Background: an optimization exercise with open tools, aiming at a short achievable clock period. Do not read the settings as production practice. The RTL was checked by simulation tests, not by an equivalence proof against the original design. The series may have gaps, and a smaller design here may also do less where the tests do not look. In every run shown here, the design's own scripts or RTL, not TritonCTS, make the clock network. No driver is modelled on the clock port, so clock power and skew are understated where the tree is cut down; a real chip needs a root buffer or a tree. No activity file was given, so power comes from the tool's default toggle rates.

## flow/design.v in outline (module list and top-level ports)
// module fft_4: 2115 lines
// module f4c_c2_000: 3 lines
// module f4c_c2_101: 3 lines
// module f4c_c2_111: 3 lines
// module f4c_g_0001: 3 lines
// module f4c_g_0001_c: 3 lines
// module f4c_g_0101: 3 lines
// module f4c_g_1010: 3 lines
// module f4c_g_1110: 3 lines
// module f4c_inv: 3 lines
// module f4c_maj_011: 3 lines
// module f4c_maj_101: 3 lines
// module f4c_maj_110: 3 lines
// module f4c_maj_111: 3 lines
// module f4c_nand_00: 3 lines
// module f4c_nand_01: 3 lines
// module f4c_nand_10: 3 lines
// module f4c_nand_10_c: 3 lines
// module f4c_nand_11: 3 lines
// module f4c_nor_00: 3 lines
// module f4c_nor_01: 3 lines
// module f4c_nor_10: 3 lines
// module f4c_nor_11: 3 lines
// module f4c_p_001: 3 lines
// module f4c_p_110: 3 lines
// module f4c_pp_01001: 3 lines
// module f4c_pp_01011: 3 lines
// module f4c_pp_11100: 3 lines
// module f4c_pp_11101: 3 lines
// module f4c_pp_11110: 3 lines
// module f4c_pp_11111: 3 lines
// module f4c_xor: 3 lines
// module f4c_xor_c: 3 lines
module fft_4(
        input               clk,
        input               rst_n,
        input wire signed [15:0]  x0_real,
        input wire signed [15:0]  x0_imag,
        input wire signed [15:0]  x1_real,
        input wire signed [15:0]  x1_imag,
        input wire signed [15:0]  x2_real,
        input wire signed [15:0]  x2_imag,
        input wire signed [15:0]  x3_real,
        input wire signed [15:0]  x3_imag,
        output reg signed [15:0]  X0_real,
        output reg signed [15:0]  X0_imag,
        output reg signed [15:0]  X1_real,
        output reg signed [15:0]  X1_imag,
        output reg signed [15:0]  X2_real,
        output reg signed [15:0]  X2_imag,
        output reg signed [15:0]  X3_real,
        output reg signed [15:0]  X3_imag
    );
  // ...
==> flow/flow/run.sh <==
#!/bin/bash
# Own layout flow: the standard flow, except that output flip-flops are
# placed next to their output buffers and the clock tree is a hand-built
# two-level inverter tree (flow/clock_tree.tcl) instead of TritonCTS's.
# Ports are buffered with buf_4 (which timing repair may resize) rather
# than the delay cell buffer_ports picks by default.
set -euo pipefail
here=$PWD
export MY_CLK_LEAVES=${MY_CLK_LEAVES:-0}
export MY_CLK_PER_LEAF=${MY_CLK_PER_LEAF:-44}
export MY_CLK_TOP=${MY_CLK_TOP:-4}
export MY_CLK_TOP_CELL=${MY_CLK_TOP_CELL:-sky130_fd_sc_hd__clkinv_16}
export MY_CLK_LEAF_CELL=${MY_CLK_LEAF_CELL:-sky130_fd_sc_hd__clkinv_16}
export MY_CLK_LEAF_UP=${MY_CLK_LEAF_UP-sky130_fd_sc_hd__clkinv_16}
bash standard.sh synth > log_synth.txt 2>&1
bash standard.sh PRE_DETAIL_PLACE_TCL=$here/flow/pre_dp.tcl "BUFFER_PORTS_ARGS=-buffer_cell sky130_fd_sc_hd__buf_4" place > log_place.txt 2>&1
# a copy of the ORFS scripts whose cts.tcl builds our own tree
rm -rf myscripts; cp -r $FLOW_HOME/scripts myscripts
sed -i "s#log_cmd clock_tree_synthesis {\*}\$cts_args#source $here/flow/clock_tree.tcl#" myscripts/cts.tcl
grep -q "flow/clock_tree.tcl" myscripts/cts.tcl
sed -n 's/^make -C \(.*\) "\${@:-finish}"$/\1/p' standard.sh > make_args.txt
eval "make -C $(cat make_args.txt) SCRIPTS_DIR=$here/myscripts do-4_1_cts do-4_cts" > log_cts.txt 2>&1
bash standard.sh > log_finish.txt 2>&1
==> flow/flow/clock_tree.tcl <==
# Two-level clock tree in place of clock_tree_synthesis. The clock port
# drives NTOP top cells, each of which drives its share of K leaf cells;
# each leaf drives a cluster of flip-flops. With inverters at both levels
# the flip-flops see the clock in its own polarity. Clusters are made by
# k-means with equal cluster sizes, so every flip-flop sees the same tree.
set K $::env(MY_CLK_LEAVES)
set NTOP $::env(MY_CLK_TOP)
set block [ord::get_db_block]
set db [ord::get_db]
set top_master [$db findMaster $::env(MY_CLK_TOP_CELL)]
set leaf_master [$db findMaster $::env(MY_CLK_LEAF_CELL)]
set clk_net [[$block findBTerm clk] getNet]

# balanced k-means: returns {assign cxs cys}
proc bal_kmeans {xs ys K} {
  set n [llength $xs]
  set cap [expr {($n + $K - 1) / $K}]
  set order [lsort -real -indices $xs]
  set cxs {}; set cys {}
  # initial centres: a grid over the bounding box
  set xmin [::tcl::mathfunc::min {*}$xs]; set xmax [::tcl::mathfunc::max {*}$xs]
  set ymin [::tcl::mathfunc::min {*}$ys]; set ymax [::tcl::mathfunc::max {*}$ys]
  set gx [expr {int(ceil(sqrt($K)))}]
  set gy [expr {int(ceil(double($K) / $gx))}]
  for {set k 0} {$k < $K} {incr k} {
    set ix [expr {$k % $gx}]; set iy [expr {$k / $gx}]
    lappend cxs [expr {$xmin + ($ix + 0.5) * ($xmax - $xmin) / $gx}]
    lappend cys [expr {$ymin + ($iy + 0.5) * ($ymax - $ymin) / $gy}]
  }
  set assign [lrepeat $n 0]
  for {set iter 0} {$iter < 30} {incr iter} {
    # order points by how much they lose if not given their nearest centre
    set keyed {}
    for {set i 0} {$i < $n} {incr i} {
      set x [lindex $xs $i]; set y [lindex $ys $i]
      set ds {}
      for {set k 0} {$k < $K} {incr k} {
        lappend ds [expr {abs($x - [lindex $cxs $k]) + abs($y - [lindex $cys $k])}]
      }
      set s [lsort -real $ds]
      lappend keyed [list $i [expr {[lindex $s end] - [lindex $s 0]}] $ds]
    }
    set used [lrepeat $K 0]
    foreach e [lsort -real -decreasing -index 1 $keyed] {
      lassign $e i regret ds
      set best -1; set bd 1e30
      for {set k 0} {$k < $K} {incr k} {
        if {[lindex $used $k] >= $cap} { continue }
        if {[lindex $ds $k] < $bd} { set bd [lindex $ds $k]; set best $k }
      }
      lset assign $i $best
      lset used $best [expr {[lindex $used $best] + 1}]
    }
    set sx [lrepeat $K 0.0]; set sy [lrepeat $K 0.0]; set sc [lrepeat $K 0]
    for {set i 0} {$i < $n} {incr i} {
      set k [lindex $assign $i]
      lset sx $k [expr {[lindex $sx $k] + [lindex $xs $i]}]
      lset sy $k [expr {[lindex $sy $k] + [lindex $ys $i]}]
      lset sc $k [expr {[lindex $sc $k] + 1}]
    }
    for {set k 0} {$k < $K} {incr k} {
      if {[lindex $sc $k] > 0} {
        lset cxs $k [expr {[lindex $sx $k] / [lindex $sc $k]}]
        lset cys $k [expr {[lindex $sy $k] / [lindex $sc $k]}]
      }
    }
  }
  puts "clock_tree: cluster sizes $sc"
  return [list $assign $cxs $cys]
}

proc add_buf {master name x y in_net out_name} {
  global block
  set b [odb::dbInst_create $block $master $name]
  $b setLocation [expr {int($x)}] [expr {int($y)}]
  $b setPlacementStatus PLACED
  set net [odb::dbNet_create $block $out_name]
  $net setSigType CLOCK
  foreach it [$b getITerms] {
    set mt [$it getMTerm]
    if {[$mt getName] eq "A"} { $it connect $in_net }
    if {[$mt getName] eq "X" || [$mt getName] eq "Y"} { $it connect $net }
  }
  return $net
}

set sinks {}
foreach it [$clk_net getITerms] { lappend sinks $it }
set n [llength $sinks]
if {$K <= 0} { set K [expr {($n + $::env(MY_CLK_PER_LEAF) - 1) / $::env(MY_CLK_PER_LEAF)}] }
puts "clock_tree: $n sinks, $K leaves, $NTOP top cells"
set xs {}; set ys {}
foreach it $sinks {
  set bb [[$it getInst] getBBox]
  lappend xs [expr {([$bb xMin] + [$bb xMax]) / 2.0}]
  lappend ys [expr {([$bb yMin] + [$bb yMax]) / 2.0}]
}
lassign [bal_kmeans $xs $ys $K] assign cxs cys
lassign [bal_kmeans $cxs $cys $NTOP] tassign tcxs tcys

foreach it $sinks { $it disconnect }
set top_nets {}
for {set t 0} {$t < $NTOP} {incr t} {
  lappend top_nets [add_buf $top_master clktop_$t [lindex $tcxs $t] [lindex $tcys $t] $clk_net clknet_top_$t]
}
set leaf_nets {}
for {set k 0} {$k < $K} {incr k} {
  lappend leaf_nets [add_buf $leaf_master clkleaf_$k [lindex $cxs $k] [lindex $cys $k] \
    [lindex $top_nets [lindex $tassign $k]] clknet_leaf_$k]
}
for {set i 0} {$i < $n} {incr i} {
  [lindex $sinks $i] connect [lindex $leaf_nets [lindex $assign $i]]
}
$clk_net setSigType CLOCK
set_propagated_clock [all_clocks]

# Size the leaves: the latest leaves get the stronger cell as long as the
# latest clock arrival at any flip-flop keeps dropping.
if {$::env(MY_CLK_LEAF_UP) ne ""} {
  source $::env(PLATFORM_DIR)/setRC.tcl
  set up_master [$db findMaster $::env(MY_CLK_LEAF_UP)]
  proc leaf_arrivals {K} {
    set res {}
    for {set k 0} {$k < $K} {incr k} {
      lappend res [get_property [get_pins clkleaf_$k/Y] arrival_max_rise]
    }
    return $res
  }
  estimate_parasitics -placement
  set arr [leaf_arrivals $K]
  set best [::tcl::mathfunc::max {*}$arr]
  puts "clock_tree: leaf arrivals [format %.3f [::tcl::mathfunc::min {*}$arr]] .. [format %.3f $best]"
  for {set iter 0} {$iter < 12} {incr iter} {
    set order [lsort -real -decreasing -indices $arr]
    set swapped {}
    foreach k [lrange $order 0 1] {
      set inst [$block findInst clkleaf_$k]
      if {[[$inst getMaster] getName] ne [$up_master getName]} {
        $inst swapMaster $up_master
        lappend swapped $k
      }
    }
    if {$swapped eq ""} { break }
    estimate_parasitics -placement
    set arr [leaf_arrivals $K]
    set worst [::tcl::mathfunc::max {*}$arr]
    puts "clock_tree: upsized leaves $swapped, latest arrival [format %.3f $worst]"
    if {$worst >= $best - 0.001} {
      foreach k $swapped { [$block findInst clkleaf_$k] swapMaster $leaf_master }
      estimate_parasitics -placement
      set arr [leaf_arrivals $K]
      break
    }
    set best $worst
  }
}
==> flow/flow/pre_dp.tcl <==
# Before detailed placement: put each output port's flip-flop right next to
# the port's output buffer, so the flop's Q drives a short wire.
set block [ord::get_db_block]
set moved 0
foreach bterm [$block getBTerms] {
  if { [$bterm getIoType] ne "OUTPUT" } { continue }
  set net [$bterm getNet]
  if { $net eq "NULL" } { continue }
  set buf ""
  foreach it [$net getITerms] {
    if { [$it isOutputSignal] } { set buf [$it getInst] }
  }
  if { $buf eq "" } { continue }
  set ff ""
  foreach it [$buf getITerms] {
    if { [$it isInputSignal] } {
      set n2 [$it getNet]
      foreach it2 [$n2 getITerms] {
        if { [$it2 isOutputSignal] } { set ff [$it2 getInst] }
      }
    }
  }
  if { $ff eq "" } { continue }
  if { ![string match "*DFF*" [[$ff getMaster] getName]] && ![string match "*df*" [[$ff getMaster] getName]] } { continue }
  set bb [$buf getBBox]
  set bx [expr {([$bb xMin] + [$bb xMax]) / 2}]
  set by [expr {([$bb yMin] + [$bb yMax]) / 2}]
  # step from the buffer toward the core centre
  set core [$block getCoreArea]
  set cx [expr {([$core xMin] + [$core xMax]) / 2}]
  set cy [expr {([$core yMin] + [$core yMax]) / 2}]
  set dx [expr {$cx - $bx}]
  set dy [expr {$cy - $by}]
  set d [expr {sqrt($dx*$dx + $dy*$dy)}]
  if { $d < 1 } { set d 1 }
  set step 6000
  set nx [expr {int($bx + $dx / $d * $step)}]
  set ny [expr {int($by + $dy / $d * $step)}]
  $ff setLocation $nx $ny
  incr moved
}
puts "pre_dp: moved $moved output flops next to their buffers"
==> flow/standard.sh <==
#!/bin/bash
# synth_recipe.tcl (not shown) runs the flow's synth.tcl, then flattens the netlist and writes it again
# the make line also repeats each setting of config.mk as NAME=value (left out here)
make -C /OpenROAD-flow-scripts/flow DESIGN_CONFIG=/design/flow/config.mk WORK_HOME=/design/flow/orfs CLKGATE_MAP_FILE= SYNTH_SCRIPT=/design/flow/synth_recipe.tcl "${@:-finish}"
==> flow/config.mk <==
export PLATFORM = sky130hd
export DESIGN_NAME = fft_4
export DESIGN_NICKNAME = fft_4
export VERILOG_FILES = /design/flow/design.v
export SDC_FILE = /design/flow/constraint.sdc
export NUM_CORES = 4
export LEC_CHECK = 0
export CAP_MARGIN = 20
export CORE_MARGIN = 2
export CORE_UTILIZATION = 40
export SETUP_SLACK_MARGIN = 2.2
export SLEW_MARGIN = 20
export SYNTH_HIERARCHICAL = 1
==> flow/constraint.sdc <==
create_clock -name core_clock -period 3.5 [get_ports {clk}]
set_input_delay 0.7000 -clock core_clock [delete_from_list [all_inputs] [get_ports {clk}]]
set_output_delay 0.7000 -clock core_clock [all_outputs]
set_load 0.01 [all_outputs]
==> run_1/cell_classes.png <==
Scale bar: 100 um. Fill, decap, tap and diode cells in grey.
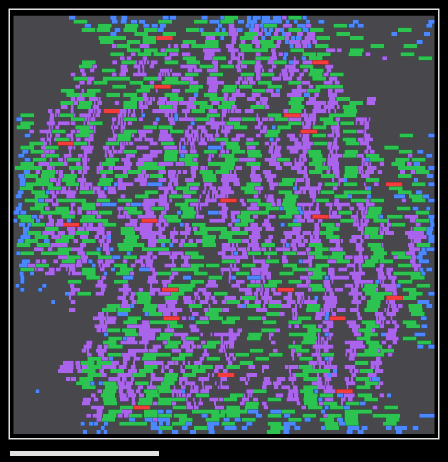
[cells driving clock nets] red | cells: 20 | share of their area: 1.6%
[flip-flops] green | cells: 684 | share of their area: 46%
[other buffers and delay cells] blue | cells: 308 | share of their area: 8.0%
[all other logic] purple | cells: 2,048 | share of their area: 45%
final core occ: 0.492
Rows: 103

==> run_1/final_congestion.png <==
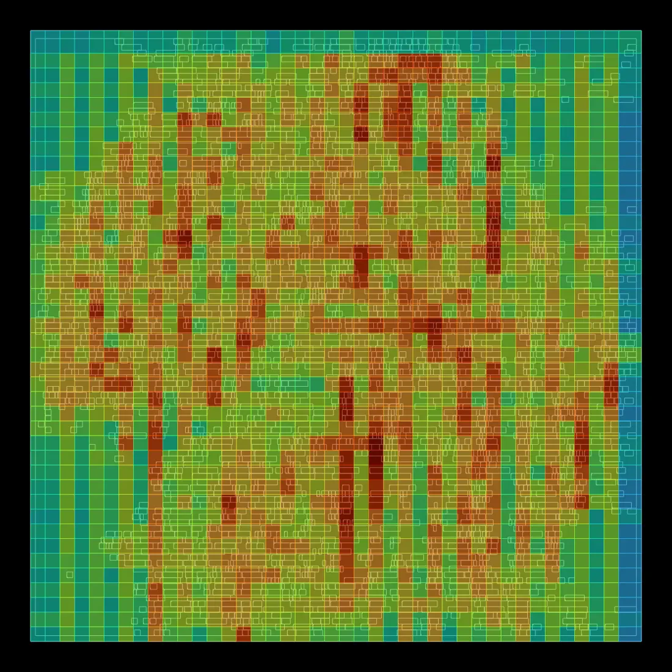
met1 Resource Use GR: 0.277
Most Crowded Layer GR: met2

==> run_1/final_placement.png <==
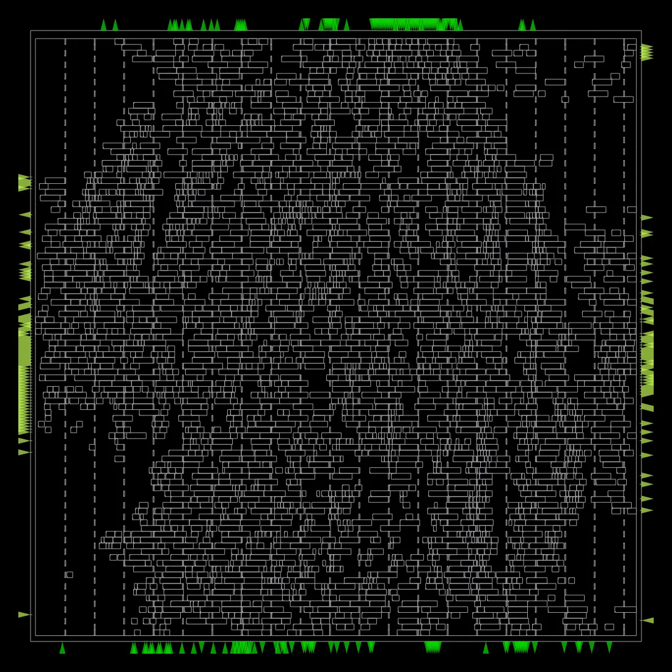
seq_cells: 684
post-route insts no fill: 4,116
Layout fillers: 6,978

==> impl_results.md, run 1 <==
- First-pass GRT wire length: 126,000 um
- Routed met3 length: 4860 um
- Commonest non-fill, non-tap cells in the layout: dfrtp_1 (627), xor2_1 (398), inv_1 (368), buf_4 (166), nor2_1 (146)
- Setup TNS Final: 0 ns
- Area occupied by multi-input gates: 15,300 sq um
- Drt first-iter violations: 1,070
- Top Consumer: sequential cells
- Number of enable flip-flop cells after synthesis: 0
- Register-to-Register Path Depth: 4
- Combinational power share: 0.413
- CP delay by family, top: flip-flops
- Synth warn: 7
- Initial Utilization: 0.405
- Gate count after technology mapping: 2,732
- Vias in the first global route: 20,363
- Post_cts resized: 266
- Fin. max-slew vios: 0
- Register area: 17,200 sq um
- Commonest non-fill, non-tap cell in the layout: dfrtp_1
- Layout cells sized above 1: 0.339
- Post-synth top cells: dfrtp_1 (684), xor2_1 (514), inv_1 (374)
- Post-synthesis adder-cell area fraction: 0.0423
- Sequential portion of the cell area: 0.442
- Startpoint Class: flop
- Power per Cell Area: 696 nW/um^2
- Leak: 17.5 nW
- RSZ-0062 raised after global routing: yes
- Dpl cells: 4,055
- CORE AREA: 79,000 sq um
- Synth area leaders: dfrtp_1 (54%), xor2_1 (14%), inv_1 (4.4%), a21oi_2 (4.3%), maj3_2 (4.2%)
- Yosys reg bits: 684
- Power Sequential: 0.0127 W
- Synth Area in Simple Gates: 0.0571
- Detailed-route via count: 19,554
- Primary FF master, synth: dfrtp_1
- IO Pins: 258
- Syn nets: 2,862
- Nets: 3,192
- Clock-net power: 0.00315 W
- Internal power: 0.0161 W
- Delay of the slowest critical-path stage: 0.40 ns
- Post-route DRC: 0
- Setup ws final: 2.01 ns
- WP data arrival: 0.79 ns
- Share of the synthesized area in the top cell type: 0.536
- Sequential area share after synthesis: 0.536
- Max layer used: met5
- Largest family of logic cells by synthesized area: XOR/XNOR gates
- Data required time at the worst endpoint: 2.80 ns
- M3 GR Usage: 0.0404
- Flop pwr share: 0.470
- CP Depth: 1
- #MultiIn Comb: 1,674
- CP max FO: 1
- Post-place setup slack: 1.65 ns
- Clk pwr share: 0.117
- Slew @ Worst Pin: 0.489 ns
- Post-Synth XOR/XNOR Area: 0.168
- IO Port Bufs: 257
- FMAX: 672 MHz
- Post-synthesis compound-gate area fraction: 0.109
- Critical path class: reg -> out
- Wire length on met2: 41,000 um
- Net switching power: 0.0109 W
- Status: complete, no violations
- Multi-input combinational area share: 0.395
- DR pass1 iterations: 7
- Syn avg cell area: 11.7 sq um
- Routability cong.: 0.909
==> run 1 -> run 2 <==
--- a/flow/config.mk
+++ b/flow/config.mk
@@ -10,2 +10,3 @@
 export CORE_UTILIZATION = 40
+export GPL_TIMING_DRIVEN = 1
 export SETUP_SLACK_MARGIN = 2.2
==> run_2/pdn.png <==
Scale bar: 100 um. Pins as bars on the die edge.
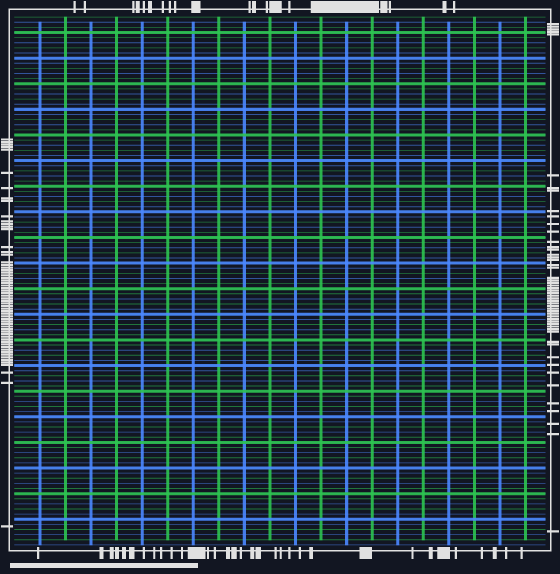
[VDD] green
[VSS] blue
met1 rails: 104
signal pins: 258

==> run_2/density.png <==
Scale bar: 100 um. 29 x 29 tiles, from white (low) to dark blue (high), 0 to 100% covered.
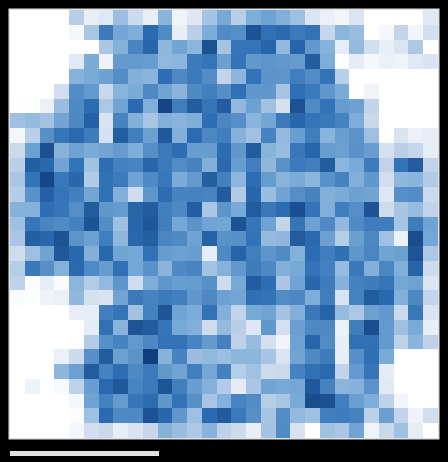
fullest tile: 94%
tiles over 75% full: 12%
mean over tiles: 46%
nearly empty tiles: 12%
Initial Utilization: 0.405
CORE AREA: 79,000 sq um

==> run_2/metal_stack.png <==
Scale bar: 100 um. Two of the layers only.
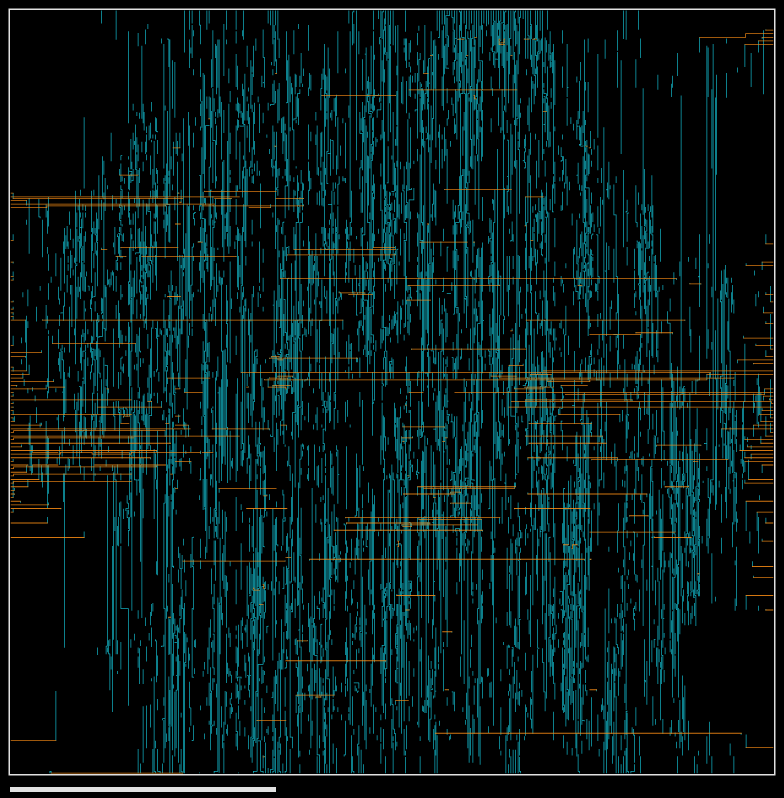
[met3] orange | wire length: 4,860 um
[met2] cyan | wire length: 41.0 mm
detailed-route via count: 19,554
All-Layer GR Usage: 0.205
wire per inst: 20.8 um

==> run 2 against run 1 <==
Against the previous run: critical path type unchanged; still clean; critical path depth stayed put; setup slack unchanged; routed wire length stayed put; power unchanged; clock skew stayed put; highest routed layer unchanged; sequential share of layout area did not move.
==> impl_results.md, run 2 <==
- Post-Synth XOR/XNOR Area: 0.168 (unchanged)
- Seq_cells: 684 (unchanged)
- Multi-input combinational area share: 0.395 (unchanged)
- Largest family of logic cells by synthesized area: XOR/XNOR gates
- Post-route DRC: 0 (unchanged)
- Vias in the first global route: 20,363 (unchanged)
- #MultiIn Comb: 1,674 (unchanged)
- Share of the synthesized area in the top cell type: 0.536 (unchanged)
- Rows: 103 (unchanged)
- Sequential portion of the cell area: 0.442 (unchanged)
- Nets: 3,192 (unchanged)
- Startpoint Class: flop
- Yosys reg bits: 684 (unchanged)
- Net switching power: 0.0109 W (unchanged)
- Drt first-iter violations: 1,070 (unchanged)
- Power Sequential: 0.0127 W (about the same)
- First-pass GRT wire length: 126,000 um (unchanged)
- FMAX: 672 MHz (unchanged)
- Post-route insts no fill: 4,116 (unchanged)
- Layout fillers: 6,978 (unchanged)
- Status: complete, no violations
- Critical path class: reg -> out
- Routability cong.: 0.909 (unchanged)
- DR pass1 iterations: 7 (unchanged)
- Routed met3 length: 4860 um (unchanged)
- Slew @ Worst Pin: 0.489 ns (unchanged)
- Internal power: 0.0161 W (unchanged)
- Register-to-Register Path Depth: 4 (unchanged)
- Commonest non-fill, non-tap cells in the layout: dfrtp_1 (627), xor2_1 (398), inv_1 (368), buf_4 (166), nor2_1 (146)
- Synth area leaders: dfrtp_1 (54%), xor2_1 (14%), inv_1 (4.4%), a21oi_2 (4.3%), maj3_2 (4.2%)
- Post-synth top cells: dfrtp_1 (684), xor2_1 (514), inv_1 (374)
- Area occupied by multi-input gates: 15,300 sq um (unchanged)
- Clk pwr share: 0.117 (about the same)
- IO Port Bufs: 257 (unchanged)
- Top Consumer: sequential cells
- Most Crowded Layer GR: met2
- Post-synthesis compound-gate area fraction: 0.109 (unchanged)
- Register area: 17,200 sq um (unchanged)
- RSZ-0062 raised after global routing: yes
- Power per Cell Area: 696 nW/um^2 (unchanged)
==> run 2 -> run 3 <==
--- a/flow/flow/run.sh
+++ b/flow/flow/run.sh
@@ -9,3 +9,3 @@
 export MY_CLK_LEAVES=${MY_CLK_LEAVES:-0}
-export MY_CLK_PER_LEAF=${MY_CLK_PER_LEAF:-44}
+export MY_CLK_PER_LEAF=${MY_CLK_PER_LEAF:-52}
 export MY_CLK_TOP=${MY_CLK_TOP:-4}
--- a/flow/config.mk
+++ b/flow/config.mk
@@ -10,3 +10,2 @@
 export CORE_UTILIZATION = 40
-export GPL_TIMING_DRIVEN = 1
 export SETUP_SLACK_MARGIN = 2.2
==> run_3/final_congestion.png <==
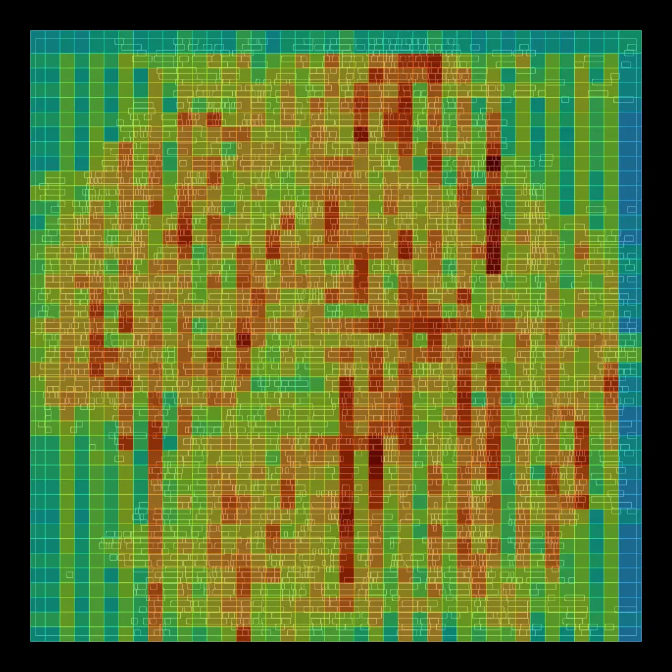
All-Layer GR Usage: 0.206
wire per inst: 20.9 um
M3 GR Usage: 0.0406
GRT met2 Usage: 0.347

==> run_3/density.png <==
Scale bar: 100 um. 29 x 29 tiles, from white (low) to dark blue (high), 0 to 100% covered.
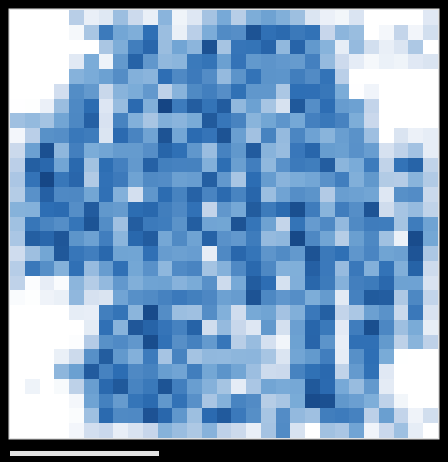
tiles over 75% full: 12%
fullest tile: 92%
mean over tiles: 46%
nearly empty tiles: 12%
final core occ: 0.491

==> run_3/final_placement.png <==
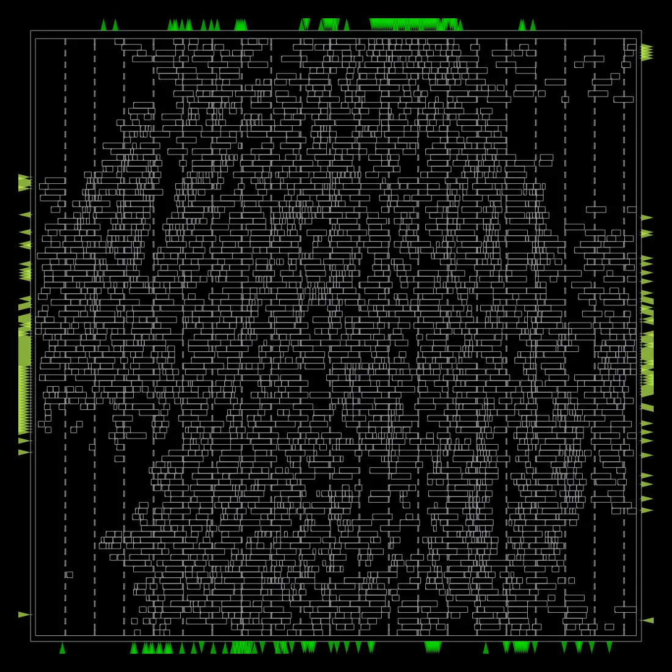
# Taps: 1,050
Layout fillers: 6,985
sequential portion of the cell area: 0.443

==> run_3/cell_classes.png <==
Scale bar: 100 um. Fill, decap, tap and diode cells in grey.
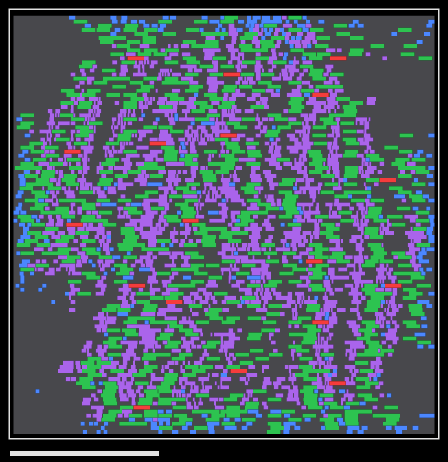
[cells driving clock nets] red | cells: 18 | share of their area: 1.4%
[all other logic] purple | cells: 2,048 | share of their area: 45%
[other buffers and delay cells] blue | cells: 312 | share of their area: 8.1%
[flip-flops] green | cells: 684 | share of their area: 46%

==> run 3 against run 2 <==
Against the previous run: still clean on timing, DRC and antenna; critical path depth unchanged; hold slack got worse by 0.014 ns; sequential power barely moved; power hardly changed.
==> impl_results.md, run 3 <==
- Status: complete, no violations
- RSZ-0062 raised after global routing: yes
- FMAX: 670 MHz (-0.26%)
- IO Pins: 258
- Post-synthesis instance area: 32,000 sq um
- Endpoints failing setup: 0
- Worst setup EP type: output port
- Largest family of logic cells by synthesized area: XOR/XNOR gates
- Routability cong.: 0.909 (unchanged)
- DR pass1 iterations: 6 (-1)
- Clk latency of the worst-skew pair: 0.27 ns
- Startpoint Class: flop
- Tmin final: 1.49 ns
- Yosys top cell by area: dfrtp_1
- Commonest non-fill, non-tap cell in the layout: dfrtp_1
- Clk pwr share: 0.114 (-0.003)
- Power Sequential: 0.0127 W (about the same)
- Slew Limit Headroom: 0.669
- Register-to-Register Path Depth: 4 (unchanged)
- Syn nets: 2,862
- Register area: 17,200 sq um (about the same)
- Leak: 17.5 nW
- Net switching power: 0.0109 W (-0.10%)
- Post-synthesis adder-cell area fraction: 0.0423
- Power per Cell Area: 697 nW/um^2 (+0.13%)
- VDD IR max: 0.000374 V
- CP max FO: 1
- Logic inverters: 392
- Total Power: 0.0270 W
- Max layer used: met5
- Post-synth top cells: dfrtp_1 (684), xor2_1 (514), inv_1 (374)
- Comb pwr: 0.0113 W
- Initial antenna violation count: 22
- Sequential area share after synthesis: 0.536
- Yosys reg bits: 684 (unchanged)
- Combinational power share: 0.417
- Synth warn: 7
- Top Consumer: sequential cells
- Setup ws final: 2.01 ns
- Drt first-iter violations: 1,161 (+8.5%)
- Vias per Instance: 4.76
- Post_cts resized: 277
- Syn avg cell area: 11.7 sq um
- Sw Share: 0.403
- Synth area leaders: dfrtp_1 (54%), xor2_1 (14%), inv_1 (4.4%), a21oi_2 (4.3%), maj3_2 (4.2%)
- Commonest non-fill, non-tap cells in the layout: dfrtp_1 (637), xor2_1 (399), inv_1 (366), buf_4 (168), nor2_1 (145)
- Gate count after technology mapping: 2,732
- Rows: 103 (unchanged)
- CP Depth: 1
- Post-route insts no fill: 4,116 (unchanged)
- Worst path bufs/invs: 1
- Most Crowded Layer GR: met2
- #MultiIn Comb: 1,674 (unchanged)
- Share of the synthesized area in the top cell type: 0.536 (unchanged)
- Hold_buf cts: 0
- Setup TNS Final: 0 ns
- Detailed Place HPWL: 68,100 um
- Clock-net power: 0.00307 W
- Critical path class: reg -> out
- Post-Synth XOR/XNOR Area: 0.168 (unchanged)
- Setup Skew: 0.0420 ns
- Final hold vios: 0
- Seq_cells: 684 (unchanged)
- Area occupied by multi-input gates: 15,300 sq um (about the same)
- First-pass GRT wire length: 127,000 um (+0.55%)
- Largest net degree at the start of global routing: 82
- Slew @ Worst Pin: 0.487 ns (-0.00282 ns)
- Post-route DRC: 0 (unchanged)
- Nets: 3,194 (+0.063%)
- Internal power: 0.0161 W (about the same)
- Die Ht: 287 um
- N_diodes: 4
- Initial Utilization: 0.405 (unchanged)
- CP delay by family, top: flip-flops
- Vias in the first global route: 20,451 (+0.43%)
- Routed met3 length: 5220 um (+7.5%)
- CORE AREA: 79,000 sq um (unchanged)
- Leading cell kind: registers
- Post-place setup slack: 1.65 ns
- Synth async-reset ratio: 1.00
- Post-synthesis compound-gate area fraction: 0.109 (unchanged)
- Multi-input combinational area share: 0.395 (about the same)
- Synth Area in Simple Gates: 0.0571
- IO Port Bufs: 257 (unchanged)
- Area Overhead vs Synth: 21.4%
- Aggregate routed wire length: 86,200 um
- Detailed-route via count: 19,611 (+0.29%)
- Wire length on met2: 41,700 um
==> run 3 -> run 4 <==
--- a/flow/flow/run.sh
+++ b/flow/flow/run.sh
@@ -9,3 +9,3 @@
 export MY_CLK_LEAVES=${MY_CLK_LEAVES:-0}
-export MY_CLK_PER_LEAF=${MY_CLK_PER_LEAF:-52}
+export MY_CLK_PER_LEAF=${MY_CLK_PER_LEAF:-36}
 export MY_CLK_TOP=${MY_CLK_TOP:-4}
==> run_4/final_congestion.png <==
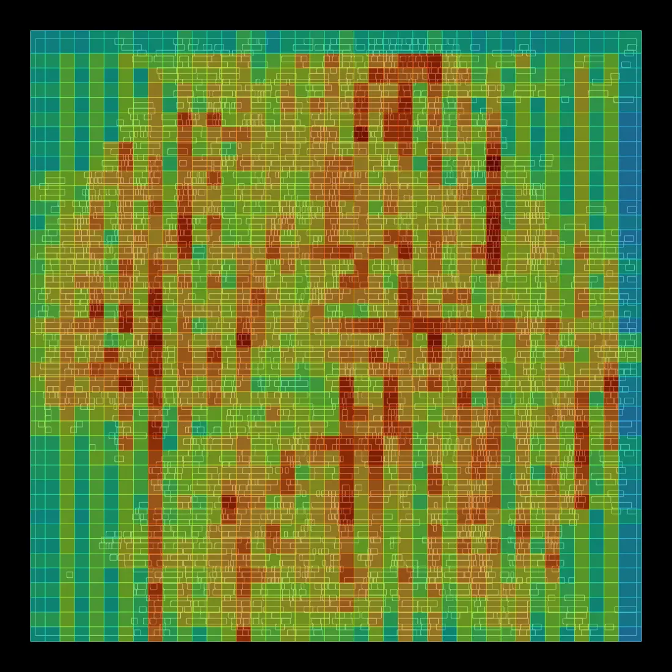
GRT met2 Usage: 0.344
wire per inst: 20.7 um

==> run_4/density.png <==
Scale bar: 100 um. 29 x 29 tiles, from white (low) to dark blue (high), 0 to 100% covered.
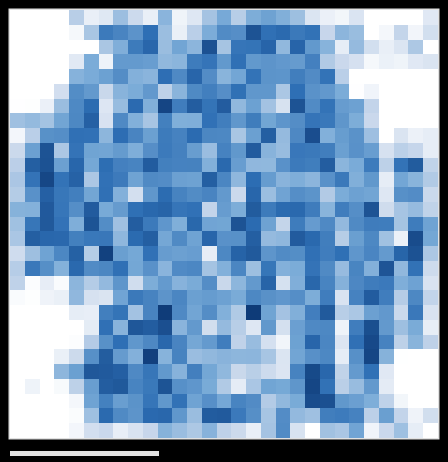
final core occ: 0.491

==> run_4/final_placement.png <==
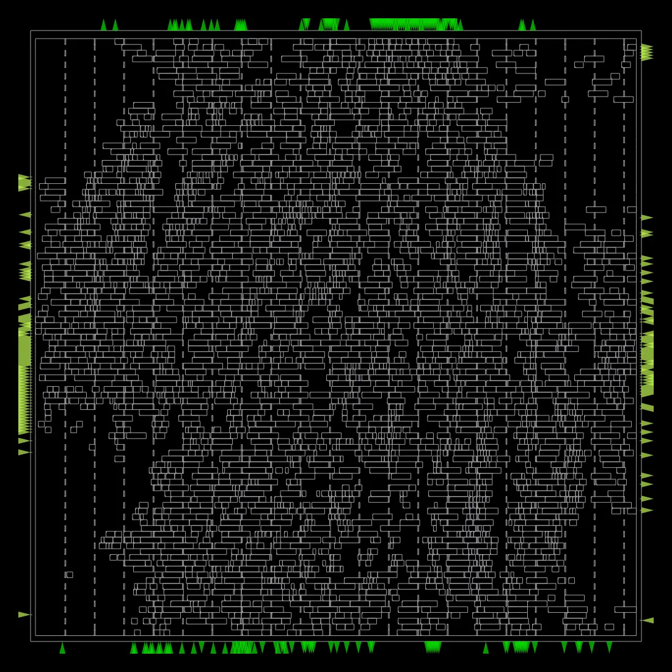
Layout fillers: 6,974
sequential portion of the cell area: 0.443
post-route insts no fill: 4,118

==> run_4/cell_classes.png <==
Scale bar: 100 um. Fill, decap, tap and diode cells in grey.
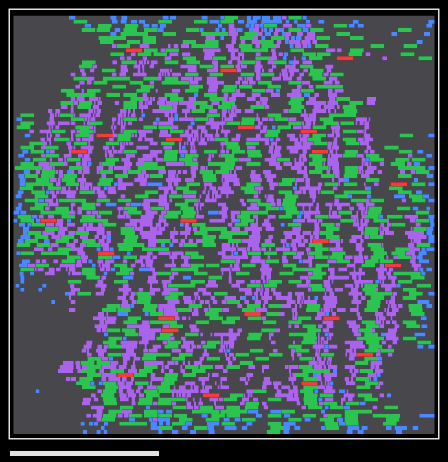
[other buffers and delay cells] blue | cells: 307 | share of their area: 7.9%
[flip-flops] green | cells: 684 | share of their area: 46%
[all other logic] purple | cells: 2,048 | share of their area: 44%
[cells driving clock nets] red | cells: 23 | share of their area: 1.8%

==> run 4 against run 3 <==
Against the previous run: still clean; global-route usage hardly changed; setup slack worse by 0.0090 ns; first-iteration DRC count is 8.7% lower; routed wire length is 0.99% lower; hold slack worse by 0.00072 ns; highest routed layer unchanged.
==> impl_results.md, run 4 <==
- M3 GR Usage: 0.0415 (+0.000874)
- Sequential area share after synthesis: 0.536 (unchanged)
- Worst setup EP type: output port
- CP Depth: 1 (unchanged)
- Share of the synthesized area in the top cell type: 0.536 (unchanged)
- Setup ws final: 2.00 ns (-0.00902 ns)
- Setup Skew: 0.0475 ns (+0.00546 ns)
- Vias in the first global route: 20,397 (-0.26%)
- Syn nets: 2,862 (unchanged)
- Startpoint Class: flop
- N_diodes: 6 (+2)
- Critical path class: reg -> out
- Gate count after technology mapping: 2,732 (unchanged)
- Post-place setup slack: 1.65 ns (unchanged)
- Vias per Instance: 4.76 (-0.17%)
- DR pass1 iterations: 6 (unchanged)
- Net switching power: 0.0110 W (+0.98%)
- Slew Limit Headroom: 0.566 (-0.103)
- Drt first-iter violations: 1,060 (-8.7%)
- Wire length on met2: 41,200 um (-1.3%)
- Post-synth top cells: dfrtp_1 (684), xor2_1 (514), inv_1 (374)
- Power per Cell Area: 700 nW/um^2 (+0.48%)
- Synth area leaders: dfrtp_1 (54%), xor2_1 (14%), inv_1 (4.4%), a21oi_2 (4.3%), maj3_2 (4.2%)
- Detailed-route via count: 19,588 (-0.12%)
- First-pass GRT wire length: 127,000 um (-0.17%)
- Seq_cells: 684 (unchanged)
- Synth async-reset ratio: 1.00 (unchanged)
- Multi-input combinational area share: 0.393 (-0.00210)
- Area Overhead vs Synth: 21.3% (about the same)
- Leading cell kind: registers
- Tmin final: 1.50 ns (+0.00902 ns)
- CP max FO: 1 (unchanged)
- Sw Share: 0.406 (+0.00224)
- Die Ht: 287 um (unchanged)
- Aggregate routed wire length: 85,400 um (-0.99%)
- All-Layer GR Usage: 0.206 (about the same)
- FMAX: 666 MHz (-0.60%)
- Clk pwr share: 0.123 (+0.009)
- Power Sequential: 0.0127 W (about the same)
- Post-synthesis instance area: 32,000 sq um (unchanged)
- Leak: 17.5 nW (about the same)
- Logic inverters: 397 (+1.3%)
- Status: complete, no violations
- Post_cts resized: 254 (-8.3%)
- Yosys reg bits: 684 (unchanged)
- Final hold vios: 0 (unchanged)
- Most Crowded Layer GR: met2
- RSZ-0062 raised after global routing: yes
- Post-route DRC: 0 (unchanged)
- Hold_buf cts: 0 (unchanged)
- VDD IR max: 0.000427 V (+14%)
- Internal power: 0.0161 W (about the same)
- Post-Synth XOR/XNOR Area: 0.168 (unchanged)
- Detailed Place HPWL: 68,100 um (unchanged)
- Routability cong.: 0.909 (unchanged)
- Area occupied by multi-input gates: 15,200 sq um (-0.60%)
- Combinational power share: 0.410 (-0.007)
- Register area: 17,200 sq um (about the same)
- Register-to-Register Path Depth: 4 (unchanged)
- Syn avg cell area: 11.7 sq um (unchanged)
- Largest family of logic cells by synthesized area: XOR/XNOR gates
- Commonest non-fill, non-tap cell in the layout: dfrtp_1
- Synth warn: 7 (unchanged)
- Slew @ Worst Pin: 0.650 ns (+0.164 ns)
- Initial Utilization: 0.405 (unchanged)
- CP delay by family, top: flip-flops
==> run 4 -> run 5 <==
--- a/flow/flow/run.sh
+++ b/flow/flow/run.sh
@@ -9,3 +9,3 @@
 export MY_CLK_LEAVES=${MY_CLK_LEAVES:-0}
-export MY_CLK_PER_LEAF=${MY_CLK_PER_LEAF:-36}
+export MY_CLK_PER_LEAF=${MY_CLK_PER_LEAF:-44}
 export MY_CLK_TOP=${MY_CLK_TOP:-4}
--- a/flow/flow/pre_dp.tcl
+++ b/flow/flow/pre_dp.tcl
@@ -24,7 +24,11 @@
   if { ![string match "*DFF*" [[$ff getMaster] getName]] && ![string match "*df*" [[$ff getMaster] getName]] } { continue }
-  set bb [$buf getBBox]
-  set bx [expr {([$bb xMin] + [$bb xMax]) / 2}]
-  set by [expr {([$bb yMin] + [$bb yMax]) / 2}]
-  # step from the buffer toward the core centre
+  # the buffer goes right inside the core edge next to its pin
   set core [$block getCoreArea]
+  set pb [$bterm getBBox]
+  set px [expr {([$pb xMin] + [$pb xMax]) / 2}]
+  set py [expr {([$pb yMin] + [$pb yMax]) / 2}]
+  set bx [expr {max([$core xMin] + 1000, min([$core xMax] - 3000, $px))}]
+  set by [expr {max([$core yMin] + 1000, min([$core yMax] - 3000, $py))}]
+  $buf setLocation $bx $by
+  # the flip-flop just inside the buffer
   set cx [expr {([$core xMin] + [$core xMax]) / 2}]
@@ -35,3 +39,3 @@
   if { $d < 1 } { set d 1 }
-  set step 6000
+  set step 5000
   set nx [expr {int($bx + $dx / $d * $step)}]
--- a/flow/config.mk
+++ b/flow/config.mk
@@ -9,3 +9,4 @@
 export CORE_MARGIN = 2
-export CORE_UTILIZATION = 40
+export CORE_UTILIZATION = 55
+export PLACE_DENSITY = 0.65
 export SETUP_SLACK_MARGIN = 2.2
==> run_5/final_placement.png <==
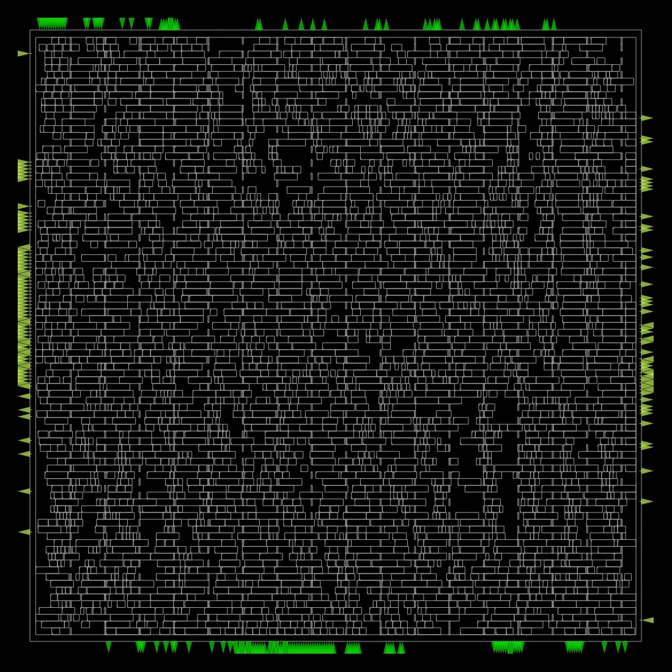
sequential portion of the cell area: 0.450
Layout fillers: 4,351

==> run_5/cell_classes.png <==
Scale bar: 50 um. Fill, decap, tap and diode cells in grey.
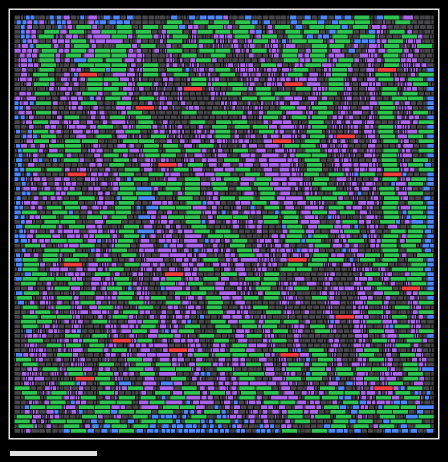
[flip-flops] green | cells: 684 | share of their area: 46%
[other buffers and delay cells] blue | cells: 305 | share of their area: 7.9%
[cells driving clock nets] red | cells: 20 | share of their area: 1.6%
[all other logic] purple | cells: 2,048 | share of their area: 44%

==> run_5/final_congestion.png <==
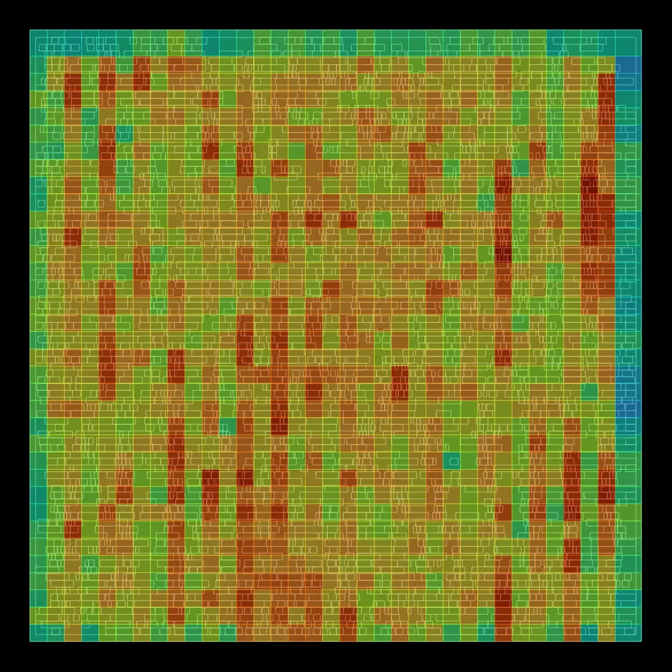
GRT met2 Usage: 0.452
met1 Resource Use GR: 0.383
final core occ: 0.662
M3 GR Usage: 0.0269
wire per inst: 20.7 um

==> run_5/density.png <==
Scale bar: 50 um. 25 x 25 tiles, from white (low) to dark blue (high), 0 to 100% covered.
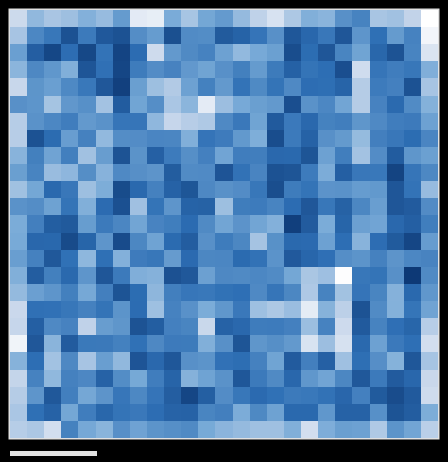
nearly empty tiles: 0.30%
tiles over 75% full: 24%
mean over tiles: 62%
fullest tile: 96%

==> run 5 against run 4 <==
Against the previous run: still clean on timing, DRC and antenna; clock skew is 0.028 ns lower; design area down 1.6%; synthesized area stayed put; routed wire length is 7.3% lower; global-route usage is 6.0 points higher; sequential power is essentially flat; die area is 27% lower; critical path depth unchanged; power shrank 2.5%; sequential share of layout area rose by 0.73 points; critical endpoint unchanged; largest cell class unchanged; largest power group unchanged; highest routed layer unchanged.
==> impl_results.md, run 5 <==
- Detailed Place HPWL: 64,000 um (-6.0%)
- Seq_cells: 684 (unchanged)
- CP delay by family, top: flip-flops
- N_diodes: 1 (-5)
- RSZ-0062 raised after global routing: yes
- Final hold vios: 0 (unchanged)
- Synth warn: 7 (unchanged)
- Vias per Instance: 5.11 (+7.4%)
- Startpoint Class: flop
- Post-Synth XOR/XNOR Area: 0.168 (unchanged)
- DR pass1 iterations: 5 (-1)
- Register-to-Register Path Depth: 5 (+1)
- Post-route DRC: 0 (unchanged)
- CP max FO: 1 (unchanged)
- Post_cts resized: 234 (-7.9%)
- Critical path class: reg -> out
- Commonest non-fill, non-tap cell in the layout: dfrtp_1
- Worst setup EP type: output port
- Logic inverters: 394 (-0.76%)
- First-pass GRT wire length: 120,000 um (-4.9%)
- Net switching power: 0.0105 W (-4.5%)
- Fin. max-slew vios: 0
- Slew Limit Headroom: 0.647 (+0.0802)
- Tmin final: 1.48 ns (-0.0186 ns)
- Aggregate routed wire length: 79,200 um (-7.3%)
- Power Sequential: 0.0127 W (about the same)
- Hold_buf cts: 0 (unchanged)
- Post-place setup slack: 1.74 ns (+0.0911 ns)
- Gate count after technology mapping: 2,732 (unchanged)
- Routability cong.: 0.906 (-0.36%)
- Largest family of logic cells by synthesized area: XOR/XNOR gates
- Area occupied by multi-input gates: 15,100 sq um (-1.1%)
- Yosys reg bits: 684 (unchanged)
- Slew @ Worst Pin: 0.530 ns (-0.121 ns)
- Setup Skew: 0.0195 ns (-0.0280 ns)
- Initial Utilization: 0.555 (+0.150)
- Post-synth top cells: dfrtp_1 (684), xor2_1 (514), inv_1 (374)
- CP Depth: 1 (unchanged)
- Commonest non-fill, non-tap cells in the layout: dfrtp_1 (643), xor2_1 (409), inv_1 (366), buf_4 (165), nor2_1 (149)
- Post-route insts no fill: 3,823 (-7.2%)
- Leading cell kind: registers
- VDD IR max: 0.000567 V (+33%)
- Area Overhead vs Synth: 19.3%
- Register area: 17,200 sq um (about the same)
- Post-synthesis instance area: 32,000 sq um (unchanged)
- Sequential area share after synthesis: 0.536 (unchanged)
- Syn avg cell area: 11.7 sq um (unchanged)
- Setup ws final: 2.02 ns (+0.0186 ns)
- Combinational power share: 0.405 (-0.005)
- Share of the synthesized area in the top cell type: 0.536 (unchanged)
- Syn nets: 2,862 (unchanged)
- Status: complete, no violations
- Multi-input combinational area share: 0.395 (+0.00216)
- Synth area leaders: dfrtp_1 (54%), xor2_1 (14%), inv_1 (4.4%), a21oi_2 (4.3%), maj3_2 (4.2%)
- Vias in the first global route: 20,144 (-1.2%)
- Sw Share: 0.397 (-0.00833)
- Power per Cell Area: 693 nW/um^2 (-0.91%)
- Wire length on met2: 38,900 um (-5.4%)
- Synth async-reset ratio: 1.00 (unchanged)
==> run 5 -> run 6 <==
--- a/flow/config.mk
+++ b/flow/config.mk
@@ -9,4 +9,3 @@
 export CORE_MARGIN = 2
-export CORE_UTILIZATION = 55
-export PLACE_DENSITY = 0.65
+export CORE_UTILIZATION = 40
 export SETUP_SLACK_MARGIN = 2.2
==> run_6/density.png <==
Scale bar: 100 um. 29 x 29 tiles, from white (low) to dark blue (high), 0 to 100% covered.
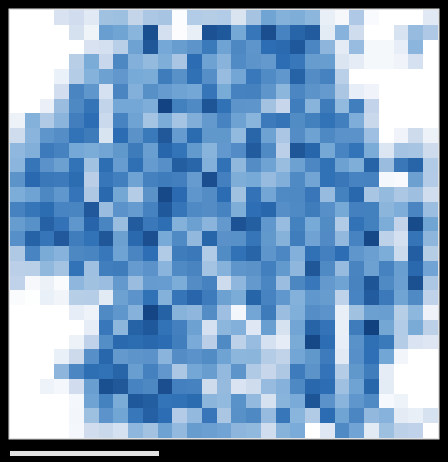
tiles over 75% full: 11%
nearly empty tiles: 12%
fullest tile: 93%
mean over tiles: 46%

==> run_6/final_congestion.png <==
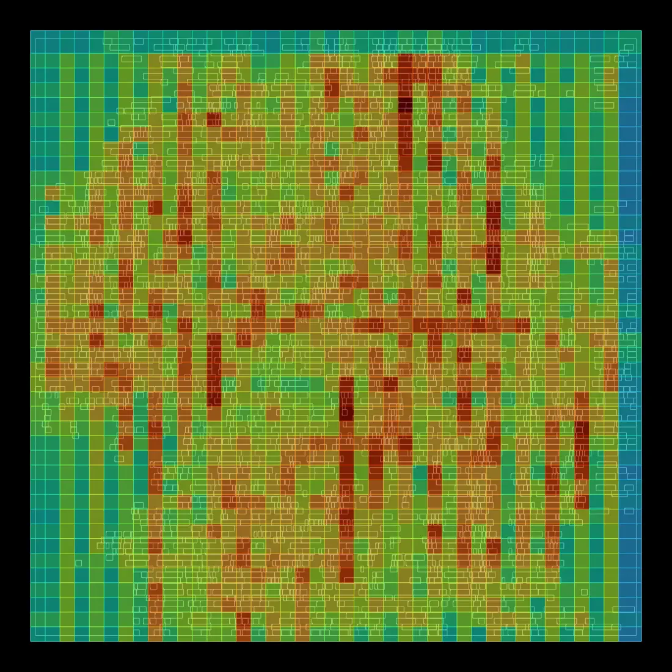
M3 GR Usage: 0.0425
All-Layer GR Usage: 0.205
met1 Resource Use GR: 0.279
final core occ: 0.493

==> run_6/metal_stack.png <==
Scale bar: 100 um. Two of the layers only.
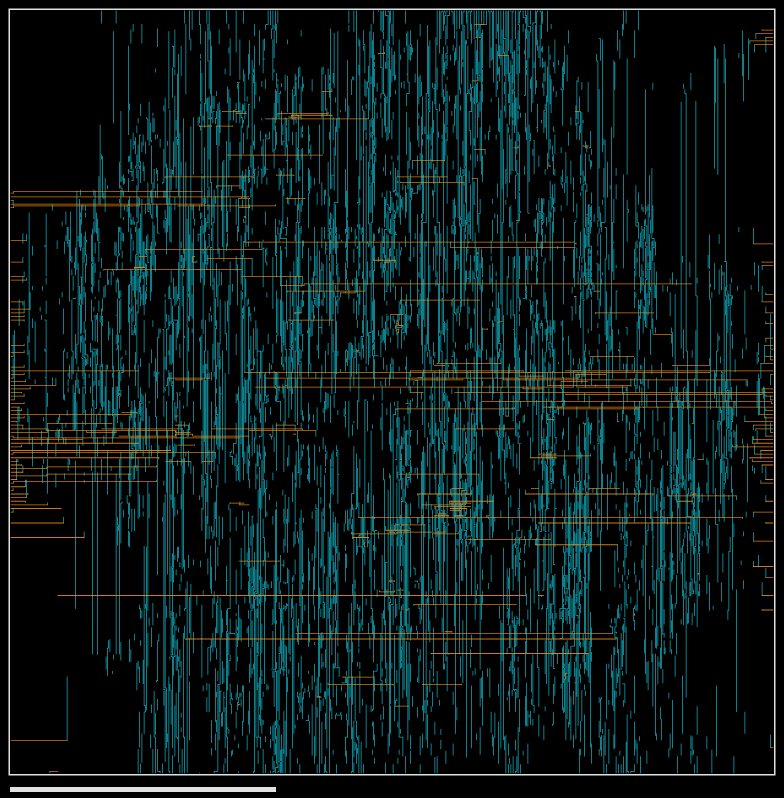
detailed-route via count: 19,582
aggregate routed wire length: 84,600 um
wire per inst: 20.6 um

==> run_6/final_placement.png <==
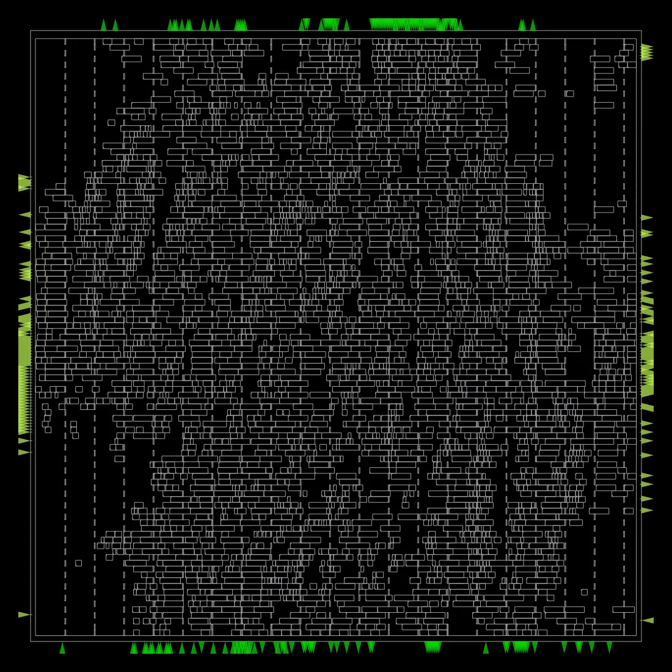
sequential portion of the cell area: 0.441
Layout fillers: 6,893

==> run 6 against run 5 <==
Against the previous run: synthesized area unchanged; hold slack lost 0.0040 ns; die area grew 37%; still clean; synthesized cell count is the same; largest power group unchanged; design area rose by 2.1%; combinational power grew 6%; routed wire length grew 6.9%; clock power is 3% higher; global-route usage shrank 6.2 points; power up 2.5%.
==> impl_results.md, run 6 <==
- Status: complete, no violations
- Tmin final: 1.49 ns (+0.00561 ns)
- Area occupied by multi-input gates: 15,400 sq um (+2.4%)
- Gate count after technology mapping: 2,732 (unchanged)
- Syn avg cell area: 11.7 sq um (unchanged)
- Synth async-reset ratio: 1.00 (unchanged)
- Syn nets: 2,862 (unchanged)
- Hold_buf cts: 0 (unchanged)
- Power per Cell Area: 696 nW/um^2 (+0.41%)
- Register area: 17,200 sq um (+0.10%)
- Post_cts resized: 271 (+16%)
- Worst setup EP type: output port
- Logic inverters: 394 (unchanged)
- Synth area leaders: dfrtp_1 (54%), xor2_1 (14%), inv_1 (4.4%), a21oi_2 (4.3%), maj3_2 (4.2%)
- Final hold vios: 0 (unchanged)
- Seq_cells: 684 (unchanged)
- Drt first-iter violations: 1,211
- First-pass GRT wire length: 125,000 um (+4.2%)
- Commonest non-fill, non-tap cells in the layout: dfrtp_1 (631), xor2_1 (396), inv_1 (366), buf_4 (166), nor2_1 (147)
- Net switching power: 0.0109 W (+4.2%)
- Post-synthesis adder-cell area fraction: 0.0423
- Share of the synthesized area in the top cell type: 0.536 (unchanged)
- CP max FO: 1 (unchanged)
- CP delay by family, top: flip-flops
- Post-Synth XOR/XNOR Area: 0.168 (unchanged)
- Power Sequential: 0.0127 W (about the same)
- Setup ws final: 2.01 ns (-0.00561 ns)
- Post-synthesis instance area: 32,000 sq um (unchanged)
- Vias in the first global route: 19,991 (-0.76%)
- Yosys reg bits: 684 (unchanged)
- Reg-to-reg slack, setup: 2.10 ns
- Detailed Place HPWL: 67,800 um (+5.9%)
- Largest family of logic cells by synthesized area: XOR/XNOR gates
- Multi-input combinational area share: 0.396 (+0.000925)
- Vias per Instance: 4.76 (-6.9%)
- DR pass1 iterations: 5 (unchanged)
- Initial antenna violation count: 21
- Synth warn: 7 (unchanged)
- Endpoints failing setup: 0
- Post-synth top cells: dfrtp_1 (684), xor2_1 (514), inv_1 (374)
- Startpoint Class: flop
- VDD IR max: 0.000379 V (-33%)
- Commonest non-fill, non-tap cell in the layout: dfrtp_1
- Post-route DRC: 0 (unchanged)
- Area Overhead vs Synth: 21.9%
- Critical path class: reg -> out
- Wire length on met2: 40,600 um (+4.3%)
- GRT met2 Usage: 0.343 (-0.109)
- Initial Utilization: 0.405 (-0.150)
- Fin. max-slew vios: 0 (unchanged)
- Post-route insts no fill: 4,118 (+7.7%)
- CP Depth: 1 (unchanged)
- Slew @ Worst Pin: 0.660 ns (+0.130 ns)
- Post-place setup slack: 1.68 ns (-0.0586 ns)
- Routability cong.: 0.909 (+0.36%)
- Leading cell kind: registers
- Combinational power share: 0.417 (+0.012)
- Sequential area share after synthesis: 0.536 (unchanged)
- Clk pwr share: 0.116
- Sw Share: 0.404 (+0.00631)
==> run 6 -> run 7 <==
==> flow/flow/pre_dp.tcl (replaced) <==
# Before detailed placement: put each output port's flip-flop next to its
# pin and the port's output buffer right beside it, so the flop's Q drives a
# short wire.
set block [ord::get_db_block]
set moved 0
foreach bterm [$block getBTerms] {
  if { [$bterm getIoType] ne "OUTPUT" } { continue }
  set net [$bterm getNet]
  if { $net eq "NULL" } { continue }
  set buf ""
  foreach it [$net getITerms] {
    if { [$it isOutputSignal] } { set buf [$it getInst] }
  }
  if { $buf eq "" } { continue }
  set ff ""
  foreach it [$buf getITerms] {
    if { [$it isInputSignal] } {
      set n2 [$it getNet]
      foreach it2 [$n2 getITerms] {
        if { [$it2 isOutputSignal] } { set ff [$it2 getInst] }
      }
    }
  }
  if { $ff eq "" } { continue }
  if { ![string match "*DFF*" [[$ff getMaster] getName]] && ![string match "*df*" [[$ff getMaster] getName]] } { continue }
  # the flip-flop goes right inside the core edge next to its pin, and
  # the buffer right beside the flip-flop, so Q drives almost no wire
  set core [$block getCoreArea]
  set pb [$bterm getBBox]
  set px [expr {([$pb xMin] + [$pb xMax]) / 2}]
  set py [expr {([$pb yMin] + [$pb yMax]) / 2}]
  set fw [[$ff getMaster] getWidth]
  set bw [[$buf getMaster] getWidth]
  set fx [expr {max([$core xMin] + 2000, min([$core xMax] - $fw - $bw - 2000, $px - $fw / 2))}]
  set fy [expr {max([$core yMin] + 2000, min([$core yMax] - 5000, $py))}]
  $ff setLocation $fx $fy
  $buf setLocation [expr {$fx + $fw}] $fy
  incr moved
}
puts "pre_dp: moved $moved output flops next to their buffers"
--- a/flow/config.mk
+++ b/flow/config.mk
@@ -9,3 +9,4 @@
 export CORE_MARGIN = 2
-export CORE_UTILIZATION = 40
+export CORE_UTILIZATION = 55
+export PLACE_DENSITY = 0.65
 export SETUP_SLACK_MARGIN = 2.2
==> run_7/density.png <==
Scale bar: 50 um. 25 x 25 tiles, from white (low) to dark blue (high), 0 to 100% covered.
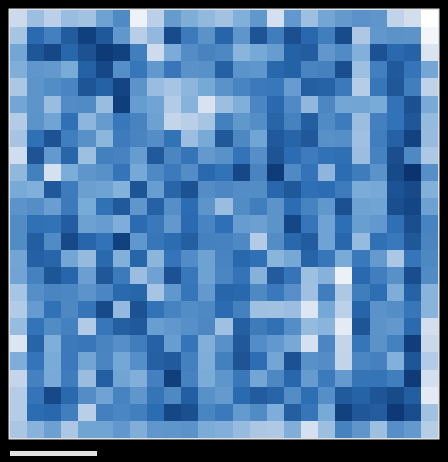
final core occ: 0.662
CORE AREA: 57,600 sq um
Initial Utilization: 0.555

==> run_7/final_placement.png <==
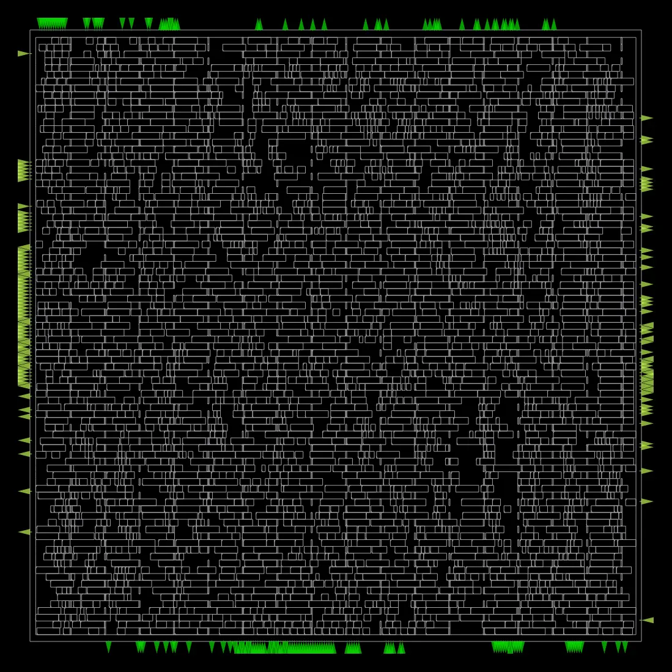
post-route insts no fill: 3,828
# Taps: 765
Layout fillers: 4,309

==> run_7/cell_classes.png <==
Scale bar: 50 um. Fill, decap, tap and diode cells in grey.
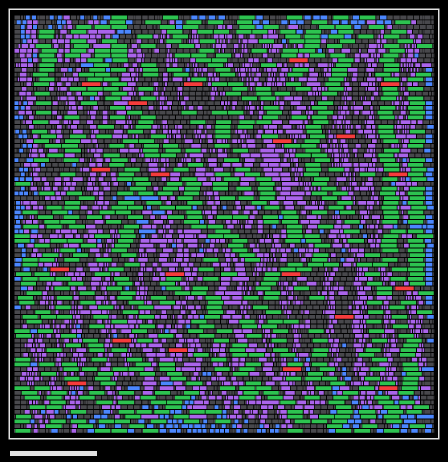
[cells driving clock nets] red | cells: 20 | share of their area: 1.6%
[other buffers and delay cells] blue | cells: 309 | share of their area: 8.0%
[flip-flops] green | cells: 684 | share of their area: 46%
[all other logic] purple | cells: 2,048 | share of their area: 44%
sequential portion of the cell area: 0.450
post-route cell area: 38,100 sq um
Rows: 88

==> run_7/final_congestion.png <==
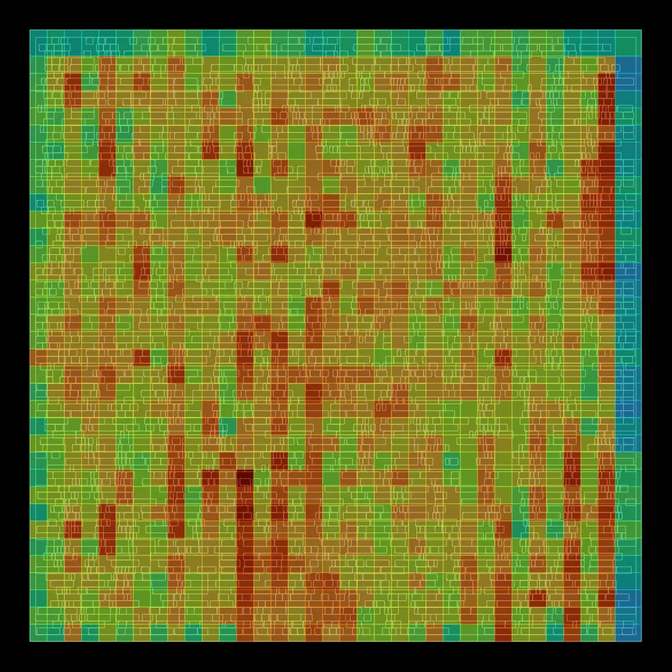
GRT met2 Usage: 0.449
wire per inst: 20.7 um
All-Layer GR Usage: 0.265
met1 Resource Use GR: 0.384
M3 GR Usage: 0.0227

==> run 7 against run 6 <==
Against the previous run: cell count decreased by 7.0%; critical path depth is the same; largest cell class unchanged; sequential power about the same; critical endpoint unchanged; largest power group unchanged; maximum frequency grew 0.76%; flip-flop and latch count stayed put; critical path type unchanged; combinational power fell by 4%; routed wire length shrank 6.3%; sequential share of layout area is 0.90 points higher.
==> impl_results.md, run 7 <==
- Commonest non-fill, non-tap cells in the layout: dfrtp_1 (640), xor2_1 (410), inv_1 (370), buf_4 (169), nor2_1 (148)
- Post-DP Area: 35,100 sq um
- Synth cell types: 20
- Tmin final: 1.48 ns (-0.0112 ns)
- Aggregate routed wire length: 79,300 um (-6.3%)
- Seq_cells: 684 (unchanged)
- Clock-net power: 0.00308 W
- N_diodes: 2
- Setup ws final: 2.02 ns (+0.0112 ns)
- Flop pwr share: 0.477
- Setup TNS Final: 0 ns
- Number of enable flip-flop cells after synthesis: 0
- Final hold vios: 0 (unchanged)
- Share of the synthesized area in the top cell type: 0.536 (unchanged)
- Detailed-route via count: 19,585 (+0.015%)
- Delay of the slowest critical-path stage: 0.41 ns
- Gate count after technology mapping: 2,732 (unchanged)
- First-pass GRT wire length: 120,000 um (-4.5%)
- Worst hold margin: 0.345 ns
- Top Consumer: sequential cells
- RSZ-0062 raised after global routing: yes
- VDD IR max: 0.000537 V (+42%)
- Largest net degree at the start of global routing: 81
- Yosys reg bits: 684 (unchanged)
- Register area: 17,200 sq um (about the same)
- Die Ht: 245 um
- Total Power: 0.0265 W
- Endpoints failing setup: 0 (unchanged)
- Post-synthesis adder-cell area fraction: 0.0423 (unchanged)
- Status: complete, no violations
- Worst Hold Depth: 0
- Detailed Place HPWL: 64,000 um (-5.6%)
- Slew @ Worst Pin: 0.532 ns (-0.128 ns)
- FMAX: 677 MHz
- Clk latency of the worst-skew pair: 0.25 ns
- DRT met1 WL: 36,200 um
- Synth area leaders: dfrtp_1 (54%), xor2_1 (14%), inv_1 (4.4%), a21oi_2 (4.3%), maj3_2 (4.2%)
- Synth async-reset ratio: 1.00 (unchanged)
- # Post-CTS Setup Buffers: 11
- Routability cong.: 0.906 (-0.36%)
- Logic inverters: 394 (unchanged)
- CP delay by family, top: flip-flops
- Combinational power share: 0.407 (-0.010)
- Most Crowded Layer GR: met2
- Post-synth top cells: dfrtp_1 (684), xor2_1 (514), inv_1 (374)
- Wire length on met2: 38,700 um (-4.8%)
- Syn nets: 2,862 (unchanged)
- Post-synthesis instance area: 32,000 sq um (unchanged)
- Power per Cell Area: 695 nW/um^2 (-0.15%)
- Register-to-Register Path Depth: 5
- Area Overhead vs Synth: 19.3%
- Max Cap Viol: 0
- Area occupied by multi-input gates: 15,000 sq um (-2.5%)
- Critical path class: reg -> out
- Yosys top cell by area: dfrtp_1
- Net switching power: 0.0105 W (-3.7%)
- GRT overflow: 0
- Die Width: 245 um
- CP Depth: 1 (unchanged)
- Largest family of logic cells by synthesized area: XOR/XNOR gates
- Comb pwr: 0.0108 W
- Clock-pin slew on the worst setup and hold paths: 0.10 ns
- Data required time at the worst endpoint: 2.80 ns
- Post-place setup slack: 1.74 ns (+0.0627 ns)
- Primary FF master, synth: dfrtp_1
- Setup Skew: 0.0228 ns
- Part of the cycle the worst path needs: 0.422
- Post-synthesis compound-gate area fraction: 0.109
- Vias in the first global route: 19,964 (-0.14%)
- IO Port Bufs: 257
- Internal power: 0.0160 W
- Sw Share: 0.398 (-0.00600)
- Power Sequential: 0.0126 W (about the same)
- Worst setup EP type: output port
- Startpoint Class: flop
- Post_cts resized: 238 (-12%)
- Multi-input combinational area share: 0.394 (-0.00190)
- Hold_buf cts: 0 (unchanged)
- Sequential area share after synthesis: 0.536 (unchanged)
- Nets: 3,193
- Most frequent cell after synthesis: dfrtp_1
- Worst path bufs/invs: 1
- Clk pwr share: 0.116 (about the same)
- Die Area: 60,100 sq um
- Fin. max-slew vios: 0 (unchanged)
- Vias per Instance: 5.12 (+7.6%)
- Leak: 17.4 nW
- WP data arrival: 0.78 ns
- Synth warn: 7 (unchanged)
- Reg-to-reg slack, setup: 2.17 ns (+0.07 ns)
- Post-route DRC: 0 (unchanged)
- Post-synthesis mux area share: 0.0438
- Leading cell kind: registers
- CP max FO: 1 (unchanged)
- Commonest non-fill, non-tap cell in the layout: dfrtp_1
- Syn avg cell area: 11.7 sq um (unchanged)
- Layout cells sized above 1: 0.329
- Initial antenna violation count: 7 (-67%)
- Synth Area in Simple Gates: 0.0571
- Max layer used: met5
- Post-Synth XOR/XNOR Area: 0.168 (unchanged)
- Drt first-iter violations: 1,024 (-15%)
- DR pass1 iterations: 5 (unchanged)
- Slowest CP cell: dfrtp_1
- ANT nets after route: 0
- #MultiIn Comb: 1,674
- Dpl cells: 3,774
- Slew Limit Headroom: 0.645
==> run 7 -> run 8 <==
--- a/flow/flow/clock_tree.tcl
+++ b/flow/flow/clock_tree.tcl
@@ -156 +156,28 @@
 }
+
+# Each output buffer right beside its flip-flop's Q pin (the flip-flops stay
+# where placement put them); the detailed placement that follows legalizes.
+foreach bterm [$block getBTerms] {
+  if { [$bterm getIoType] ne "OUTPUT" } { continue }
+  set net [$bterm getNet]
+  set buf ""
+  foreach it [$net getITerms] { if { [$it isOutputSignal] } { set buf [$it getInst] } }
+  if { $buf eq "" } { continue }
+  set q ""
+  foreach it [$buf getITerms] {
+    if { [$it isInputSignal] } {
+      foreach it2 [[$it getNet] getITerms] { if { [$it2 isOutputSignal] } { set q $it2 } }
+    }
+  }
+  if { $q eq "" } { continue }
+  set ff [$q getInst]
+  set fb [$ff getBBox]
+  set qb [$q getBBox]
+  set bw [[$buf getMaster] getWidth]
+  if { [$qb xMin] + [$qb xMax] > [$fb xMin] + [$fb xMax] } {
+    $buf setLocation [$fb xMax] [$fb yMin]
+  } else {
+    $buf setLocation [expr {[$fb xMin] - $bw}] [$fb yMin]
+  }
+  $buf setOrient [$ff getOrient]
+}
==> run_8/final_placement.png <==
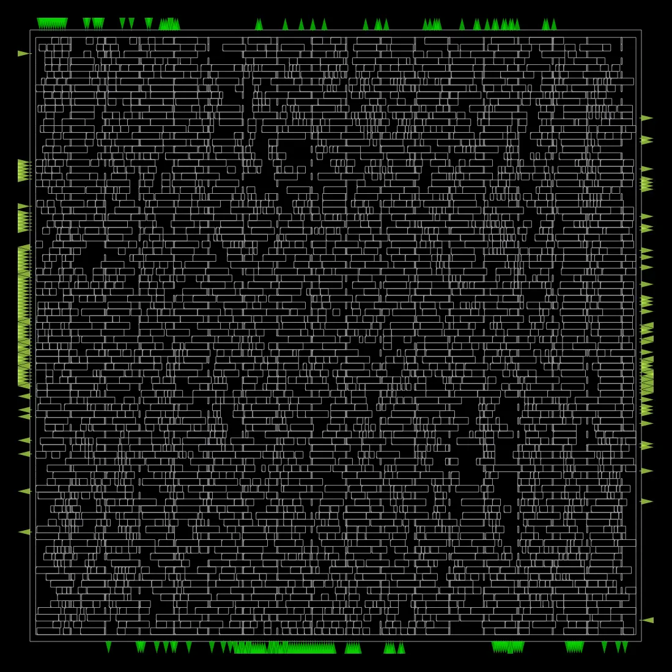
final core occ: 0.662
post-route insts no fill: 3,826
Layout fillers: 4,319
sequential portion of the cell area: 0.451

==> run_8/cell_classes.png <==
Scale bar: 50 um. Fill, decap, tap and diode cells in grey.
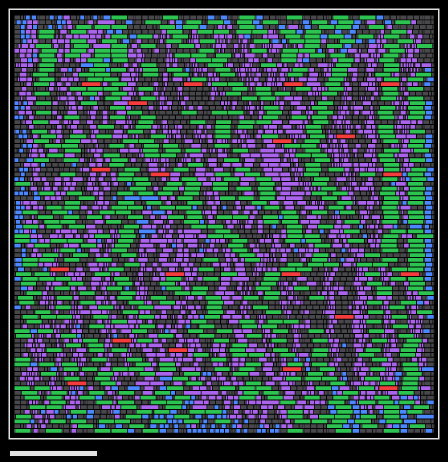
post-route cell area: 38,100 sq um

==> run_8/metal_stack.png <==
Scale bar: 50 um. Two of the layers only.
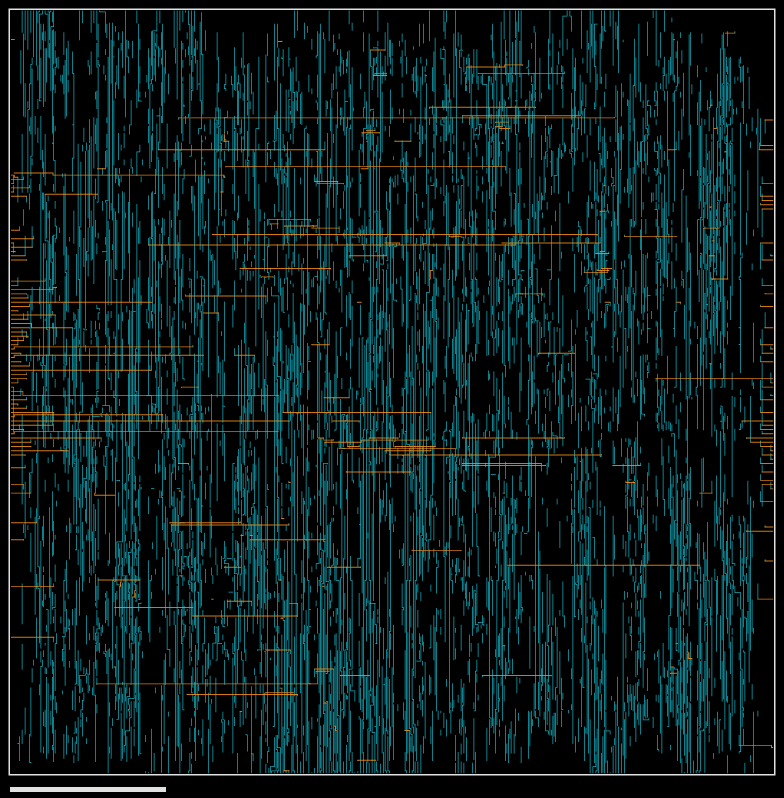
[met2] cyan | wire length: 38.9 mm
[met3] orange | wire length: 2,940 um

==> run_8/final_congestion.png <==
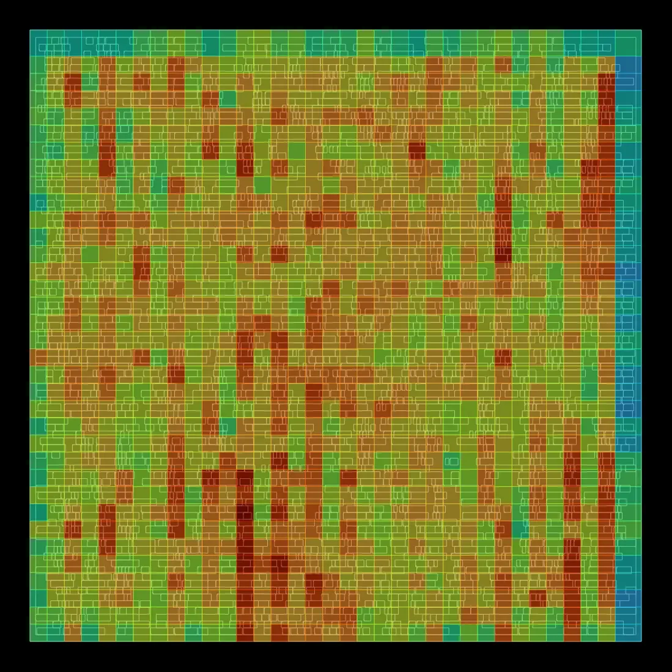
GRT met2 Usage: 0.452
M3 GR Usage: 0.0269

==> run 8 against run 7 <==
Against the previous run: still clean; combinational power about the same; setup slack gained 0.0034 ns; flip-flop and latch count unchanged; maximum frequency increased by 0.23%; clock power is essentially flat; clock skew up 0.0017 ns; hold slack gained 0.00056 ns; cell count is essentially flat; global-route usage is 0.11 points higher; synthesized cell count did not move; critical path type unchanged; critical endpoint is now X0_imag[9]; largest cell class unchanged.
==> impl_results.md, run 8 <==
- Post-synthesis instance area: 32,000 sq um (unchanged)
- Gate count after technology mapping: 2,732 (unchanged)
- Setup Skew: 0.0245 ns (+0.00172 ns)
- Clock-pin slew on the worst setup and hold paths: 0.10 ns (about the same)
- Status: complete, no violations
- Reg-to-reg slack, setup: 2.18 ns (about the same)
- CORE AREA: 57,600 sq um (unchanged)
- Multi-input combinational area share: 0.394 (about the same)
- CP Depth: 1 (unchanged)
- IO Port Bufs: 257 (unchanged)
- Wire length on met2: 38,900 um (+0.52%)
- Max Cap Viol: 0 (unchanged)
- Comb pwr: 0.0108 W (about the same)
- FMAX: 679 MHz (+0.23%)
- Drt first-iter violations: 1,024 (unchanged)
- GRT overflow: 0 (unchanged)
- # Post-CTS Setup Buffers: 11 (unchanged)
- Routability cong.: 0.906 (unchanged)
- Largest net degree at the start of global routing: 81 (unchanged)
- Flop pwr share: 0.476 (about the same)
- Synth area leaders: dfrtp_1 (54%), xor2_1 (14%), inv_1 (4.4%), a21oi_2 (4.3%), maj3_2 (4.2%)
- Rows: 88 (unchanged)
- Die Width: 245 um (unchanged)
- WP data arrival: 0.77 ns (about the same)
- Internal power: 0.0160 W (about the same)
- DR pass1 iterations: 5 (unchanged)
- #MultiIn Comb: 1,674 (unchanged)
- Net switching power: 0.0106 W (+0.17%)
- Critical path class: reg -> out
- CP delay by family, top: flip-flops
- Leading cell kind: registers
- Seq_cells: 684 (unchanged)
- DRT met1 WL: 36,400 um (+0.52%)
- Leak: 17.4 nW (about the same)
- Largest family of logic cells by synthesized area: XOR/XNOR gates
- Synth async-reset ratio: 1.00 (unchanged)
- Top Consumer: sequential cells
- Post-synthesis compound-gate area fraction: 0.109 (unchanged)
- Register-to-Register Path Depth: 5 (unchanged)
- Initial antenna violation count: 7 (unchanged)
- Post-place setup slack: 1.74 ns (unchanged)
- Post-synthesis mux area share: 0.0438 (unchanged)
- Area Overhead vs Synth: 19.3% (about the same)
==> run 8 -> run 9 <==
--- a/flow/flow/clock_tree.tcl
+++ b/flow/flow/clock_tree.tcl
@@ -156,28 +156 @@
 }
-
-# Each output buffer right beside its flip-flop's Q pin (the flip-flops stay
-# where placement put them); the detailed placement that follows legalizes.
-foreach bterm [$block getBTerms] {
-  if { [$bterm getIoType] ne "OUTPUT" } { continue }
-  set net [$bterm getNet]
-  set buf ""
-  foreach it [$net getITerms] { if { [$it isOutputSignal] } { set buf [$it getInst] } }
-  if { $buf eq "" } { continue }
-  set q ""
-  foreach it [$buf getITerms] {
-    if { [$it isInputSignal] } {
-      foreach it2 [[$it getNet] getITerms] { if { [$it2 isOutputSignal] } { set q $it2 } }
-    }
-  }
-  if { $q eq "" } { continue }
-  set ff [$q getInst]
-  set fb [$ff getBBox]
-  set qb [$q getBBox]
-  set bw [[$buf getMaster] getWidth]
-  if { [$qb xMin] + [$qb xMax] > [$fb xMin] + [$fb xMax] } {
-    $buf setLocation [$fb xMax] [$fb yMin]
-  } else {
-    $buf setLocation [expr {[$fb xMin] - $bw}] [$fb yMin]
-  }
-  $buf setOrient [$ff getOrient]
-}
--- a/flow/flow/pre_dp.tcl
+++ b/flow/flow/pre_dp.tcl
@@ -1,4 +1,4 @@
-# Before detailed placement: put each output port's flip-flop next to its
-# pin and the port's output buffer right beside it, so the flop's Q drives a
-# short wire.
+# Before detailed placement: put each output port's buffer at the core edge
+# next to its pin and the port's flip-flop right beside it, so the flop's Q
+# drives a short wire.
 set block [ord::get_db_block]
@@ -25,4 +25,4 @@
   if { ![string match "*DFF*" [[$ff getMaster] getName]] && ![string match "*df*" [[$ff getMaster] getName]] } { continue }
-  # the flip-flop goes right inside the core edge next to its pin, and
-  # the buffer right beside the flip-flop, so Q drives almost no wire
+  # the buffer goes at the core edge next to its pin, and the flip-flop
+  # right inward of the buffer, so Q drives almost no wire
   set core [$block getCoreArea]
@@ -33,6 +33,23 @@
   set bw [[$buf getMaster] getWidth]
-  set fx [expr {max([$core xMin] + 2000, min([$core xMax] - $fw - $bw - 2000, $px - $fw / 2))}]
-  set fy [expr {max([$core yMin] + 2000, min([$core yMax] - 5000, $py))}]
-  $ff setLocation $fx $fy
-  $buf setLocation [expr {$fx + $fw}] $fy
+  set rh [[$buf getMaster] getHeight]
+  set dl [expr {abs($px - [$core xMin])}]
+  set dr [expr {abs($px - [$core xMax])}]
+  set db [expr {abs($py - [$core yMin])}]
+  set dt [expr {abs($py - [$core yMax])}]
+  set m [::tcl::mathfunc::min $dl $dr $db $dt]
+  set cx [expr {max([$core xMin], min([$core xMax] - $fw, $px - $fw / 2))}]
+  set cy [expr {max([$core yMin], min([$core yMax] - $rh, $py - $rh / 2))}]
+  if {$m == $db} {
+    $buf setLocation $cx [$core yMin]
+    $ff setLocation $cx [expr {[$core yMin] + $rh}]
+  } elseif {$m == $dt} {
+    $buf setLocation $cx [expr {[$core yMax] - $rh}]
+    $ff setLocation $cx [expr {[$core yMax] - 2 * $rh}]
+  } elseif {$m == $dl} {
+    $buf setLocation [$core xMin] $cy
+    $ff setLocation [expr {[$core xMin] + $bw}] $cy
+  } else {
+    $buf setLocation [expr {[$core xMax] - $bw}] $cy
+    $ff setLocation [expr {[$core xMax] - $bw - $fw}] $cy
+  }
   incr moved
==> run_9/metal_stack.png <==
Scale bar: 50 um. Two of the layers only.
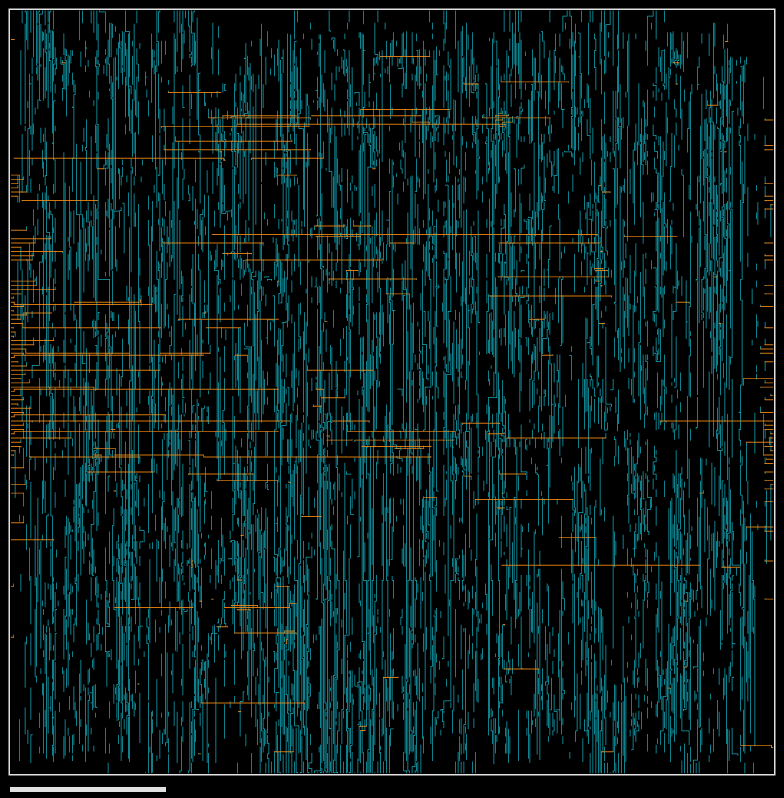
[met3] orange | wire length: 2,810 um
[met2] cyan | wire length: 39.5 mm

==> run_9/cell_classes.png <==
Scale bar: 50 um. Fill, decap, tap and diode cells in grey.
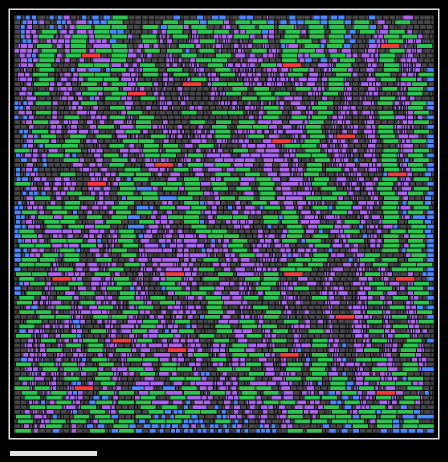
[cells driving clock nets] red | cells: 20 | share of their area: 1.6%
[flip-flops] green | cells: 684 | share of their area: 46%
[other buffers and delay cells] blue | cells: 307 | share of their area: 8.0%
[all other logic] purple | cells: 2,048 | share of their area: 44%
final core occ: 0.663
post-route cell area: 38,200 sq um

==> run_9/final_placement.png <==
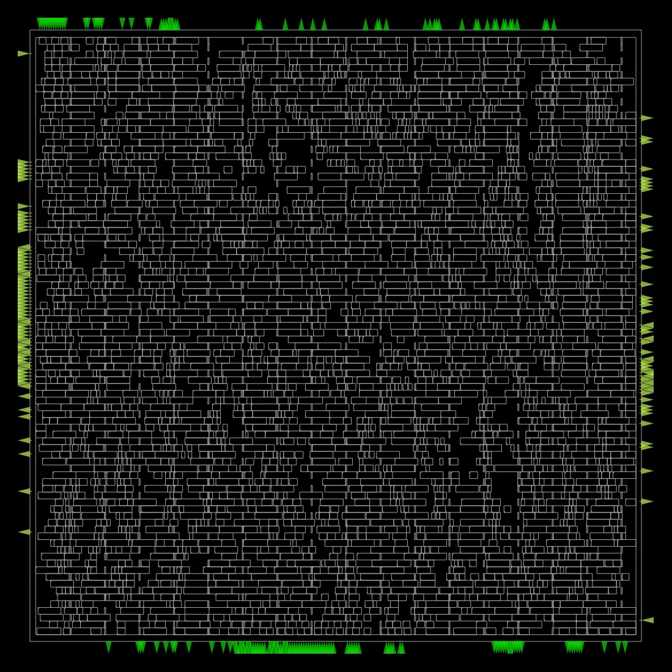
post-route insts no fill: 3,825
sequential portion of the cell area: 0.450

==> run_9/pdn.png <==
Scale bar: 50 um. Pins as bars on the die edge.
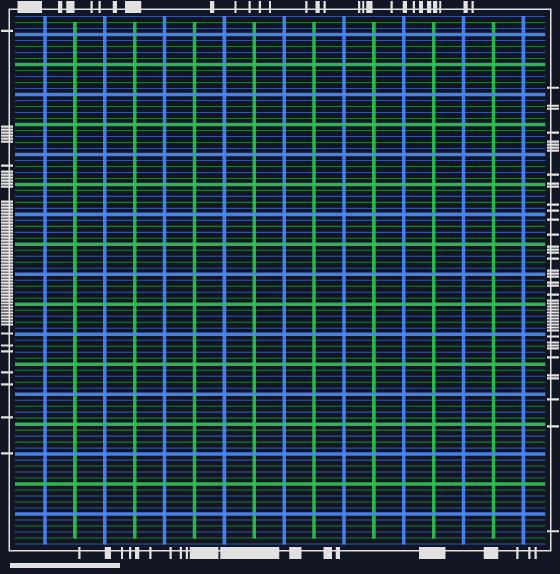
[VSS] blue
[VDD] green
met1 rails: 89
signal pins: 258
met4 straps: 17

==> run 9 against run 8 <==
Against the previous run: first-iteration DRC count is 0.98% lower; hold slack worse by 0.027 ns; core utilization is 0.12 points higher; clock power hardly changed; via count is 0.18% higher; sequential share of layout area is 0.073 points lower; clock skew is 0.0038 ns lower; largest power group unchanged; die area stayed put; register-to-register slack hardly changed; routed wire length is 0.27% higher; still clean on timing, DRC and antenna.
==> impl_results.md, run 9 <==
- Status: complete, no violations
- Data required time at the worst endpoint: 2.80 ns
- Slew Limit Headroom: 0.628
- Register-to-Register Path Depth: 2 (-3)
- Synth Area in Simple Gates: 0.0571
- Initial antenna violation count: 9 (+2)
- GRT met2 Usage: 0.456 (+0.00349)
- IO Port Bufs: 257 (unchanged)
- Layout fillers: 4,342 (+0.53%)
- Setup Skew: 0.0207 ns (-0.00381 ns)
- Most Crowded Layer GR: met2
- Wire length on met2: 39,500 um (+1.6%)
- Reg-to-reg slack, setup: 2.18 ns (about the same)
- Multi-input combinational area share: 0.395 (+0.000980)
- CP delay by family, top: flip-flops
- Slew @ Worst Pin: 0.557 ns
- Routability cong.: 0.906 (unchanged)
- Clock-net power: 0.00306 W
- Synth area leaders: dfrtp_1 (54%), xor2_1 (14%), inv_1 (4.4%), a21oi_2 (4.3%), maj3_2 (4.2%)
- Flop pwr share: 0.478 (+0.002)
- ANT nets after route: 0
- M3 GR Usage: 0.0249 (-0.00197)
- Seq_cells: 684 (unchanged)
- Worst setup EP type: output port
- Critical path class: reg -> out
- Wire per inst: 20.9 um
- Top Consumer: sequential cells
- Largest family of logic cells by synthesized area: XOR/XNOR gates
- Die Width: 245 um (unchanged)
- Detailed Place HPWL: 63,600 um
- Largest net degree at the start of global routing: 81 (unchanged)
- DRT met1 WL: 36,300 um (-0.32%)
- Share of the synthesized area in the top cell type: 0.536
- Post-DP Area: 35,100 sq um
- Max Cap Viol: 0 (unchanged)
- Post-synthesis instance area: 32,000 sq um (unchanged)
- Post-synthesis mux area share: 0.0438 (unchanged)
- Logic inverters: 394
- Clock-pin slew on the worst setup and hold paths: 0.10 ns (about the same)
- Slowest CP cell: dfrtp_1
- Startpoint Class: flop
- Final hold vios: 0
- # Post-CTS Setup Buffers: 10 (-1)
- Post-synthesis compound-gate area fraction: 0.109 (unchanged)
- Hold_buf cts: 0
- Leak: 17.4 nW (about the same)
- Gate count after technology mapping: 2,732 (unchanged)
- Area Overhead vs Synth: 19.5%
- Clk latency of the worst-skew pair: 0.25 ns
- #MultiIn Comb: 1,674 (unchanged)
- Post_cts resized: 231
- Drt first-iter violations: 1,014 (-0.98%)
- Worst hold margin: 0.319 ns
- Vias per Instance: 5.11
- Post-synth top cells: dfrtp_1 (684), xor2_1 (514), inv_1 (374)
- Routed met3 length: 2810 um
- VDD IR max: 0.000469 V
- All-Layer GR Usage: 0.268
- Fin. max-slew vios: 0
- DR pass1 iterations: 4 (-1)
- Rows: 88 (unchanged)
- CP max FO: 1
- Comb pwr: 0.0108 W (about the same)
- Synth async-reset ratio: 1.00 (unchanged)
- CP Depth: 1 (unchanged)
- WP data arrival: 0.79 ns (+0.02 ns)
- CORE AREA: 57,600 sq um (unchanged)
- Commonest non-fill, non-tap cell in the layout: dfrtp_1
- Die Ht: 245 um
- GRT overflow: 0 (unchanged)
- Max layer used: met5
- FMAX: 673 MHz (-0.89%)
- Number of enable flip-flop cells after synthesis: 0
- Internal power: 0.0160 W (about the same)
- Endpoints failing setup: 0
- Leading cell kind: registers
- Post-place setup slack: 1.73 ns (-0.0120 ns)
- Met1 Resource Use GR: 0.386
- Post-route DRC: 0
- Total Power: 0.0265 W
- Net switching power: 0.0106 W (about the same)
- Part of the cycle the worst path needs: 0.425

==> layout pictures side by side <==
Wiring by layer.
image #1
Scale bar: 50 um. Two of the layers only.
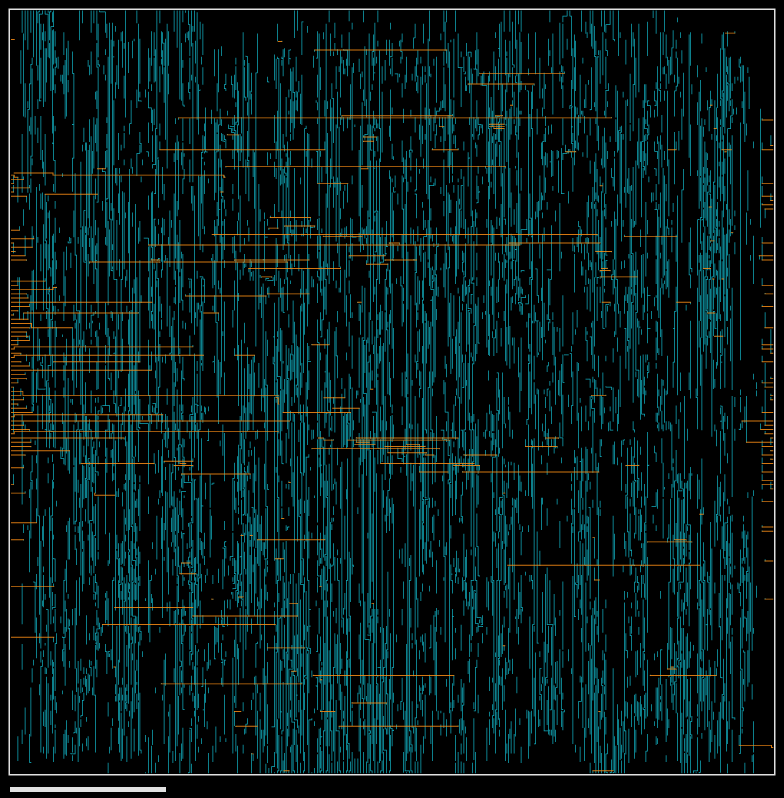
image #2
Scale bar: 100 um. Two of the layers only.
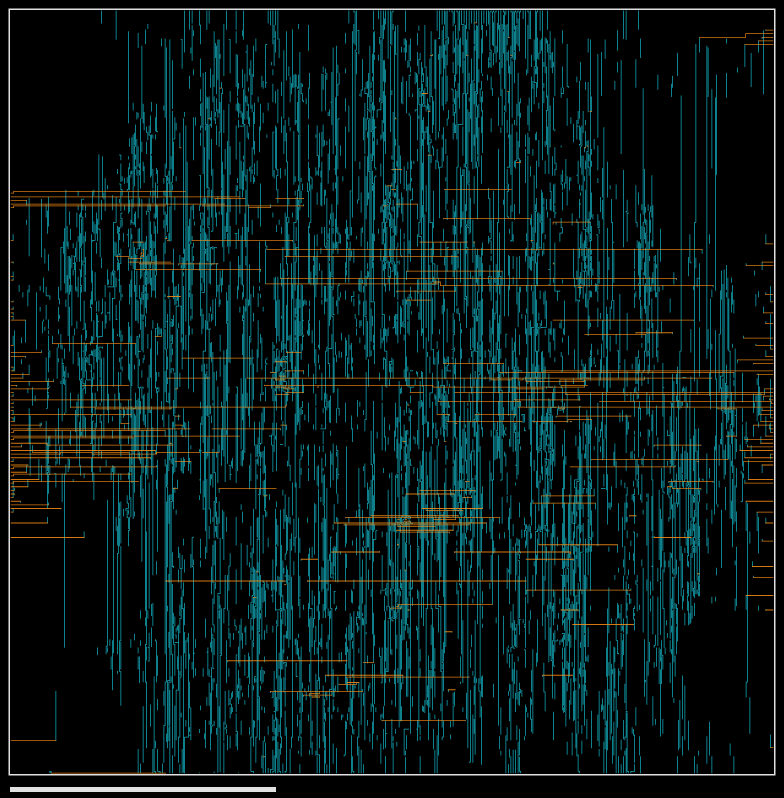
For run 4, see image #2.
For run 7, see image #1.
Of these, largest die: image #2

Key to image #2:
[met2] cyan | wire length: 41.2 mm
[met3] orange | wire length: 5,200 um

[afterwards: timing with drivers on the ports]
In the flow no input, the clock included, has a driving cell. The finished layouts below were timed again as built, in two steps.
Step 1 sets driving cells, clkbuf_16 on the clock port and buf_2 on the other inputs (assumed; they add their load-dependent delay and slew).
Step 2, shift: input delay + t, output delay - t, t = (earliest + latest rising clock arrival at the registers) / 2. This alone moves slack from input paths to output paths.
a / b / c = no drivers / after step 1 / after step 2; a / b = the first two.
run	t (ns)	slack for setup (ns)	slew at the worst register clock pin (ns)	worst data-port slew with drivers (ns)	pins driven straight from the clock port
run 1	0.512	2.012 / 1.746 / 1.898	0.11 / 0.11	0.28	4
run 2	0.512	2.012 / 1.746 / 1.898	0.11 / 0.11	0.28	4
run 3	0.506	2.008 / 1.746 / 1.914	0.12 / 0.12	0.28	4
run 4	0.524	1.999 / 1.724 / 1.912	0.10 / 0.11	0.15	4
run 5	0.495	2.018 / 1.757 / 1.866	0.10 / 0.11	0.13	4
run 6	0.510	2.012 / 1.743 / 1.910	0.11 / 0.11	0.15	4
run 7	0.492	2.023 / 1.765 / 1.897	0.11 / 0.11	0.11	4
run 8	0.492	2.027 / 1.767 / 1.880	0.11 / 0.11	0.12	4
run 9	0.495	2.014 / 1.753 / 1.879	0.11 / 0.11	0.12	4
After both steps setup and hold are still met in every run listed. The setup slack of run 5, which loses most, moves by -0.261 ns with the drivers and by -0.152 ns with both steps.
